Background: an optimization exercise with open tools, aiming at small area and a short achievable clock period. Do not read the settings as production practice.
In this exercise RTL edits were held to simulation tests only and were not proved equivalent to the original.
The series may have gaps, and a smaller design here may also do less where the tests do not look.

==> flow/design.v <==
`timescale 1ns / 1ps
module iir_DF1_Biquad (
  input clk,
  input rst,
  input signed [15:0] din,
  output signed [15:0] dout
);
  localparam signed [15:0] a1_fixed = -31881;
  localparam signed [15:0] a2_fixed = 15531;
  localparam signed [15:0] b0_fixed = 167;     
  localparam signed [15:0] b1_fixed = -302;    
  localparam signed [15:0] b2_fixed = 167;     
  reg signed [15:0] r_x;
  reg signed [15:0] r_x_z1;
  reg signed [15:0] r_x_z2;
  reg signed [15:0] r_y_z1;
  reg signed [15:0] r_y_z2;
  wire signed [31:0] w_product_a1;
  wire signed [31:0] w_product_a2;
  wire signed [31:0] w_product_b0;
  wire signed [31:0] w_product_b1;
  wire signed [31:0] w_product_b2;
  wire signed [31:0] w_sum;
  always @ (posedge clk)
    begin
      if (rst)
        begin
          r_x    <= 0;
          r_x_z1 <= 0;
          r_x_z2 <= 0;
          r_y_z1 <= 0;
          r_y_z2 <= 0;
        end
      else
        begin
          r_x <= din;
          r_x_z1 <= r_x;
          r_x_z2 <= r_x_z1;
          r_y_z1 <= w_sum >>> 14;   
          r_y_z2 <= r_y_z1;
        end
    end
  assign w_product_a1 = r_y_z1 * -a1_fixed;
  assign w_product_a2 = r_y_z2 * -a2_fixed;
  assign w_product_b0 = r_x * b0_fixed;
  assign w_product_b1 = r_x_z1 * b1_fixed;
  assign w_product_b2 = r_x_z2 * b2_fixed;
  assign w_sum = w_product_b0 + w_product_b1 + w_product_b2 + w_product_a1 + w_product_a2;
  assign dout = r_y_z1;
endmodule
==> flow/run.sh <==
#!/bin/bash
# synth_recipe.tcl (not shown) runs the flow's synth.tcl, then flattens the netlist and writes it again
# the make line also repeats each setting of config.mk as NAME=value (left out here)
make -C /OpenROAD-flow-scripts/flow DESIGN_CONFIG=/design/flow/config.mk WORK_HOME=/design/flow/orfs CLKGATE_MAP_FILE= SYNTH_SCRIPT=/design/flow/synth_recipe.tcl finish
==> flow/config.mk <==
export PLATFORM = sky130hd
export DESIGN_NAME = iir_DF1_Biquad
export DESIGN_NICKNAME = iir_DF1_Biquad
export VERILOG_FILES = /design/flow/design.v
export SDC_FILE = /design/flow/constraint.sdc
export NUM_CORES = 4
export LEC_CHECK = 0
export CAP_MARGIN = 20
export CORE_MARGIN = 2
export CORE_UTILIZATION = 40
export SLEW_MARGIN = 20
==> flow/constraint.sdc <==
create_clock -name core_clock -period 11.0 [get_ports {clk}]
set_input_delay 2.2000 -clock core_clock [delete_from_list [all_inputs] [get_ports {clk}]]
set_output_delay 2.2000 -clock core_clock [all_outputs]
set_load 0.01 [all_outputs]
==> impl_metrics.ini, run 1 <==
[detailed_routing]
wirelength_mm = 48.7
drtIter0Drc = 495
route.detailed.drc = 0
route.met2.wl_mm = 26.0
top_layer = met4
postRouteAntennaNets = 0
drt_first_pass_iters = 6
vias_per_cell = 4.64
m1WireLength_mm = 20.2
dr_wl_met3_mm = 1.20

[finish]
area_dominant_class = multi-input combinational cells
nMultiInputCombCells = 1270
num-nonclk-inverters = 744
syn2layout_area_growth_pct = 7.86
regArea_mm2 = 0.00162
signal_buffers = 41
nets = 3112
n_sequential_cell = 80
fillCellCount = 5186
nClkBuffers = 9
clk_share = 0.0120

[critical_path]
cp-start-kind = flop
ff2ff_setup_slack_ps = 360
crit_top_cell = fa_1
required_ps = 11270
cp_max_fo = 5
crit_family = adder cells
end_kind = flop
critPathKind = flop to flop
startpoint = r_x_z1[2]
cp_slowest_stage_delay_ps = 540
reg2reg_depth = 39
cp_num_cells = 39
crit_slowest_cell = fa_1
crit_buf_inv = 9

[logic_synthesis]
synth_top_family_by_area = adder cells
synth_compound_area_frac = 0.0280
synth_area_mm2 = 0.0221
muxShareOfSynthArea = 0.00318
synth-edff-count = 0
synth_async_sr_flop_share = 0
synth_area_leaders = fa_1 43%, ha_1 27%, inv_1 13%
synth_xor_area_frac = 0.0333
ys_seq_elements = 80
yosysTopAreaCell = fa_1
yosysSeqAreaShare = 0.0726
synthSimpleGateAreaFrac = 0.0329
synth.avg_cell_area_um2 = 10.5
ys.warnings.count = 1
synth_top_area_share = 0.435
yosys.area_share.adder = 0.701

[timing]
timing.final.crit_share = 0.967
worst_pin_slew_ps = 996
max_freq_mhz = 94.0
whs_ps = 528
drv_slew = 0
min_period_ps = 10640
fin_skew_ps = 18.8
setup_slack_ps = 363
hold_viol_final = 0
fin_tns_setup_ps = 0

[clocking]
cts_resized = 1
cts.sink_count = 80
cts_tree = done
clk_pin_slew_ps = 70
cts_buffers = 9
clkLatencyLatePin_ps = 400
cts_setup_buffers = 0
htreeDepth = 3
hold_buffers = 0
cts_root_buf = clkbuf_16

[die]
initial_utilization = 0.403
fp.dieArea_mm2 = 0.0570
io_pins = 34
fp-row-count = 86
nWellTaps = 704
die_h_um = 239
coreArea_mm2 = 0.0548

[grt]
busiest_layer = met2
use_met3 = 0.0239
grt_max_degree = 82
use_met2 = 0.344
overflow = 0
grt_pass1_wl_mm = 81.1
grt_use_met1 = 0.233
antenna_found_initial = 0

[outcome]
status = timing/DRC/antenna clean

[placed_design]
globalplace.congestion = 0.886
dp.cells = 2837
dp_hpwl_mm = 43.2
detailed_place.area_mm2 = 0.0233
io_buffer_count = 33
place_ws_ps = -31.6

[hold_path]
hp-class = flop to flop
worstHoldStart = r_x_z1[1]
min_path_cells = 2

[flow_run]
cap_violations = 0
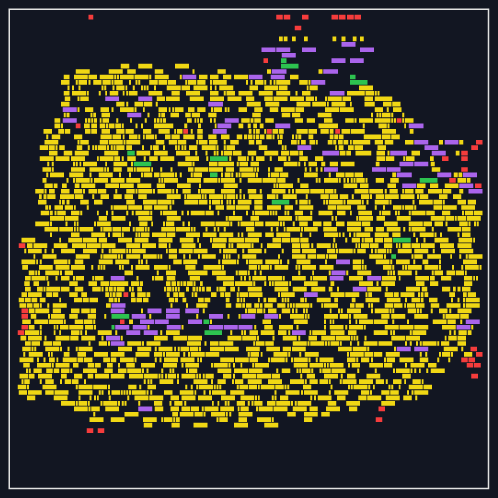
run_1/class_map.png
Drawn at 2 px/µm.
clock drivers and dummy loads: marked green, cells 16. remaining logic cells: marked yellow, cells 2014. remaining buffers and delay cells: marked red, cells 41. registers: marked purple, cells 80.
final instance area: 0.0238 mm²
Seq/total area: 0.0680
post-layout util: 0.434

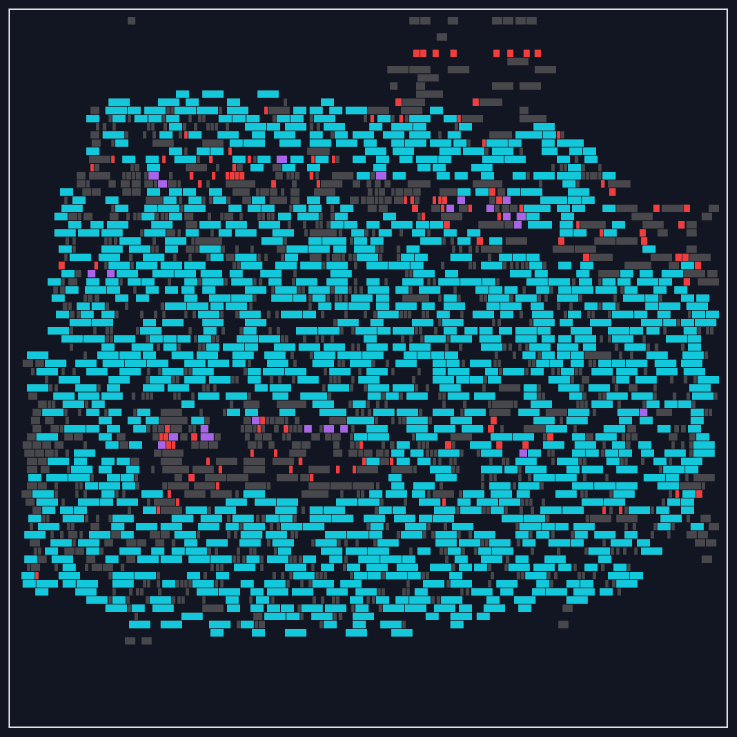
run_1/gates.png
Drawn at 3 px/µm.
non-inverting ao/oa cells: marked purple, cells 23. fa/ha/maj cells: marked cyan, cells 948. nor cells: marked red, cells 106.
Final Non-Filler Cells: 2855
commonest non-fill, non-tap cell in the layout: inv_1
multi-input gate share of the layout cell area: 0.749

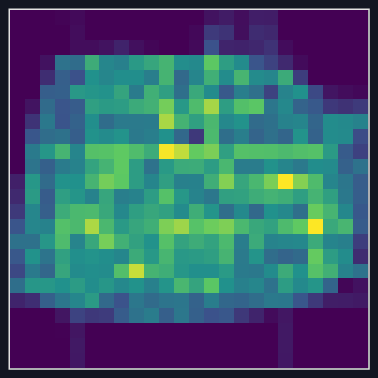
run_1/route_heat.png
Drawn at 1.5 px/µm. 24 x 24 tiles, from dark purple (low) to yellow (high), scaled to the fullest tile. Values are wire area over tile area, all layers added.
The mean over all tiles is 0.13. The emptiest ninth of the die: upper right. The densest ninth of the die: centre. 32% of the tiles are over half the peak. 25% of the tiles are nearly empty. The fullest tile reaches 0.39.

--- run 2 (changed files replaced; the others as in run 1) ---
==> flow/design.v <==
module iir_DF1_Biquad (
  input clk,
  input rst,
  input signed [15:0] din,
  output signed [15:0] dout
);
  reg [15:0] y, xa, xb;
  reg c0_0;
  reg c0_1;
  reg c0_2;
  reg c0_3;
  reg c0_4;
  reg c0_5;
  reg c0_6;
  reg c0_7;
  reg c0_8;
  reg c0_9;
  reg c0_10;
  reg c0_11;
  reg c0_12;
  reg c0_13;
  reg c0_14;
  reg c0_15;
  reg c0_16;
  reg c0_17;
  reg c0_18;
  reg c0_19;
  reg c0_20;
  reg c0_21;
  reg c0_22;
  reg c0_23;
  reg c0_24;
  reg c0_25;
  reg c0_26;
  reg c0_27;
  reg c0_28;
  reg c0_29;
  reg c1_0;
  reg c1_1;
  reg c1_2;
  reg c1_3;
  reg c1_4;
  reg c1_5;
  reg c1_6;
  reg c1_7;
  reg c1_8;
  reg c1_9;
  reg c1_10;
  reg c1_11;
  reg c1_12;
  reg c1_13;
  reg c1_14;
  reg c1_15;
  reg c1_16;
  reg c1_17;
  reg c1_18;
  reg c1_19;
  reg c1_20;
  reg c1_21;
  reg c1_22;
  reg c1_23;
  reg c1_24;
  reg c1_25;
  reg c1_26;
  reg c1_29;
  wire s1;
  wire c2;
  wire s3;
  wire c4;
  wire s5;
  wire c6;
  wire s7;
  wire c8;
  wire s9;
  wire c10;
  wire s11;
  wire c12;
  wire s13;
  wire c14;
  wire s15;
  wire c16;
  wire s17;
  wire c18;
  wire s19;
  wire c20;
  wire s21;
  wire c22;
  wire s23;
  wire c24;
  wire s25;
  wire c26;
  wire s27;
  wire c28;
  wire s29;
  wire c30;
  wire s31;
  wire c32;
  wire s33;
  wire c34;
  wire s35;
  wire c36;
  wire s37;
  wire c38;
  wire s39;
  wire c40;
  wire s41;
  wire c42;
  wire s43;
  wire c44;
  wire s45;
  wire c46;
  wire s47;
  wire c48;
  wire s49;
  wire c50;
  wire s51;
  wire c52;
  wire s53;
  wire c54;
  wire s55;
  wire c56;
  wire s57;
  wire c58;
  wire s59;
  wire c60;
  wire s61;
  wire c62;
  wire s63;
  wire c64;
  wire s65;
  wire c66;
  wire s67;
  wire c68;
  wire s69;
  wire c70;
  wire s71;
  wire c72;
  wire s73;
  wire c74;
  wire s75;
  wire c76;
  wire s77;
  wire c78;
  wire s79;
  wire c80;
  wire s81;
  wire c82;
  wire s83;
  wire c84;
  wire s85;
  wire c86;
  wire s87;
  wire c88;
  wire s89;
  wire c90;
  wire s91;
  wire c92;
  wire s93;
  wire c94;
  wire s95;
  wire c96;
  wire s97;
  wire c98;
  wire s99;
  wire c100;
  wire s101;
  wire c102;
  wire s103;
  wire c104;
  wire s105;
  wire c106;
  wire s107;
  wire c108;
  wire s109;
  wire c110;
  wire s111;
  wire c112;
  wire s113;
  wire c114;
  wire s115;
  wire c116;
  wire s117;
  wire c118;
  wire s119;
  wire c120;
  wire s121;
  wire c122;
  wire s123;
  wire c124;
  wire s125;
  wire c126;
  wire s127;
  wire c128;
  wire s129;
  wire c130;
  wire s131;
  wire c132;
  wire s133;
  wire c134;
  wire s135;
  wire c136;
  wire s137;
  wire c138;
  wire s139;
  wire c140;
  wire s141;
  wire c142;
  wire s143;
  wire c144;
  wire s145;
  wire c146;
  wire s147;
  wire c148;
  wire s149;
  wire c150;
  wire s151;
  wire c152;
  wire s153;
  wire c154;
  wire s155;
  wire c156;
  wire s157;
  wire c158;
  wire s159;
  wire c160;
  wire s161;
  wire c162;
  wire s163;
  wire c164;
  wire s165;
  wire c166;
  wire s167;
  wire c168;
  wire s169;
  wire c170;
  wire s171;
  wire c172;
  wire s173;
  wire c174;
  wire s175;
  wire c176;
  wire s177;
  wire c178;
  wire s179;
  wire c180;
  wire s181;
  wire c182;
  wire s183;
  wire c184;
  wire s185;
  wire c186;
  wire s187;
  wire c188;
  wire s189;
  wire c190;
  wire s191;
  wire c192;
  wire s193;
  wire c194;
  wire s195;
  wire c196;
  wire s197;
  wire c198;
  wire s199;
  wire c200;
  wire s201;
  wire c202;
  wire s203;
  wire c204;
  wire s205;
  wire c206;
  wire s207;
  wire c208;
  wire s209;
  wire c210;
  wire s211;
  wire c212;
  wire s213;
  wire c214;
  wire s215;
  wire c216;
  wire s217;
  wire c218;
  wire s219;
  wire c220;
  wire s221;
  wire c222;
  wire s223;
  wire c224;
  wire s225;
  wire c226;
  wire s227;
  wire c228;
  wire s229;
  wire c230;
  wire s231;
  wire c232;
  wire s233;
  wire c234;
  wire s235;
  wire c236;
  wire s237;
  wire c238;
  wire s239;
  wire c240;
  wire s241;
  wire c242;
  wire s243;
  wire c244;
  wire s245;
  wire c246;
  wire s247;
  wire c248;
  wire s249;
  wire c250;
  wire s251;
  wire c252;
  wire s253;
  wire c254;
  wire s255;
  wire c256;
  wire s257;
  wire c258;
  wire s259;
  wire c260;
  wire s261;
  wire c262;
  wire s263;
  wire c264;
  wire s265;
  wire c266;
  wire s267;
  wire c268;
  wire s269;
  wire c270;
  wire s271;
  wire c272;
  wire s273;
  wire c274;
  wire s275;
  wire c276;
  wire s277;
  wire c278;
  wire s279;
  wire c280;
  wire s281;
  wire c282;
  wire s283;
  wire c284;
  wire s285;
  wire c286;
  wire s287;
  wire c288;
  wire s289;
  wire c290;
  wire s291;
  wire c292;
  wire s293;
  wire c294;
  wire s295;
  wire c296;
  wire s297;
  wire c298;
  wire s299;
  wire c300;
  wire s301;
  wire c302;
  wire s303;
  wire c304;
  wire s305;
  wire c306;
  wire s307;
  wire c308;
  wire s309;
  wire c310;
  wire s311;
  wire c312;
  wire s313;
  wire c314;
  wire s315;
  wire c316;
  wire s317;
  wire c318;
  wire s319;
  wire c320;
  wire s321;
  wire c322;
  wire s323;
  wire c324;
  wire s325;
  wire c326;
  wire s327;
  wire c328;
  wire s329;
  wire c330;
  wire s331;
  wire c332;
  wire s333;
  wire c334;
  wire s335;
  wire c336;
  wire s337;
  wire c338;
  wire s339;
  wire c340;
  wire s341;
  wire c342;
  wire s343;
  wire c344;
  wire s345;
  wire c346;
  wire s347;
  wire c348;
  wire s349;
  wire c350;
  wire s351;
  wire c352;
  wire s353;
  wire c354;
  wire s355;
  wire c356;
  wire s357;
  wire c358;
  wire s359;
  wire c360;
  wire s361;
  wire c362;
  wire s363;
  wire c364;
  wire s365;
  wire c366;
  wire s367;
  wire c368;
  wire s369;
  wire c370;
  wire s371;
  wire c372;
  wire s373;
  wire c374;
  wire s375;
  wire c376;
  wire s377;
  wire c378;
  wire s379;
  wire c380;
  wire s381;
  wire c382;
  wire s383;
  wire c384;
  wire s385;
  wire c386;
  wire s387;
  wire c388;
  wire s389;
  wire c390;
  wire s391;
  wire c392;
  wire s393;
  wire c394;
  wire s395;
  wire c396;
  wire s397;
  wire c398;
  wire s399;
  wire c400;
  wire s401;
  wire c402;
  wire s403;
  wire c404;
  wire s405;
  wire c406;
  wire s407;
  wire c408;
  wire s409;
  wire c410;
  wire s411;
  wire c412;
  wire s413;
  wire c414;
  wire s415;
  wire c416;
  wire s417;
  wire c418;
  wire s419;
  wire c420;
  wire s421;
  wire c422;
  wire s423;
  wire c424;
  wire s425;
  wire c426;
  wire s427;
  wire c428;
  wire s429;
  wire c430;
  wire s431;
  wire c432;
  wire s433;
  wire c434;
  wire s435;
  wire c436;
  wire s437;
  wire c438;
  wire s439;
  wire c440;
  wire s441;
  wire c442;
  wire s443;
  wire c444;
  wire s445;
  wire c446;
  wire s447;
  wire c448;
  wire s449;
  wire c450;
  wire s451;
  wire c452;
  wire s453;
  wire c454;
  wire s455;
  wire c456;
  wire s457;
  wire c458;
  wire s459;
  wire c460;
  wire s461;
  wire c462;
  wire s463;
  wire c464;
  wire s465;
  wire c466;
  wire s467;
  wire c468;
  wire s469;
  wire c470;
  wire s471;
  wire c472;
  wire s473;
  wire c474;
  wire s475;
  wire c476;
  wire s477;
  wire c478;
  wire s479;
  wire c480;
  wire s481;
  wire c482;
  wire s483;
  wire c484;
  wire s485;
  wire c486;
  wire s487;
  wire c488;
  wire s489;
  wire c490;
  wire s491;
  wire c492;
  wire s493;
  wire c494;
  wire s495;
  wire c496;
  wire s497;
  wire c498;
  wire s499;
  wire c500;
  wire s501;
  wire c502;
  wire s503;
  wire c504;
  wire s505;
  wire c506;
  wire s507;
  wire c508;
  wire s509;
  wire c510;
  wire s511;
  wire c512;
  wire s513;
  wire c514;
  wire s515;
  wire c516;
  wire s517;
  wire c518;
  wire s519;
  wire c520;
  wire s521;
  wire c522;
  wire s523;
  wire c524;
  wire s525;
  wire c526;
  wire s527;
  wire c528;
  wire s529;
  wire c530;
  wire s531;
  wire c532;
  wire s533;
  wire c534;
  wire s535;
  wire c536;
  wire s537;
  wire c538;
  wire s539;
  wire c540;
  wire s541;
  wire c542;
  wire s543;
  wire c544;
  wire s545;
  wire c546;
  wire s547;
  wire c548;
  wire s549;
  wire c550;
  wire s551;
  wire c552;
  wire s553;
  wire c554;
  wire s555;
  wire c556;
  wire s557;
  wire c558;
  wire s559;
  wire c560;
  wire s561;
  wire c562;
  wire s563;
  wire c564;
  wire s565;
  wire c566;
  wire s567;
  wire c568;
  wire s569;
  wire c570;
  wire s571;
  wire c572;
  wire s573;
  wire c574;
  wire s575;
  wire c576;
  wire s577;
  wire c578;
  wire s579;
  wire c580;
  wire s581;
  wire c582;
  wire s583;
  wire c584;
  wire s585;
  wire c586;
  wire s587;
  wire c588;
  wire s589;
  wire c590;
  wire s591;
  wire c592;
  wire s593;
  wire c594;
  wire s595;
  wire c596;
  wire s597;
  wire c598;
  wire s599;
  wire c600;
  wire s601;
  wire c602;
  wire s603;
  wire c604;
  wire s605;
  wire c606;
  wire s607;
  wire c608;
  wire s609;
  wire c610;
  wire s611;
  wire c612;
  wire s613;
  wire c614;
  wire s615;
  wire c616;
  wire s617;
  wire c618;
  wire s619;
  wire c620;
  wire s621;
  wire c622;
  wire s623;
  wire c624;
  wire s625;
  wire c626;
  wire s627;
  wire c628;
  wire s629;
  wire c630;
  wire s631;
  wire c632;
  wire s633;
  wire c634;
  wire s635;
  wire c636;
  wire s637;
  wire c638;
  wire s639;
  wire c640;
  wire s641;
  wire c642;
  wire s643;
  wire c644;
  wire s645;
  wire c646;
  wire s647;
  wire c648;
  wire s649;
  wire c650;
  wire s651;
  wire c652;
  wire s653;
  wire c654;
  wire s655;
  wire c656;
  wire s657;
  wire c658;
  wire s659;
  wire c660;
  wire s661;
  wire c662;
  wire s663;
  wire c664;
  wire s665;
  wire c666;
  wire s667;
  wire c668;
  wire s669;
  wire c670;
  wire s671;
  wire c672;
  wire s673;
  wire c674;
  wire s675;
  wire c676;
  wire s677;
  wire c678;
  wire s679;
  wire c680;
  wire s681;
  wire c682;
  wire s683;
  wire c684;
  wire s685;
  wire c686;
  wire s687;
  wire c688;
  wire s689;
  wire c690;
  wire s691;
  wire c692;
  wire s693;
  wire c694;
  wire s695;
  wire c696;
  wire s697;
  wire c698;
  wire s699;
  wire c700;
  wire s701;
  wire c702;
  wire s703;
  wire c704;
  wire s705;
  wire c706;
  wire s707;
  wire c708;
  wire s709;
  wire c710;
  wire s711;
  wire c712;
  wire s713;
  wire c714;
  wire s715;
  wire c716;
  wire s717;
  wire c718;
  wire s719;
  wire c720;
  wire s721;
  wire c722;
  wire [29:0] s_sum = {c720, s719, s717, c712, c706, s705, c694, c686, c678, s677, c662, c652, c642, c632, s629, c614, c606, c598, c590, s589, c576, c570, s567, c560, c556, c552, s549, c546, c544, c1_0} + {s721, c718, c716, s715, s711, c700, s699, s693, s685, c670, s669, s661, s651, s641, s631, s621, s613, s605, s597, c582, s581, s575, s569, s563, s559, s555, s551, s547, s545, s543};
  assign s1 = ~xb[0] ^ y[0];
  assign c2 = ~xb[0] & y[0];
  assign s3 = ~(~xb[1] ^ xa[0]);
  assign c4 = ~xb[1] | xa[0];
  assign s5 = y[1] ^ c2 ^ s3;
  assign c6 = (y[1] & c2) | (s3 & (y[1] ^ c2));
  assign s7 = ~xb[2] ^ xa[1] ^ y[2];
  assign c8 = (~xb[2] & xa[1]) | (y[2] & (~xb[2] ^ xa[1]));
  assign s9 = y[0] ^ c4 ^ s7;
  assign c10 = (y[0] & c4) | (s7 & (y[0] ^ c4));
  assign s11 = c6 ^ s9;
  assign c12 = c6 & s9;
  assign s13 = ~xb[3] ^ xb[0] ^ xa[2];
  assign c14 = (~xb[3] & xb[0]) | (xa[2] & (~xb[3] ^ xb[0]));
  assign s15 = y[3] ^ y[1] ^ c8;
  assign c16 = (y[3] & y[1]) | (c8 & (y[3] ^ y[1]));
  assign s17 = s13 ^ c10 ^ s15;
  assign c18 = (s13 & c10) | (s15 & (s13 ^ c10));
  assign s19 = c12 ^ s17 ^ ~din[3];
  assign c20 = (c12 & s17) | (~din[3] & (c12 ^ s17));
  assign s21 = ~xb[4] ^ xb[1] ^ xa[3];
  assign c22 = (~xb[4] & xb[1]) | (xa[3] & (~xb[4] ^ xb[1]));
  assign s23 = xa[0] ^ y[4] ^ y[2];
  assign c24 = (xa[0] & y[4]) | (y[2] & (xa[0] ^ y[4]));
  assign s25 = y[0] ^ c14 ^ s21;
  assign c26 = (y[0] & c14) | (s21 & (y[0] ^ c14));
  assign s27 = s23 ^ c16 ^ s25;
  assign c28 = (s23 & c16) | (s25 & (s23 ^ c16));
  assign s29 = c18 ^ s27 ^ ~din[4];
  assign c30 = (c18 & s27) | (~din[4] & (c18 ^ s27));
  assign s31 = din[1] ^ c20;
  assign c32 = din[1] & c20;
  assign s33 = ~xb[5] ^ xb[2] ^ xb[0];
  assign c34 = (~xb[5] & xb[2]) | (xb[0] & (~xb[5] ^ xb[2]));
  assign s35 = xa[4] ^ xa[1] ^ y[5];
  assign c36 = (xa[4] & xa[1]) | (y[5] & (xa[4] ^ xa[1]));
  assign s37 = y[3] ^ y[1] ^ c22;
  assign c38 = (y[3] & y[1]) | (c22 & (y[3] ^ y[1]));
  assign s39 = c24 ^ s33 ^ s35;
  assign c40 = (c24 & s33) | (s35 & (c24 ^ s33));
  assign s41 = c26 ^ s37 ^ s39;
  assign c42 = (c26 & s37) | (s39 & (c26 ^ s37));
  assign s43 = c28 ^ s41 ^ ~din[5];
  assign c44 = (c28 & s41) | (~din[5] & (c28 ^ s41));
  assign s45 = din[2] ^ din[0] ^ c30;
  assign c46 = (din[2] & din[0]) | (c30 & (din[2] ^ din[0]));
  assign s47 = s43 ^ c32;
  assign c48 = s43 & c32;
  assign s49 = ~(~xb[6] ^ xb[3]);
  assign c50 = ~xb[6] | xb[3];
  assign s51 = xb[1] ^ xa[5] ^ xa[2];
  assign c52 = (xb[1] & xa[5]) | (xa[2] & (xb[1] ^ xa[5]));
  assign s53 = ~xa[0] ^ y[6] ^ y[4];
  assign c54 = (~xa[0] & y[6]) | (y[4] & (~xa[0] ^ y[6]));
  assign s55 = y[2] ^ y[0] ^ s49;
  assign c56 = (y[2] & y[0]) | (s49 & (y[2] ^ y[0]));
  assign s57 = c34 ^ c36 ^ s51;
  assign c58 = (c34 & c36) | (s51 & (c34 ^ c36));
  assign s59 = s53 ^ s55 ^ c38;
  assign c60 = (s53 & s55) | (c38 & (s53 ^ s55));
  assign s61 = c40 ^ s57 ^ s59;
  assign c62 = (c40 & s57) | (s59 & (c40 ^ s57));
  assign s63 = c42 ^ s61 ^ ~din[6];
  assign c64 = (c42 & s61) | (~din[6] & (c42 ^ s61));
  assign s65 = din[3] ^ din[1] ^ c44;
  assign c66 = (din[3] & din[1]) | (c44 & (din[3] ^ din[1]));
  assign s67 = s63 ^ c46 ^ s65;
  assign c68 = (s63 & c46) | (s65 & (s63 ^ c46));
  assign s69 = ~xb[7] ^ xb[4] ^ xb[2];
  assign c70 = (~xb[7] & xb[4]) | (xb[2] & (~xb[7] ^ xb[4]));
  assign s71 = xb[0] ^ xa[6] ^ xa[3];
  assign c72 = (xb[0] & xa[6]) | (xa[3] & (xb[0] ^ xa[6]));
  assign s73 = ~xa[1] ^ y[7] ^ y[5];
  assign c74 = (~xa[1] & y[7]) | (y[5] & (~xa[1] ^ y[7]));
  assign s75 = y[3] ^ y[1] ^ c50;
  assign c76 = (y[3] & y[1]) | (c50 & (y[3] ^ y[1]));
  assign s77 = c52 ^ c54 ^ s69;
  assign c78 = (c52 & c54) | (s69 & (c52 ^ c54));
  assign s79 = s71 ^ s73 ^ c56;
  assign c80 = (s71 & s73) | (c56 & (s71 ^ s73));
  assign s81 = s75 ^ c58 ^ s77;
  assign c82 = (s75 & c58) | (s77 & (s75 ^ c58));
  assign s83 = s79 ^ c60 ^ s81;
  assign c84 = (s79 & c60) | (s81 & (s79 ^ c60));
  assign s85 = c62 ^ s83 ^ ~din[7];
  assign c86 = (c62 & s83) | (~din[7] & (c62 ^ s83));
  assign s87 = din[4] ^ din[2] ^ din[0];
  assign c88 = (din[4] & din[2]) | (din[0] & (din[4] ^ din[2]));
  assign s89 = c64 ^ s85 ^ s87;
  assign c90 = (c64 & s85) | (s87 & (c64 ^ s85));
  assign s91 = c66 ^ s89;
  assign c92 = c66 & s89;
  assign s93 = ~xb[8] ^ xb[5] ^ xb[3];
  assign c94 = (~xb[8] & xb[5]) | (xb[3] & (~xb[8] ^ xb[5]));
  assign s95 = xb[1] ^ xa[7] ^ xa[4];
  assign c96 = (xb[1] & xa[7]) | (xa[4] & (xb[1] ^ xa[7]));
  assign s97 = ~xa[2] ^ ~xa[0] ^ y[8];
  assign c98 = (~xa[2] & ~xa[0]) | (y[8] & (~xa[2] ^ ~xa[0]));
  assign s99 = y[6] ^ y[4] ^ y[2];
  assign c100 = (y[6] & y[4]) | (y[2] & (y[6] ^ y[4]));
  assign s101 = ~y[0] ^ c70 ^ c72;
  assign c102 = (~y[0] & c70) | (c72 & (~y[0] ^ c70));
  assign s103 = c74 ^ s93 ^ s95;
  assign c104 = (c74 & s93) | (s95 & (c74 ^ s93));
  assign s105 = s97 ^ s99 ^ c76;
  assign c106 = (s97 & s99) | (c76 & (s97 ^ s99));
  assign s107 = c78 ^ s101 ^ s103;
  assign c108 = (c78 & s101) | (s103 & (c78 ^ s101));
  assign s109 = c80 ^ s105 ^ c82;
  assign c110 = (c80 & s105) | (c82 & (c80 ^ s105));
  assign s111 = s107 ^ c84 ^ s109;
  assign c112 = (s107 & c84) | (s109 & (s107 ^ c84));
  assign s113 = ~din[8] ^ din[5] ^ din[3];
  assign c114 = (~din[8] & din[5]) | (din[3] & (~din[8] ^ din[5]));
  assign s115 = din[1] ^ s111 ^ c86;
  assign c116 = (din[1] & s111) | (c86 & (din[1] ^ s111));
  assign s117 = c88 ^ s113 ^ c90;
  assign c118 = (c88 & s113) | (c90 & (c88 ^ s113));
  assign s119 = s115 ^ c92;
  assign c120 = s115 & c92;
  assign s121 = ~(~xb[9] ^ xb[6]);
  assign c122 = ~xb[9] | xb[6];
  assign s123 = xb[4] ^ xb[2] ^ xa[8];
  assign c124 = (xb[4] & xb[2]) | (xa[8] & (xb[4] ^ xb[2]));
  assign s125 = xa[5] ^ ~xa[3] ^ ~xa[1];
  assign c126 = (xa[5] & ~xa[3]) | (~xa[1] & (xa[5] ^ ~xa[3]));
  assign s127 = y[9] ^ y[7] ^ y[5];
  assign c128 = (y[9] & y[7]) | (y[5] & (y[9] ^ y[7]));
  assign s129 = y[3] ^ ~y[1] ^ s121;
  assign c130 = (y[3] & ~y[1]) | (s121 & (y[3] ^ ~y[1]));
  assign s131 = c94 ^ c96 ^ c98;
  assign c132 = (c94 & c96) | (c98 & (c94 ^ c96));
  assign s133 = c100 ^ s123 ^ s125;
  assign c134 = (c100 & s123) | (s125 & (c100 ^ s123));
  assign s135 = s127 ^ s129 ^ c102;
  assign c136 = (s127 & s129) | (c102 & (s127 ^ s129));
  assign s137 = c104 ^ s131 ^ s133;
  assign c138 = (c104 & s131) | (s133 & (c104 ^ s131));
  assign s139 = c106 ^ s135 ^ c108;
  assign c140 = (c106 & s135) | (c108 & (c106 ^ s135));
  assign s141 = s137 ^ c110 ^ s139;
  assign c142 = (s137 & c110) | (s139 & (s137 ^ c110));
  assign s143 = ~din[9] ^ din[6] ^ din[4];
  assign c144 = (~din[9] & din[6]) | (din[4] & (~din[9] ^ din[6]));
  assign s145 = din[2] ^ c112 ^ s141;
  assign c146 = (din[2] & c112) | (s141 & (din[2] ^ c112));
  assign s147 = c114 ^ s143 ^ s145;
  assign c148 = (c114 & s143) | (s145 & (c114 ^ s143));
  assign s149 = c116 ^ s147 ^ c118;
  assign c150 = (c116 & s147) | (c118 & (c116 ^ s147));
  assign s151 = ~(~xb[10] ^ xb[7]);
  assign c152 = ~xb[10] | xb[7];
  assign s153 = xb[5] ^ xb[3] ^ xa[9];
  assign c154 = (xb[5] & xb[3]) | (xa[9] & (xb[5] ^ xb[3]));
  assign s155 = xa[6] ^ ~xa[4] ^ ~xa[2];
  assign c156 = (xa[6] & ~xa[4]) | (~xa[2] & (xa[6] ^ ~xa[4]));
  assign s157 = y[10] ^ y[8] ^ y[6];
  assign c158 = (y[10] & y[8]) | (y[6] & (y[10] ^ y[8]));
  assign s159 = y[4] ^ ~y[2] ^ y[0];
  assign c160 = (y[4] & ~y[2]) | (y[0] & (y[4] ^ ~y[2]));
  assign s161 = c122 ^ s151 ^ c124;
  assign c162 = (c122 & s151) | (c124 & (c122 ^ s151));
  assign s163 = c126 ^ c128 ^ s153;
  assign c164 = (c126 & c128) | (s153 & (c126 ^ c128));
  assign s165 = s155 ^ s157 ^ s159;
  assign c166 = (s155 & s157) | (s159 & (s155 ^ s157));
  assign s167 = c130 ^ c132 ^ c134;
  assign c168 = (c130 & c132) | (c134 & (c130 ^ c132));
  assign s169 = s161 ^ s163 ^ s165;
  assign c170 = (s161 & s163) | (s165 & (s161 ^ s163));
  assign s171 = c136 ^ c138 ^ s167;
  assign c172 = (c136 & c138) | (s167 & (c136 ^ c138));
  assign s173 = s169 ^ c140 ^ s171;
  assign c174 = (s169 & c140) | (s171 & (s169 ^ c140));
  assign s175 = ~din[10] ^ din[7] ^ din[5];
  assign c176 = (~din[10] & din[7]) | (din[5] & (~din[10] ^ din[7]));
  assign s177 = din[3] ^ c142 ^ s173;
  assign c178 = (din[3] & c142) | (s173 & (din[3] ^ c142));
  assign s179 = c144 ^ s175 ^ c146;
  assign c180 = (c144 & s175) | (c146 & (c144 ^ s175));
  assign s181 = s177 ^ c148 ^ s179;
  assign c182 = (s177 & c148) | (s179 & (s177 ^ c148));
  assign s183 = ~xb[11] ^ xb[8] ^ xb[6];
  assign c184 = (~xb[11] & xb[8]) | (xb[6] & (~xb[11] ^ xb[8]));
  assign s185 = xb[4] ^ xa[10] ^ xa[7];
  assign c186 = (xb[4] & xa[10]) | (xa[7] & (xb[4] ^ xa[10]));
  assign s187 = ~xa[5] ^ ~xa[3] ^ y[11];
  assign c188 = (~xa[5] & ~xa[3]) | (y[11] & (~xa[5] ^ ~xa[3]));
  assign s189 = y[9] ^ y[7] ^ y[5];
  assign c190 = (y[9] & y[7]) | (y[5] & (y[9] ^ y[7]));
  assign s191 = ~y[3] ^ y[1] ^ c152;
  assign c192 = (~y[3] & y[1]) | (c152 & (~y[3] ^ y[1]));
  assign s193 = c154 ^ c156 ^ c158;
  assign c194 = (c154 & c156) | (c158 & (c154 ^ c156));
  assign s195 = c160 ^ s183 ^ s185;
  assign c196 = (c160 & s183) | (s185 & (c160 ^ s183));
  assign s197 = s187 ^ s189 ^ s191;
  assign c198 = (s187 & s189) | (s191 & (s187 ^ s189));
  assign s199 = c162 ^ c164 ^ c166;
  assign c200 = (c162 & c164) | (c166 & (c162 ^ c164));
  assign s201 = s193 ^ s195 ^ s197;
  assign c202 = (s193 & s195) | (s197 & (s193 ^ s195));
  assign s203 = c168 ^ c170 ^ s199;
  assign c204 = (c168 & c170) | (s199 & (c168 ^ c170));
  assign s205 = s201 ^ c172 ^ s203;
  assign c206 = (s201 & c172) | (s203 & (s201 ^ c172));
  assign s207 = ~din[11] ^ din[8] ^ din[6];
  assign c208 = (~din[11] & din[8]) | (din[6] & (~din[11] ^ din[8]));
  assign s209 = din[4] ^ c174 ^ s205;
  assign c210 = (din[4] & c174) | (s205 & (din[4] ^ c174));
  assign s211 = c176 ^ s207 ^ c178;
  assign c212 = (c176 & s207) | (c178 & (c176 ^ s207));
  assign s213 = s209 ^ c180 ^ s211;
  assign c214 = (s209 & c180) | (s211 & (s209 ^ c180));
  assign s215 = ~xb[12] ^ xb[9] ^ xb[7];
  assign c216 = (~xb[12] & xb[9]) | (xb[7] & (~xb[12] ^ xb[9]));
  assign s217 = xb[5] ^ xa[11] ^ xa[8];
  assign c218 = (xb[5] & xa[11]) | (xa[8] & (xb[5] ^ xa[11]));
  assign s219 = ~xa[6] ^ ~xa[4] ^ y[12];
  assign c220 = (~xa[6] & ~xa[4]) | (y[12] & (~xa[6] ^ ~xa[4]));
  assign s221 = y[10] ^ y[8] ^ y[6];
  assign c222 = (y[10] & y[8]) | (y[6] & (y[10] ^ y[8]));
  assign s223 = ~y[4] ^ y[2] ^ c184;
  assign c224 = (~y[4] & y[2]) | (c184 & (~y[4] ^ y[2]));
  assign s225 = c186 ^ c188 ^ c190;
  assign c226 = (c186 & c188) | (c190 & (c186 ^ c188));
  assign s227 = s215 ^ s217 ^ s219;
  assign c228 = (s215 & s217) | (s219 & (s215 ^ s217));
  assign s229 = s221 ^ c192 ^ c194;
  assign c230 = (s221 & c192) | (c194 & (s221 ^ c192));
  assign s231 = c196 ^ s223 ^ s225;
  assign c232 = (c196 & s223) | (s225 & (c196 ^ s223));
  assign s233 = s227 ^ c198 ^ c200;
  assign c234 = (s227 & c198) | (c200 & (s227 ^ c198));
  assign s235 = s229 ^ s231 ^ c202;
  assign c236 = (s229 & s231) | (c202 & (s229 ^ s231));
  assign s237 = c204 ^ s233 ^ s235;
  assign c238 = (c204 & s233) | (s235 & (c204 ^ s233));
  assign s239 = ~din[12] ^ din[9] ^ din[7];
  assign c240 = (~din[12] & din[9]) | (din[7] & (~din[12] ^ din[9]));
  assign s241 = din[5] ^ c206 ^ c208;
  assign c242 = (din[5] & c206) | (c208 & (din[5] ^ c206));
  assign s243 = s237 ^ s239 ^ c210;
  assign c244 = (s237 & s239) | (c210 & (s237 ^ s239));
  assign s245 = s241 ^ c212 ^ s243;
  assign c246 = (s241 & c212) | (s243 & (s241 ^ c212));
  assign s247 = ~xb[13] ^ xb[10] ^ xb[8];
  assign c248 = (~xb[13] & xb[10]) | (xb[8] & (~xb[13] ^ xb[10]));
  assign s249 = xb[6] ^ xa[12] ^ xa[9];
  assign c250 = (xb[6] & xa[12]) | (xa[9] & (xb[6] ^ xa[12]));
  assign s251 = ~xa[7] ^ ~xa[5] ^ y[13];
  assign c252 = (~xa[7] & ~xa[5]) | (y[13] & (~xa[7] ^ ~xa[5]));
  assign s253 = y[11] ^ y[9] ^ y[7];
  assign c254 = (y[11] & y[9]) | (y[7] & (y[11] ^ y[9]));
  assign s255 = ~y[5] ^ y[3] ^ c216;
  assign c256 = (~y[5] & y[3]) | (c216 & (~y[5] ^ y[3]));
  assign s257 = c218 ^ c220 ^ c222;
  assign c258 = (c218 & c220) | (c222 & (c218 ^ c220));
  assign s259 = s247 ^ s249 ^ s251;
  assign c260 = (s247 & s249) | (s251 & (s247 ^ s249));
  assign s261 = s253 ^ c224 ^ c226;
  assign c262 = (s253 & c224) | (c226 & (s253 ^ c224));
  assign s263 = c228 ^ s255 ^ s257;
  assign c264 = (c228 & s255) | (s257 & (c228 ^ s255));
  assign s265 = s259 ^ c230 ^ c232;
  assign c266 = (s259 & c230) | (c232 & (s259 ^ c230));
  assign s267 = s261 ^ s263 ^ c234;
  assign c268 = (s261 & s263) | (c234 & (s261 ^ s263));
  assign s269 = s265 ^ c236 ^ ~din[13];
  assign c270 = (s265 & c236) | (~din[13] & (s265 ^ c236));
  assign s271 = din[10] ^ din[8] ^ din[6];
  assign c272 = (din[10] & din[8]) | (din[6] & (din[10] ^ din[8]));
  assign s273 = s267 ^ c238 ^ c240;
  assign c274 = (s267 & c238) | (c240 & (s267 ^ c238));
  assign s275 = s269 ^ s271 ^ c242;
  assign c276 = (s269 & s271) | (c242 & (s269 ^ s271));
  assign s277 = s273 ^ c244 ^ s275;
  assign c278 = (s273 & c244) | (s275 & (s273 ^ c244));
  assign s279 = ~(~xb[14] ^ xb[11]);
  assign c280 = ~xb[14] | xb[11];
  assign s281 = xb[9] ^ xb[7] ^ xa[13];
  assign c282 = (xb[9] & xb[7]) | (xa[13] & (xb[9] ^ xb[7]));
  assign s283 = xa[10] ^ ~xa[8] ^ ~xa[6];
  assign c284 = (xa[10] & ~xa[8]) | (~xa[6] & (xa[10] ^ ~xa[8]));
  assign s285 = y[14] ^ y[12] ^ y[10];
  assign c286 = (y[14] & y[12]) | (y[10] & (y[14] ^ y[12]));
  assign s287 = y[8] ^ ~y[6] ^ y[4];
  assign c288 = (y[8] & ~y[6]) | (y[4] & (y[8] ^ ~y[6]));
  assign s289 = ~y[0] ^ s279 ^ c248;
  assign c290 = (~y[0] & s279) | (c248 & (~y[0] ^ s279));
  assign s291 = c250 ^ c252 ^ c254;
  assign c292 = (c250 & c252) | (c254 & (c250 ^ c252));
  assign s293 = s281 ^ s283 ^ s285;
  assign c294 = (s281 & s283) | (s285 & (s281 ^ s283));
  assign s295 = s287 ^ c256 ^ c258;
  assign c296 = (s287 & c256) | (c258 & (s287 ^ c256));
  assign s297 = c260 ^ s289 ^ s291;
  assign c298 = (c260 & s289) | (s291 & (c260 ^ s289));
  assign s299 = s293 ^ c262 ^ c264;
  assign c300 = (s293 & c262) | (c264 & (s293 ^ c262));
  assign s301 = s295 ^ s297 ^ c266;
  assign c302 = (s295 & s297) | (c266 & (s295 ^ s297));
  assign s303 = s299 ^ c268 ^ ~din[14];
  assign c304 = (s299 & c268) | (~din[14] & (s299 ^ c268));
  assign s305 = din[11] ^ din[9] ^ din[7];
  assign c306 = (din[11] & din[9]) | (din[7] & (din[11] ^ din[9]));
  assign s307 = s301 ^ c270 ^ c272;
  assign c308 = (s301 & c270) | (c272 & (s301 ^ c270));
  assign s309 = s303 ^ s305 ^ c274;
  assign c310 = (s303 & s305) | (c274 & (s303 ^ s305));
  assign s311 = s307 ^ c276 ^ s309;
  assign c312 = (s307 & c276) | (s309 & (s307 ^ c276));
  assign s313 = xb[15] ^ xb[12] ^ xb[10];
  assign c314 = (xb[15] & xb[12]) | (xb[10] & (xb[15] ^ xb[12]));
  assign s315 = xb[8] ^ xa[14] ^ xa[11];
  assign c316 = (xb[8] & xa[14]) | (xa[11] & (xb[8] ^ xa[14]));
  assign s317 = ~xa[9] ^ ~xa[7] ^ ~y[15];
  assign c318 = (~xa[9] & ~xa[7]) | (~y[15] & (~xa[9] ^ ~xa[7]));
  assign s319 = y[13] ^ y[11] ^ y[9];
  assign c320 = (y[13] & y[11]) | (y[9] & (y[13] ^ y[11]));
  assign s321 = ~y[7] ^ y[5] ^ ~y[1];
  assign c322 = (~y[7] & y[5]) | (~y[1] & (~y[7] ^ y[5]));
  assign s323 = c280 ^ c282 ^ c284;
  assign c324 = (c280 & c282) | (c284 & (c280 ^ c282));
  assign s325 = c286 ^ c288 ^ s313;
  assign c326 = (c286 & c288) | (s313 & (c286 ^ c288));
  assign s327 = s315 ^ s317 ^ s319;
  assign c328 = (s315 & s317) | (s319 & (s315 ^ s317));
  assign s329 = s321 ^ c290 ^ c292;
  assign c330 = (s321 & c290) | (c292 & (s321 ^ c290));
  assign s331 = c294 ^ s323 ^ s325;
  assign c332 = (c294 & s323) | (s325 & (c294 ^ s323));
  assign s333 = s327 ^ c296 ^ c298;
  assign c334 = (s327 & c296) | (c298 & (s327 ^ c296));
  assign s335 = s329 ^ s331 ^ c300;
  assign c336 = (s329 & s331) | (c300 & (s329 ^ s331));
  assign s337 = s333 ^ c302 ^ din[15];
  assign c338 = (s333 & c302) | (din[15] & (s333 ^ c302));
  assign s339 = din[12] ^ din[10] ^ din[8];
  assign c340 = (din[12] & din[10]) | (din[8] & (din[12] ^ din[10]));
  assign s341 = s335 ^ c304 ^ c306;
  assign c342 = (s335 & c304) | (c306 & (s335 ^ c304));
  assign s343 = s337 ^ s339 ^ c308;
  assign c344 = (s337 & s339) | (c308 & (s337 ^ s339));
  assign s345 = s341 ^ c310 ^ s343;
  assign c346 = (s341 & c310) | (s343 & (s341 ^ c310));
  assign s347 = ~(xb[13] ^ xb[11]);
  assign c348 = xb[13] | xb[11];
  assign s349 = xb[9] ^ ~xa[15] ^ xa[12];
  assign c350 = (xb[9] & ~xa[15]) | (xa[12] & (xb[9] ^ ~xa[15]));
  assign s351 = ~xa[10] ^ ~xa[8] ^ y[14];
  assign c352 = (~xa[10] & ~xa[8]) | (y[14] & (~xa[10] ^ ~xa[8]));
  assign s353 = y[12] ^ y[10] ^ ~y[8];
  assign c354 = (y[12] & y[10]) | (~y[8] & (y[12] ^ y[10]));
  assign s355 = y[6] ^ ~y[2] ^ s347;
  assign c356 = (y[6] & ~y[2]) | (s347 & (y[6] ^ ~y[2]));
  assign s357 = c314 ^ c316 ^ c318;
  assign c358 = (c314 & c316) | (c318 & (c314 ^ c316));
  assign s359 = c320 ^ c322 ^ s349;
  assign c360 = (c320 & c322) | (s349 & (c320 ^ c322));
  assign s361 = s351 ^ s353 ^ s355;
  assign c362 = (s351 & s353) | (s355 & (s351 ^ s353));
  assign s363 = c324 ^ c326 ^ c328;
  assign c364 = (c324 & c326) | (c328 & (c324 ^ c326));
  assign s365 = s357 ^ s359 ^ c330;
  assign c366 = (s357 & s359) | (c330 & (s357 ^ s359));
  assign s367 = s361 ^ c332 ^ s363;
  assign c368 = (s361 & c332) | (s363 & (s361 ^ c332));
  assign s369 = c334 ^ s365 ^ s367;
  assign c370 = (c334 & s365) | (s367 & (c334 ^ s365));
  assign s371 = c336 ^ din[13] ^ din[11];
  assign c372 = (c336 & din[13]) | (din[11] & (c336 ^ din[13]));
  assign s373 = din[9] ^ s369 ^ c338;
  assign c374 = (din[9] & s369) | (c338 & (din[9] ^ s369));
  assign s375 = c340 ^ s371 ^ c342;
  assign c376 = (c340 & s371) | (c342 & (c340 ^ s371));
  assign s377 = s373 ^ c344 ^ s375;
  assign c378 = (s373 & c344) | (s375 & (s373 ^ c344));
  assign s379 = ~(xb[14] ^ xb[12]);
  assign c380 = xb[14] | xb[12];
  assign s381 = xb[10] ^ xa[13] ^ ~xa[11];
  assign c382 = (xb[10] & xa[13]) | (~xa[11] & (xb[10] ^ xa[13]));
  assign s383 = ~xa[9] ^ ~y[15] ^ y[13];
  assign c384 = (~xa[9] & ~y[15]) | (y[13] & (~xa[9] ^ ~y[15]));
  assign s385 = y[11] ^ ~y[9] ^ y[7];
  assign c386 = (y[11] & ~y[9]) | (y[7] & (y[11] ^ ~y[9]));
  assign s387 = ~y[3] ^ c348 ^ s379;
  assign c388 = (~y[3] & c348) | (s379 & (~y[3] ^ c348));
  assign s389 = c350 ^ c352 ^ c354;
  assign c390 = (c350 & c352) | (c354 & (c350 ^ c352));
  assign s391 = s381 ^ s383 ^ s385;
  assign c392 = (s381 & s383) | (s385 & (s381 ^ s383));
  assign s393 = c356 ^ s387 ^ c358;
  assign c394 = (c356 & s387) | (c358 & (c356 ^ s387));
  assign s395 = c360 ^ s389 ^ s391;
  assign c396 = (c360 & s389) | (s391 & (c360 ^ s389));
  assign s397 = c362 ^ c364 ^ s393;
  assign c398 = (c362 & c364) | (s393 & (c362 ^ c364));
  assign s399 = s395 ^ c366 ^ c368;
  assign c400 = (s395 & c366) | (c368 & (s395 ^ c366));
  assign s401 = s397 ^ din[14] ^ din[12];
  assign c402 = (s397 & din[14]) | (din[12] & (s397 ^ din[14]));
  assign s403 = din[10] ^ c370 ^ s399;
  assign c404 = (din[10] & c370) | (s399 & (din[10] ^ c370));
  assign s405 = c372 ^ s401 ^ s403;
  assign c406 = (c372 & s401) | (s403 & (c372 ^ s401));
  assign s407 = c374 ^ s405 ^ c376;
  assign c408 = (c374 & s405) | (c376 & (c374 ^ s405));
  assign s409 = ~(~xb[15] ^ xb[13]);
  assign c410 = ~xb[15] | xb[13];
  assign s411 = xb[11] ^ xa[14] ^ ~xa[12];
  assign c412 = (xb[11] & xa[14]) | (~xa[12] & (xb[11] ^ xa[14]));
  assign s413 = ~xa[10] ^ y[14] ^ y[12];
  assign c414 = (~xa[10] & y[14]) | (y[12] & (~xa[10] ^ y[14]));
  assign s415 = ~y[10] ^ y[8] ^ ~y[4];
  assign c416 = (~y[10] & y[8]) | (~y[4] & (~y[10] ^ y[8]));
  assign s417 = c380 ^ s409 ^ c382;
  assign c418 = (c380 & s409) | (c382 & (c380 ^ s409));
  assign s419 = c384 ^ c386 ^ s411;
  assign c420 = (c384 & c386) | (s411 & (c384 ^ c386));
  assign s421 = s413 ^ s415 ^ c388;
  assign c422 = (s413 & s415) | (c388 & (s413 ^ s415));
  assign s423 = c390 ^ c392 ^ s417;
  assign c424 = (c390 & c392) | (s417 & (c390 ^ c392));
  assign s425 = s419 ^ s421 ^ c394;
  assign c426 = (s419 & s421) | (c394 & (s419 ^ s421));
  assign s427 = c396 ^ s423 ^ c398;
  assign c428 = (c396 & s423) | (c398 & (c396 ^ s423));
  assign s429 = s425 ^ ~din[15] ^ din[13];
  assign c430 = (s425 & ~din[15]) | (din[13] & (s425 ^ ~din[15]));
  assign s431 = din[11] ^ c400 ^ s427;
  assign c432 = (din[11] & c400) | (s427 & (din[11] ^ c400));
  assign s433 = c402 ^ s429 ^ c404;
  assign c434 = (c402 & s429) | (c404 & (c402 ^ s429));
  assign s435 = s431 ^ c406 ^ s433;
  assign c436 = (s431 & c406) | (s433 & (s431 ^ c406));
  assign s437 = ~(xb[14] ^ xb[12]);
  assign c438 = xb[14] | xb[12];
  assign s439 = ~xa[15] ^ ~xa[13] ^ ~xa[11];
  assign c440 = (~xa[15] & ~xa[13]) | (~xa[11] & (~xa[15] ^ ~xa[13]));
  assign s441 = ~y[15] ^ y[13] ^ ~y[11];
  assign c442 = (~y[15] & y[13]) | (~y[11] & (~y[15] ^ y[13]));
  assign s443 = y[9] ^ ~y[5] ^ c410;
  assign c444 = (y[9] & ~y[5]) | (c410 & (y[9] ^ ~y[5]));
  assign s445 = s437 ^ c412 ^ c414;
  assign c446 = (s437 & c412) | (c414 & (s437 ^ c412));
  assign s447 = c416 ^ s439 ^ s441;
  assign c448 = (c416 & s439) | (s441 & (c416 ^ s439));
  assign s449 = s443 ^ c418 ^ c420;
  assign c450 = (s443 & c418) | (c420 & (s443 ^ c418));
  assign s451 = s445 ^ s447 ^ c422;
  assign c452 = (s445 & s447) | (c422 & (s445 ^ s447));
  assign s453 = c424 ^ s449 ^ s451;
  assign c454 = (c424 & s449) | (s451 & (c424 ^ s449));
  assign s455 = c426 ^ s453 ^ c428;
  assign c456 = (c426 & s453) | (c428 & (c426 ^ s453));
  assign s457 = din[14] ^ din[12] ^ c430;
  assign c458 = (din[14] & din[12]) | (c430 & (din[14] ^ din[12]));
  assign s459 = c432 ^ s455 ^ s457;
  assign c460 = (c432 & s455) | (s457 & (c432 ^ s455));
  assign s461 = c434 ^ s459;
  assign c462 = c434 & s459;
  assign s463 = ~(~xb[15] ^ xb[13]);
  assign c464 = ~xb[15] | xb[13];
  assign s465 = ~xa[14] ^ ~xa[12] ^ y[14];
  assign c466 = (~xa[14] & ~xa[12]) | (y[14] & (~xa[14] ^ ~xa[12]));
  assign s467 = ~y[12] ^ y[10] ^ ~y[6];
  assign c468 = (~y[12] & y[10]) | (~y[6] & (~y[12] ^ y[10]));
  assign s469 = c438 ^ s463 ^ c440;
  assign c470 = (c438 & s463) | (c440 & (c438 ^ s463));
  assign s471 = c442 ^ s465 ^ s467;
  assign c472 = (c442 & s465) | (s467 & (c442 ^ s465));
  assign s473 = c444 ^ c446 ^ c448;
  assign c474 = (c444 & c446) | (c448 & (c444 ^ c446));
  assign s475 = s469 ^ s471 ^ c450;
  assign c476 = (s469 & s471) | (c450 & (s469 ^ s471));
  assign s477 = s473 ^ c452 ^ s475;
  assign c478 = (s473 & c452) | (s475 & (s473 ^ c452));
  assign s479 = c454 ^ ~din[15] ^ din[13];
  assign c480 = (c454 & ~din[15]) | (din[13] & (c454 ^ ~din[15]));
  assign s481 = s477 ^ c456 ^ s479;
  assign c482 = (s477 & c456) | (s479 & (s477 ^ c456));
  assign s483 = c458 ^ s481 ^ c460;
  assign c484 = (c458 & s481) | (c460 & (c458 ^ s481));
  assign s485 = ~(xb[14] ^ xa[15]);
  assign c486 = xb[14] | xa[15];
  assign s487 = ~xa[13] ^ ~y[15] ^ ~y[13];
  assign c488 = (~xa[13] & ~y[15]) | (~y[13] & (~xa[13] ^ ~y[15]));
  assign s489 = y[11] ^ ~y[7] ^ c464;
  assign c490 = (y[11] & ~y[7]) | (c464 & (y[11] ^ ~y[7]));
  assign s491 = s485 ^ c466 ^ c468;
  assign c492 = (s485 & c466) | (c468 & (s485 ^ c466));
  assign s493 = s487 ^ s489 ^ c470;
  assign c494 = (s487 & s489) | (c470 & (s487 ^ s489));
  assign s495 = c472 ^ s491 ^ c474;
  assign c496 = (c472 & s491) | (c474 & (c472 ^ s491));
  assign s497 = s493 ^ c476 ^ s495;
  assign c498 = (s493 & c476) | (s495 & (s493 ^ c476));
  assign s499 = din[14] ^ c478 ^ s497;
  assign c500 = (din[14] & c478) | (s497 & (din[14] ^ c478));
  assign s501 = c480 ^ s499 ^ c482;
  assign c502 = (c480 & s499) | (c482 & (c480 ^ s499));
  assign s503 = ~xb[15] ^ ~xa[14] ^ ~y[14];
  assign c504 = (~xb[15] & ~xa[14]) | (~y[14] & (~xb[15] ^ ~xa[14]));
  assign s505 = y[12] ^ ~y[8] ^ c486;
  assign c506 = (y[12] & ~y[8]) | (c486 & (y[12] ^ ~y[8]));
  assign s507 = c488 ^ s503 ^ c490;
  assign c508 = (c488 & s503) | (c490 & (c488 ^ s503));
  assign s509 = s505 ^ c492 ^ s507;
  assign c510 = (s505 & c492) | (s507 & (s505 ^ c492));
  assign s511 = c494 ^ s509 ^ c496;
  assign c512 = (c494 & s509) | (c496 & (c494 ^ s509));
  assign s513 = ~din[15] ^ c498 ^ s511;
  assign c514 = (~din[15] & c498) | (s511 & (~din[15] ^ c498));
  assign s515 = c500 ^ s513;
  assign c516 = c500 & s513;
  assign s517 = ~(xa[15] ^ y[15]);
  assign c518 = xa[15] | y[15];
  assign s519 = y[13] ^ ~y[9] ^ s517;
  assign c520 = (y[13] & ~y[9]) | (s517 & (y[13] ^ ~y[9]));
  assign s521 = c504 ^ c506 ^ s519;
  assign c522 = (c504 & c506) | (s519 & (c504 ^ c506));
  assign s523 = c508 ^ s521 ^ c510;
  assign c524 = (c508 & s521) | (c510 & (c508 ^ s521));
  assign s525 = s523 ^ c512 ^ c514;
  assign c526 = (s523 & c512) | (c514 & (s523 ^ c512));
  assign s527 = ~(y[14] ^ ~y[10]);
  assign c528 = y[14] | ~y[10];
  assign s529 = c518 ^ s527 ^ c520;
  assign c530 = (c518 & s527) | (c520 & (c518 ^ s527));
  assign s531 = c522 ^ s529 ^ c524;
  assign c532 = (c522 & s529) | (c524 & (c522 ^ s529));
  assign s533 = ~y[15] ^ ~y[11] ^ c528;
  assign c534 = (~y[15] & ~y[11]) | (c528 & (~y[15] ^ ~y[11]));
  assign s535 = s533 ^ c530;
  assign c536 = s533 & c530;
  assign s537 = ~y[12] ^ c534;
  assign c538 = ~y[12] & c534;
  assign s539 = ~(~y[13] ^ c538);
  assign c540 = ~y[13] | c538;
  assign s541 = ~(~y[14] ^ c540);
  assign c542 = ~y[14] | c540;
  assign s543 = y[0] ^ c0_0;
  assign c544 = y[0] & c0_0;
  assign s545 = y[1] ^ c0_1 ^ c1_1;
  assign c546 = (y[1] & c0_1) | (c1_1 & (y[1] ^ c0_1));
  assign s547 = y[2] ^ c0_2 ^ c1_2;
  assign c548 = (y[2] & c0_2) | (c1_2 & (y[2] ^ c0_2));
  assign s549 = y[3] ^ y[0] ^ c0_3;
  assign c550 = (y[3] & y[0]) | (c0_3 & (y[3] ^ y[0]));
  assign s551 = c1_3 ^ c548;
  assign c552 = c1_3 & c548;
  assign s553 = y[4] ^ y[1] ^ c0_4;
  assign c554 = (y[4] & y[1]) | (c0_4 & (y[4] ^ y[1]));
  assign s555 = c1_4 ^ c550 ^ s553;
  assign c556 = (c1_4 & c550) | (s553 & (c1_4 ^ c550));
  assign s557 = y[5] ^ y[2] ^ c0_5;
  assign c558 = (y[5] & y[2]) | (c0_5 & (y[5] ^ y[2]));
  assign s559 = c1_5 ^ c554 ^ s557;
  assign c560 = (c1_5 & c554) | (s557 & (c1_5 ^ c554));
  assign s561 = y[6] ^ y[3] ^ c0_6;
  assign c562 = (y[6] & y[3]) | (c0_6 & (y[6] ^ y[3]));
  assign s563 = c1_6 ^ c558 ^ s561;
  assign c564 = (c1_6 & c558) | (s561 & (c1_6 ^ c558));
  assign s565 = y[7] ^ y[4] ^ y[0];
  assign c566 = (y[7] & y[4]) | (y[0] & (y[7] ^ y[4]));
  assign s567 = c0_7 ^ c1_7 ^ c562;
  assign c568 = (c0_7 & c1_7) | (c562 & (c0_7 ^ c1_7));
  assign s569 = s565 ^ c564;
  assign c570 = s565 & c564;
  assign s571 = y[8] ^ y[5] ^ y[1];
  assign c572 = (y[8] & y[5]) | (y[1] & (y[8] ^ y[5]));
  assign s573 = c0_8 ^ c1_8 ^ c566;
  assign c574 = (c0_8 & c1_8) | (c566 & (c0_8 ^ c1_8));
  assign s575 = s571 ^ c568 ^ s573;
  assign c576 = (s571 & c568) | (s573 & (s571 ^ c568));
  assign s577 = y[9] ^ y[6] ^ y[2];
  assign c578 = (y[9] & y[6]) | (y[2] & (y[9] ^ y[6]));
  assign s579 = c0_9 ^ c1_9 ^ c572;
  assign c580 = (c0_9 & c1_9) | (c572 & (c0_9 ^ c1_9));
  assign s581 = s577 ^ c574 ^ s579;
  assign c582 = (s577 & c574) | (s579 & (s577 ^ c574));
  assign s583 = y[10] ^ y[7] ^ y[3];
  assign c584 = (y[10] & y[7]) | (y[3] & (y[10] ^ y[7]));
  assign s585 = ~y[0] ^ c0_10 ^ c1_10;
  assign c586 = (~y[0] & c0_10) | (c1_10 & (~y[0] ^ c0_10));
  assign s587 = c578 ^ s583 ^ s585;
  assign c588 = (c578 & s583) | (s585 & (c578 ^ s583));
  assign s589 = c580 ^ s587;
  assign c590 = c580 & s587;
  assign s591 = y[11] ^ y[8] ^ y[4];
  assign c592 = (y[11] & y[8]) | (y[4] & (y[11] ^ y[8]));
  assign s593 = ~y[1] ^ c0_11 ^ c1_11;
  assign c594 = (~y[1] & c0_11) | (c1_11 & (~y[1] ^ c0_11));
  assign s595 = c584 ^ c586 ^ s591;
  assign c596 = (c584 & c586) | (s591 & (c584 ^ c586));
  assign s597 = s593 ^ c588 ^ s595;
  assign c598 = (s593 & c588) | (s595 & (s593 ^ c588));
  assign s599 = y[12] ^ y[9] ^ y[5];
  assign c600 = (y[12] & y[9]) | (y[5] & (y[12] ^ y[9]));
  assign s601 = ~y[2] ^ c0_12 ^ c1_12;
  assign c602 = (~y[2] & c0_12) | (c1_12 & (~y[2] ^ c0_12));
  assign s603 = c592 ^ c594 ^ s599;
  assign c604 = (c592 & c594) | (s599 & (c592 ^ c594));
  assign s605 = s601 ^ c596 ^ s603;
  assign c606 = (s601 & c596) | (s603 & (s601 ^ c596));
  assign s607 = y[13] ^ y[10] ^ y[6];
  assign c608 = (y[13] & y[10]) | (y[6] & (y[13] ^ y[10]));
  assign s609 = ~y[3] ^ c0_13 ^ c1_13;
  assign c610 = (~y[3] & c0_13) | (c1_13 & (~y[3] ^ c0_13));
  assign s611 = c600 ^ c602 ^ s607;
  assign c612 = (c600 & c602) | (s607 & (c600 ^ c602));
  assign s613 = s609 ^ c604 ^ s611;
  assign c614 = (s609 & c604) | (s611 & (s609 ^ c604));
  assign s615 = y[14] ^ y[11] ^ y[7];
  assign c616 = (y[14] & y[11]) | (y[7] & (y[14] ^ y[11]));
  assign s617 = ~y[4] ^ c0_14 ^ c1_14;
  assign c618 = (~y[4] & c0_14) | (c1_14 & (~y[4] ^ c0_14));
  assign s619 = c608 ^ c610 ^ s615;
  assign c620 = (c608 & c610) | (s615 & (c608 ^ c610));
  assign s621 = s617 ^ c612 ^ s619;
  assign c622 = (s617 & c612) | (s619 & (s617 ^ c612));
  assign s623 = ~y[15] ^ y[12] ^ y[8];
  assign c624 = (~y[15] & y[12]) | (y[8] & (~y[15] ^ y[12]));
  assign s625 = ~y[5] ^ y[0] ^ c0_15;
  assign c626 = (~y[5] & y[0]) | (c0_15 & (~y[5] ^ y[0]));
  assign s627 = c1_15 ^ c616 ^ c618;
  assign c628 = (c1_15 & c616) | (c618 & (c1_15 ^ c616));
  assign s629 = s623 ^ s625 ^ c620;
  assign c630 = (s623 & s625) | (c620 & (s623 ^ s625));
  assign s631 = s627 ^ c622;
  assign c632 = s627 & c622;
  assign s633 = y[13] ^ y[9] ^ ~y[6];
  assign c634 = (y[13] & y[9]) | (~y[6] & (y[13] ^ y[9]));
  assign s635 = y[1] ^ c0_16 ^ c1_16;
  assign c636 = (y[1] & c0_16) | (c1_16 & (y[1] ^ c0_16));
  assign s637 = c624 ^ c626 ^ s633;
  assign c638 = (c624 & c626) | (s633 & (c624 ^ c626));
  assign s639 = s635 ^ c628 ^ s637;
  assign c640 = (s635 & c628) | (s637 & (s635 ^ c628));
  assign s641 = c630 ^ s639;
  assign c642 = c630 & s639;
  assign s643 = y[14] ^ y[10] ^ ~y[7];
  assign c644 = (y[14] & y[10]) | (~y[7] & (y[14] ^ y[10]));
  assign s645 = y[2] ^ c0_17 ^ c1_17;
  assign c646 = (y[2] & c0_17) | (c1_17 & (y[2] ^ c0_17));
  assign s647 = c634 ^ c636 ^ s643;
  assign c648 = (c634 & c636) | (s643 & (c634 ^ c636));
  assign s649 = s645 ^ c638 ^ s647;
  assign c650 = (s645 & c638) | (s647 & (s645 ^ c638));
  assign s651 = c640 ^ s649;
  assign c652 = c640 & s649;
  assign s653 = ~y[15] ^ y[11] ^ ~y[8];
  assign c654 = (~y[15] & y[11]) | (~y[8] & (~y[15] ^ y[11]));
  assign s655 = y[3] ^ c0_18 ^ c1_18;
  assign c656 = (y[3] & c0_18) | (c1_18 & (y[3] ^ c0_18));
  assign s657 = c644 ^ c646 ^ s653;
  assign c658 = (c644 & c646) | (s653 & (c644 ^ c646));
  assign s659 = s655 ^ c648 ^ s657;
  assign c660 = (s655 & c648) | (s657 & (s655 ^ c648));
  assign s661 = c650 ^ s659;
  assign c662 = c650 & s659;
  assign s663 = y[12] ^ ~y[9] ^ y[4];
  assign c664 = (y[12] & ~y[9]) | (y[4] & (y[12] ^ ~y[9]));
  assign s665 = c0_19 ^ c1_19 ^ c654;
  assign c666 = (c0_19 & c1_19) | (c654 & (c0_19 ^ c1_19));
  assign s667 = c656 ^ s663 ^ c658;
  assign c668 = (c656 & s663) | (c658 & (c656 ^ s663));
  assign s669 = s665 ^ c660 ^ s667;
  assign c670 = (s665 & c660) | (s667 & (s665 ^ c660));
  assign s671 = y[13] ^ ~y[10] ^ y[5];
  assign c672 = (y[13] & ~y[10]) | (y[5] & (y[13] ^ ~y[10]));
  assign s673 = c0_20 ^ c1_20 ^ c664;
  assign c674 = (c0_20 & c1_20) | (c664 & (c0_20 ^ c1_20));
  assign s675 = s671 ^ c666 ^ s673;
  assign c676 = (s671 & c666) | (s673 & (s671 ^ c666));
  assign s677 = c668 ^ s675;
  assign c678 = c668 & s675;
  assign s679 = y[14] ^ ~y[11] ^ y[6];
  assign c680 = (y[14] & ~y[11]) | (y[6] & (y[14] ^ ~y[11]));
  assign s681 = c0_21 ^ c1_21 ^ c672;
  assign c682 = (c0_21 & c1_21) | (c672 & (c0_21 ^ c1_21));
  assign s683 = s679 ^ c674 ^ s681;
  assign c684 = (s679 & c674) | (s681 & (s679 ^ c674));
  assign s685 = c676 ^ s683;
  assign c686 = c676 & s683;
  assign s687 = ~y[15] ^ ~y[12] ^ y[7];
  assign c688 = (~y[15] & ~y[12]) | (y[7] & (~y[15] ^ ~y[12]));
  assign s689 = c0_22 ^ c1_22 ^ c680;
  assign c690 = (c0_22 & c1_22) | (c680 & (c0_22 ^ c1_22));
  assign s691 = s687 ^ c682 ^ s689;
  assign c692 = (s687 & c682) | (s689 & (s687 ^ c682));
  assign s693 = c684 ^ s691;
  assign c694 = c684 & s691;
  assign s695 = ~y[13] ^ y[8] ^ c0_23;
  assign c696 = (~y[13] & y[8]) | (c0_23 & (~y[13] ^ y[8]));
  assign s697 = c1_23 ^ c688 ^ s695;
  assign c698 = (c1_23 & c688) | (s695 & (c1_23 ^ c688));
  assign s699 = c690 ^ s697 ^ c692;
  assign c700 = (c690 & s697) | (c692 & (c690 ^ s697));
  assign s701 = ~y[14] ^ y[9] ^ c0_24;
  assign c702 = (~y[14] & y[9]) | (c0_24 & (~y[14] ^ y[9]));
  assign s703 = c1_24 ^ c696 ^ s701;
  assign c704 = (c1_24 & c696) | (s701 & (c1_24 ^ c696));
  assign s705 = c698 ^ s703;
  assign c706 = c698 & s703;
  assign s707 = y[15] ^ y[10] ^ c0_25;
  assign c708 = (y[15] & y[10]) | (c0_25 & (y[15] ^ y[10]));
  assign s709 = c1_25 ^ c702 ^ s707;
  assign c710 = (c1_25 & c702) | (s707 & (c1_25 ^ c702));
  assign s711 = c704 ^ s709;
  assign c712 = c704 & s709;
  assign s713 = y[11] ^ c0_26 ^ c1_26;
  assign c714 = (y[11] & c0_26) | (c1_26 & (y[11] ^ c0_26));
  assign s715 = c708 ^ s713 ^ c710;
  assign c716 = (c708 & s713) | (c710 & (c708 ^ s713));
  assign s717 = y[12] ^ c0_27 ^ c714;
  assign c718 = (y[12] & c0_27) | (c714 & (y[12] ^ c0_27));
  assign s719 = y[13] ^ c0_28;
  assign c720 = y[13] & c0_28;
  assign s721 = y[14] ^ c0_29 ^ c1_29;
  assign c722 = (y[14] & c0_29) | (c1_29 & (y[14] ^ c0_29));
  always @(posedge clk) begin
    if (rst) begin
      y <= 16'd0; xa <= 16'd0; xb <= 16'd0;
      c0_0 <= 1'b0;
      c0_1 <= 1'b0;
      c0_2 <= 1'b0;
      c0_3 <= 1'b0;
      c0_4 <= 1'b0;
      c0_5 <= 1'b0;
      c0_6 <= 1'b0;
      c0_7 <= 1'b0;
      c0_8 <= 1'b0;
      c0_9 <= 1'b0;
      c0_10 <= 1'b1;
      c0_11 <= 1'b0;
      c0_12 <= 1'b0;
      c0_13 <= 1'b0;
      c0_14 <= 1'b0;
      c0_15 <= 1'b1;
      c0_16 <= 1'b1;
      c0_17 <= 1'b1;
      c0_18 <= 1'b0;
      c0_19 <= 1'b1;
      c0_20 <= 1'b1;
      c0_21 <= 1'b1;
      c0_22 <= 1'b0;
      c0_23 <= 1'b1;
      c0_24 <= 1'b1;
      c0_25 <= 1'b0;
      c0_26 <= 1'b1;
      c0_27 <= 1'b1;
      c0_28 <= 1'b1;
      c0_29 <= 1'b1;
      c1_0 <= 1'b0;
      c1_1 <= 1'b0;
      c1_2 <= 1'b0;
      c1_3 <= 1'b0;
      c1_4 <= 1'b0;
      c1_5 <= 1'b0;
      c1_6 <= 1'b0;
      c1_7 <= 1'b0;
      c1_8 <= 1'b0;
      c1_9 <= 1'b0;
      c1_10 <= 1'b0;
      c1_11 <= 1'b0;
      c1_12 <= 1'b0;
      c1_13 <= 1'b0;
      c1_14 <= 1'b0;
      c1_15 <= 1'b0;
      c1_16 <= 1'b0;
      c1_17 <= 1'b0;
      c1_18 <= 1'b0;
      c1_19 <= 1'b0;
      c1_20 <= 1'b0;
      c1_21 <= 1'b0;
      c1_22 <= 1'b0;
      c1_23 <= 1'b0;
      c1_24 <= 1'b0;
      c1_25 <= 1'b0;
      c1_26 <= 1'b0;
      c1_29 <= 1'b0;
    end else begin
      y <= s_sum[29:14]; xa <= din; xb <= xa;
      c0_0 <= s1;
      c0_1 <= s5;
      c0_2 <= s11;
      c0_3 <= din[0];
      c0_4 <= s29;
      c0_5 <= s45;
      c0_6 <= c48;
      c0_7 <= s91;
      c0_8 <= s117;
      c0_9 <= c120;
      c0_10 <= s181;
      c0_11 <= c182;
      c0_12 <= c214;
      c0_13 <= c246;
      c0_14 <= c278;
      c0_15 <= c312;
      c0_16 <= c346;
      c0_17 <= c378;
      c0_18 <= s435;
      c0_19 <= c436;
      c0_20 <= c462;
      c0_21 <= s501;
      c0_22 <= s515;
      c0_23 <= c516;
      c0_24 <= s531;
      c0_25 <= s535;
      c0_26 <= s537;
      c0_27 <= s539;
      c0_28 <= s541;
      c0_29 <= y[15];
      c1_0 <= ~din[0];
      c1_1 <= ~din[1];
      c1_2 <= ~din[2];
      c1_3 <= s19;
      c1_4 <= s31;
      c1_5 <= s47;
      c1_6 <= s67;
      c1_7 <= c68;
      c1_8 <= s119;
      c1_9 <= s149;
      c1_10 <= c150;
      c1_11 <= s213;
      c1_12 <= s245;
      c1_13 <= s277;
      c1_14 <= s311;
      c1_15 <= s345;
      c1_16 <= s377;
      c1_17 <= s407;
      c1_18 <= c408;
      c1_19 <= s461;
      c1_20 <= s483;
      c1_21 <= c484;
      c1_22 <= c502;
      c1_23 <= s525;
      c1_24 <= c526;
      c1_25 <= c532;
      c1_26 <= c536;
      c1_29 <= c542;
    end
  end
  assign dout = y;
endmodule
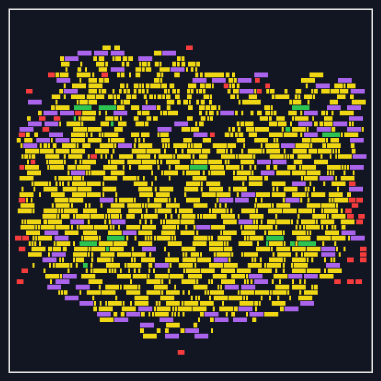
run_2/class_map.png
Drawn at 2 px/µm.
final instance area: 0.0135 mm²
row cnt: 64
post-layout util: 0.442
area of the core: 0.0307 mm²
Seq/total area: 0.155

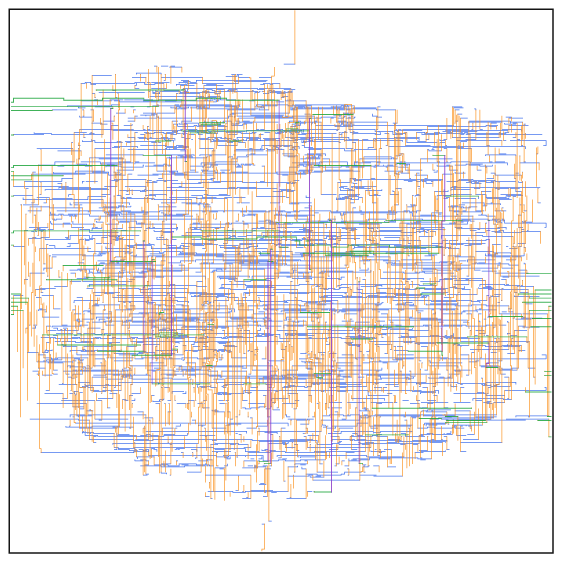
run_2/layers.png
Drawn at 3 px/µm.
M4: marked purple, wire length 715 µm. M1: marked blue, wire length 13000 µm. M3: marked green, wire length 1280 µm. M2: marked orange, wire length 14500 µm.

==> run 2 against run 1 <==
Compared with the run above: still clean; routed wire length down 39%; non-clock buffer count decreased by 2; register-to-register slack gained 5300 ps; final cell count down 44%; sequential cell count is 25 higher; clock-buffer cell count increased by 2; die area is 43% lower.
==> impl_metrics.ini, run 2 <==
[critical_path]
cp_num_cells = 11
reg2reg_depth = 11
ff2ff_setup_slack_ps = 5620
required_ps = 11230
crit_family = adder cells
cp-start-kind = flop
cp_max_fo = 8
cp_slowest_stage_delay_ps = 760
startpoint = y[6]
crit_buf_inv = 2

[logic_synthesis]
synth_top_area_share = 0.511
synth_top_family_by_area = adder cells
yosysSeqAreaShare = 0.168
muxShareOfSynthArea = 0.00601
synth_area_mm2 = 0.0125
synth_compound_area_frac = 0.0533
synth_area_leaders = fa_1 51%, dfxtp_1 17%, inv_1 12%
synth.avg_cell_area_um2 = 10.7
ys.warnings.count = 1

[outcome]
status = timing/DRC/antenna clean

[timing]
min_period_ps = 5380
hold_viol_final = 0
setup_slack_ps = 5620
timing.final.crit_share = 0.489
fin_skew_ps = 10.7

[hold_path]
worstHoldStart = xa[15]
min_path_cells = 2

[placed_design]
io_buffer_count = 33
dp_hpwl_mm = 25.2
place_ws_ps = 5610

[finish]
regArea_mm2 = 0.00210
syn2layout_area_growth_pct = 8.44
nMultiInputCombCells = 640
final_common_cell = inv_1
area_dominant_class = multi-input combinational cells
fillCellCount = 2911
nClkBuffers = 11
num-nonclk-inverters = 404

[clocking]
htreeDepth = 3
hold_buffers = 0
clk_pin_slew_ps = 70
cts_setup_buffers = 0
cts_root_buf = clkbuf_16
cts.sink_count = 105

[detailed_routing]
m1WireLength_mm = 13.0
wirelength_mm = 29.6
route.met2.wl_mm = 14.5

[grt]
antenna_found_initial = 0
grt_pass1_wl_mm = 48.3
grt_use_met1 = 0.271

[die]
die_h_um = 181
initial_utilization = 0.407

[flow_run]
cap_violations = 0
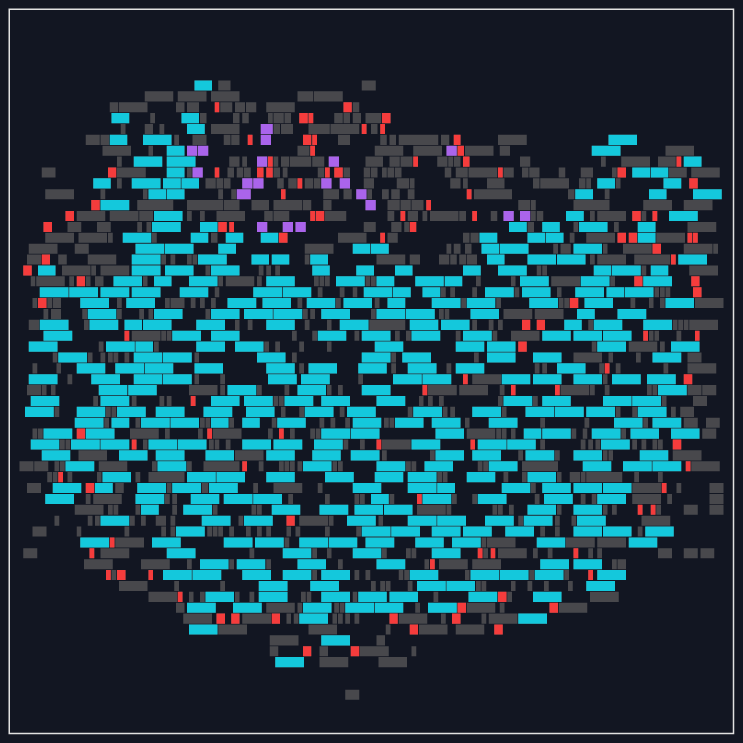
run_2/gates.png
Drawn at 4 px/µm.
multi-input gate share of the layout cell area: 0.649
Final Non-Filler Cells: 1600

==> run 3: too many edits to list; what changed since run 2 <==
flow/design.v: 1635 -> 2034 lines; modules unchanged: 0
  iir_DF1_Biquad: edited, 1635 -> 2030 lines
  iir_fa: new, 4 lines
==> module iir_fa as of run 3 <==
module iir_fa (input a, input b, input c, output s, output co);
  assign s = a ^ b ^ c;
  assign co = (a & b) | (c & (a ^ b));
endmodule
--- a/flow/config.mk
+++ b/flow/config.mk
@@ -10,2 +10,4 @@
 export CORE_UTILIZATION = 40
 export SLEW_MARGIN = 20
+export SYNTH_HIERARCHICAL = 1
+export SYNTH_MINIMUM_KEEP_SIZE = 0
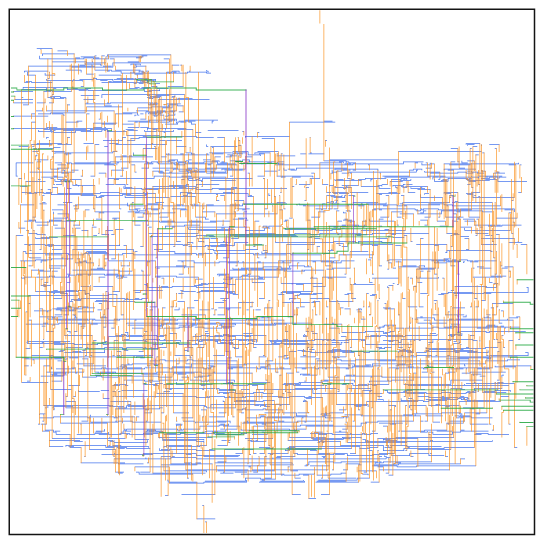
run_3/layers.png
Drawn at 3 px/µm.
M1: marked blue, wire length 10600 µm. M4: marked purple, wire length 626 µm. M2: marked orange, wire length 13300 µm. M3: marked green, wire length 1090 µm.

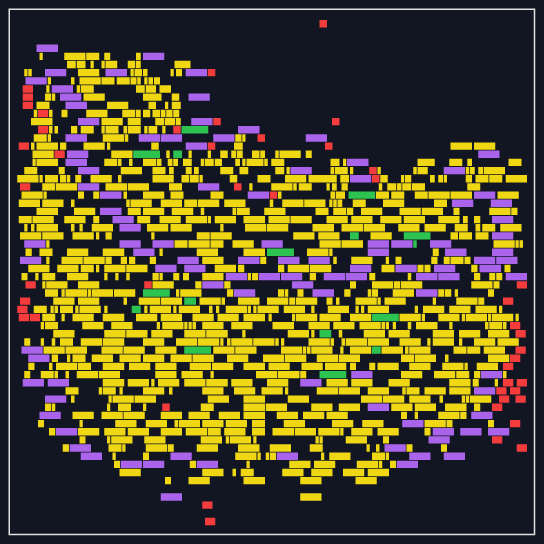
run_3/class_map.png
Drawn at 3 px/µm.
remaining logic cells: marked yellow, cells 772. remaining buffers and delay cells: marked red, cells 46. registers: marked purple, cells 106. clock drivers and dummy loads: marked green, cells 16.

==> run 3 against run 2 <==
Compared with the run above: still clean; sequential cell count increased by 1; critical path depth decreased by 2; clock-buffer cell count decreased by 1; critical path type is now input pin to flop.
==> impl_metrics.ini, run 3 <==
[logic_synthesis]
synth_area_leaders = fa_1 56%, dfxtp_1 18%, ha_1 8.5%
synth_top_family_by_area = adder cells
synth.avg_cell_area_um2 = 13.1
synth_async_sr_flop_share = 0
ys.warnings.count = 7
synth_compound_area_frac = 0.0324
yosys.area_share.adder = 0.649
synth_xor_area_frac = 0.00828
ys_seq_elements = 106
synth_area_mm2 = 0.0116
yosysSeqAreaShare = 0.182
synthSimpleGateAreaFrac = 0.0689

[clocking]
htreeDepth = 3
cts_tree = done
cts_root_buf = clkbuf_16
cts_resized = 0
cts.sink_count = 106

[detailed_routing]
drtIter0Drc = 299
top_layer = met4
route.detailed.drc = 0

[finish]
finalNonFillerCells = 1324
regArea_mm2 = 0.00212
area_dominant_class = multi-input combinational cells
signal_buffers = 46
fillCellCount = 2660
clk_share = 0.0224
nClkBuffers = 10
nMultiInputCombCells = 608
seq_share = 0.166
final_common_cell = fa_1

[critical_path]
critPathKind = input pin to flop
crit_slowest_cell = clkdlybuf4s50_1
startpoint = din[15]
reg2reg_depth = 9
crit_family = adder cells
required_ps = 11250
cp_slowest_stage_delay_ps = 650
cp-start-kind = input pin

[hold_path]
min_path_cells = 1
hp-class = flop to flop

[timing]
fin_skew_ps = 12.0
timing.final.crit_share = 0.464
hold_viol_final = 0
drv_slew = 0

[grt]
grt_pass1_wl_mm = 43.2
antenna_found_initial = 0
use_met2 = 0.341
overflow = 0
grt_use_met1 = 0.247

[placed_design]
io_buffer_count = 33
place_ws_ps = 5520
globalplace.congestion = 0.827
dp_hpwl_mm = 20.8
detailed_place.area_mm2 = 0.0125
dp.cells = 1308

[die]
fp.dieArea_mm2 = 0.0305
die_h_um = 175
coreArea_mm2 = 0.0287

[outcome]
status = timing/DRC/antenna clean
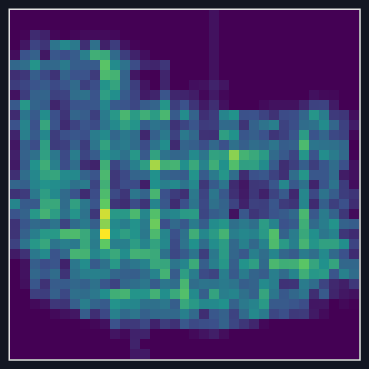
run_3/route_heat.png
Drawn at 2 px/µm. 35 x 35 tiles, from dark purple (low) to yellow (high), scaled to the fullest tile. Values are wire area over tile area, all layers added.
Routed WL: 25.6 mm
vias: 6365

==> run 4: too many edits to list; what changed since run 3 <==
flow/design.v: 2034 -> 2189 lines; modules unchanged: 1
  iir_DF1_Biquad: edited, 2030 -> 2185 lines
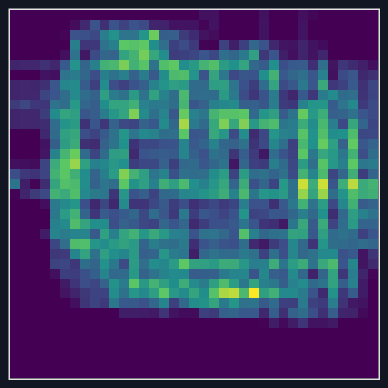
run_4/route_heat.png
Drawn at 2 px/µm. 37 x 37 tiles, from dark purple (low) to yellow (high), scaled to the fullest tile. Values are wire area over tile area, all layers added.
18% of the tiles are over half the peak. The densest ninth of the die: middle right. The emptiest ninth of the die: lower left. The mean over all tiles is 0.14. 28% of the tiles are nearly empty. The fullest tile reaches 0.52.
vias: 7103
per-cell routed wire length: 19.5 µm
Routed WL: 29.4 mm

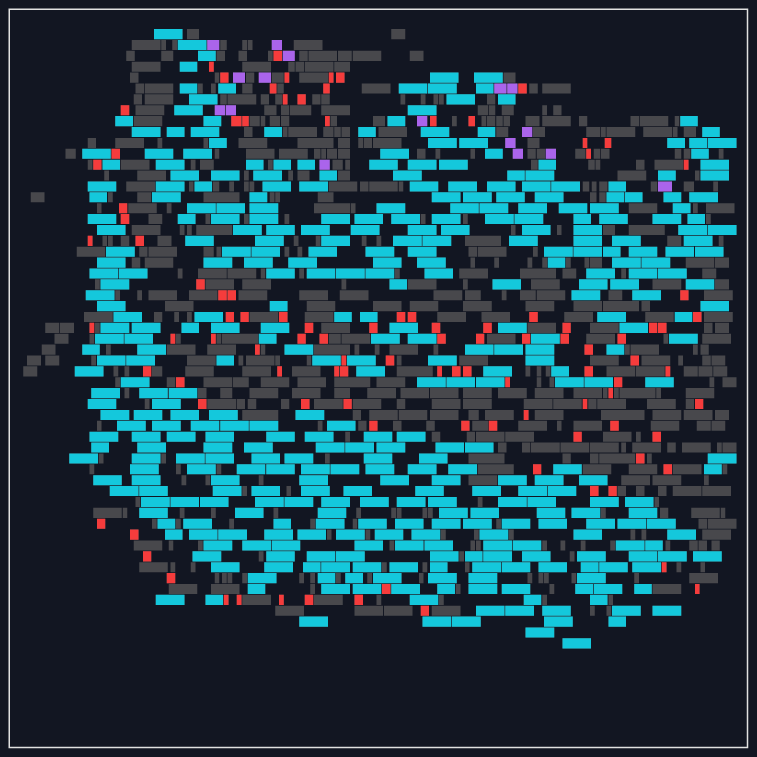
run_4/gates.png
Drawn at 4 px/µm.
Final Non-Filler Cells: 1507
commonest non-fill, non-tap cell in the layout: fa_1
multi-input gate share of the layout cell area: 0.623

==> run 4 against run 3 <==
Compared with the run above: still clean on timing, DRC and antenna; via count up 12%; utilization up 0.69 points.
==> impl_metrics.ini, run 4 <==
[outcome]
status = timing/DRC/antenna clean

[placed_design]
place_ws_ps = 6060
dp.cells = 1475
globalplace.congestion = 0.862
dp_hpwl_mm = 24.7
io_buffer_count = 33
detailed_place.area_mm2 = 0.0138

[timing]
max_freq_mhz = 202
min_period_ps = 4960
rsz0062_at_grt = no
drv_slew = 0
setup_slack_ps = 6040
fin_skew_ps = 12.1
worst_pin_slew_ps = 906
whs_ps = 637
finalSetupViolCount = 0
fin_tns_setup_ps = 0
relSlewSlack = 0.396
timing.final.crit_share = 0.451
hold_viol_final = 0

[finish]
nets = 1477
utilization = 0.452
nClkBuffers = 17
fillCellCount = 2942
nMultiInputCombCells = 647
clk_share = 0.0408
final_cell_mix = 328 x fa_1, 199 x inv_1, 160 x dfxtp_1
signal_buffers = 34
finalInstanceArea_mm2 = 0.0144
drive_above_1_share = 0.0737
signal_buffer_area_fraction = 0.0233
syn2layout_area_growth_pct = 10.8
regArea_mm2 = 0.00320
num-nonclk-inverters = 199
antenna_cells = 0
area_dominant_class = multi-input combinational cells
n_sequential_cell = 160
seq_share = 0.223
multi_input_area_mm2 = 0.00897

[critical_path]
crit_family = adder cells
crit_slowest_cell = dfxtp_1
path_cells = fa_1 > fa_1 > fa_1 > fa_1 > ha_1 > a21o_1 > a21o_1 > a21oi_2 > o22ai_1 > o21a_1 > or2_1 > a311oi_2 > mux2_1
critPathKind = flop to flop
endpoint = y[12]
arrival_ps = 5280
end_kind = flop
ff2ff_setup_slack_ps = 6040
cp_num_cells = 13
cp_slowest_stage_delay_ps = 660
cp_max_fo = 6
reg2reg_depth = 13
required_ps = 11320
crit_buf_inv = 0
cp-start-kind = flop
r2r-end = y[12]
startpoint = y[13]
crit_top_cell = fa_1
rr_startpoint = y[13]

[detailed_routing]
dr_wl_met3_mm = 1.23
postRouteAntennaNets = 0
drtIter0Drc = 350
drt_first_pass_iters = 4
vias_per_cell = 4.71
route.detailed.drc = 0
top_layer = met4
m1WireLength_mm = 12.3
route.met2.wl_mm = 15.1

[flow_run]
cap_violations = 0

[hold_path]
hold_path_end = xb[2]
worstHoldStart = xa[2]
hp-class = flop to flop
min_path_cells = 2

[die]
nWellTaps = 435
io_pins = 34
fp.dieArea_mm2 = 0.0339
initial_utilization = 0.408
die-width_um = 184
fp-row-count = 65
coreArea_mm2 = 0.0318
die_h_um = 184

[grt]
grt_use_met1 = 0.248
overflow = 0
grt_pass1_vias = 8586
use_met3 = 0.0385
grt_max_degree = 103
busiest_layer = met2
grt_pass1_wl_mm = 48.1
antenna_found_initial = 0
use_met2 = 0.351

[logic_synthesis]
yosysTopAreaCell = fa_1
synth-edff-count = 0
synth.avg_cell_area_um2 = 12.7
synth_top_area_share = 0.506
yosysUniqueCellTypes = 46
muxShareOfSynthArea = 0.00164
synth_commonest_cells = 328 x fa_1, 199 x inv_1, 160 x dfxtp_1
synth_top_family_by_area = adder cells
synth_area_mm2 = 0.0130
synth_xor_area_frac = 0.00674
synth-main-ff-cell = dfxtp_1
yosysMostFrequentCell = fa_1
synth_compound_area_frac = 0.0260
synth_nets = 1442
ys_seq_elements = 160
ys.warnings.count = 7
yosysSeqAreaShare = 0.247
synth_async_sr_flop_share = 0
synth_area_leaders = fa_1 51%, dfxtp_1 25%, ha_1 6.9%
netlist_instances = 1024
synthSimpleGateAreaFrac = 0.0812
yosys.area_share.adder = 0.575

[clocking]
cts_buffers = 17
cts_setup_buffers = 0
cts.sink_count = 160
clkLatencyLatePin_ps = 430
clk_pin_slew_ps = 70
cts_root_buf = clkbuf_16
htreeDepth = 4
hold_buffers = 0
cts_tree = done
cts_resized = 0
cts_max_path_buffers = 2

[power_and_ir_drop]
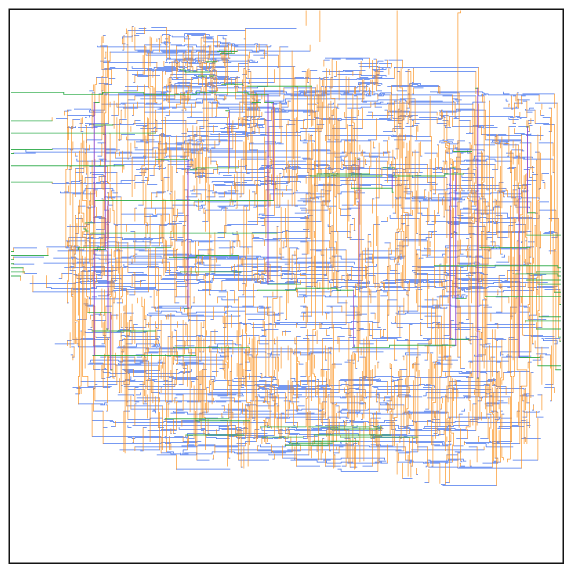
run_4/layers.png
Drawn at 3 px/µm.
M3: marked green, wire length 1230 µm. M2: marked orange, wire length 15100 µm. M1: marked blue, wire length 12300 µm. M4: marked purple, wire length 705 µm.
GRT Util Overall: 0.198

afterwards: timing with drivers on the ports:
How much do the figures lean on ideal ports? The routed layouts below were timed once more, with nothing changed but the port constraints. Step 1 assumes that a clkbuf_16 drives the clock port and a buf_2 every other input. Step 2 times the ports against the registers' clock, not the clock port: input delays grow and output delays shrink by t, the midpoint of the rising clock arrivals with the driver on. Slacks: ideal / step 1 / step 2; pairs: ideal / step 1.
| run | t, ns | setup slack, ns | worst register clock-pin slew, ns |
|---|---|---|---|
| run 1 | 0.446 | 0.363 / 0.363 / 0.363 | 0.08 / 0.08 |
| run 2 | 0.419 | 5.621 / 5.621 / 5.621 | 0.08 / 0.08 |
| run 3 | 0.409 | 5.898 / 5.914 / 5.505 | 0.09 / 0.09 |
| run 4 | 0.481 | 6.044 / 6.044 / 6.044 | 0.07 / 0.07 |
After both steps setup and hold are still met in every run listed. The setup slack of run 3, which loses most, moves by +0.016 ns with the drivers and by -0.393 ns with both steps.
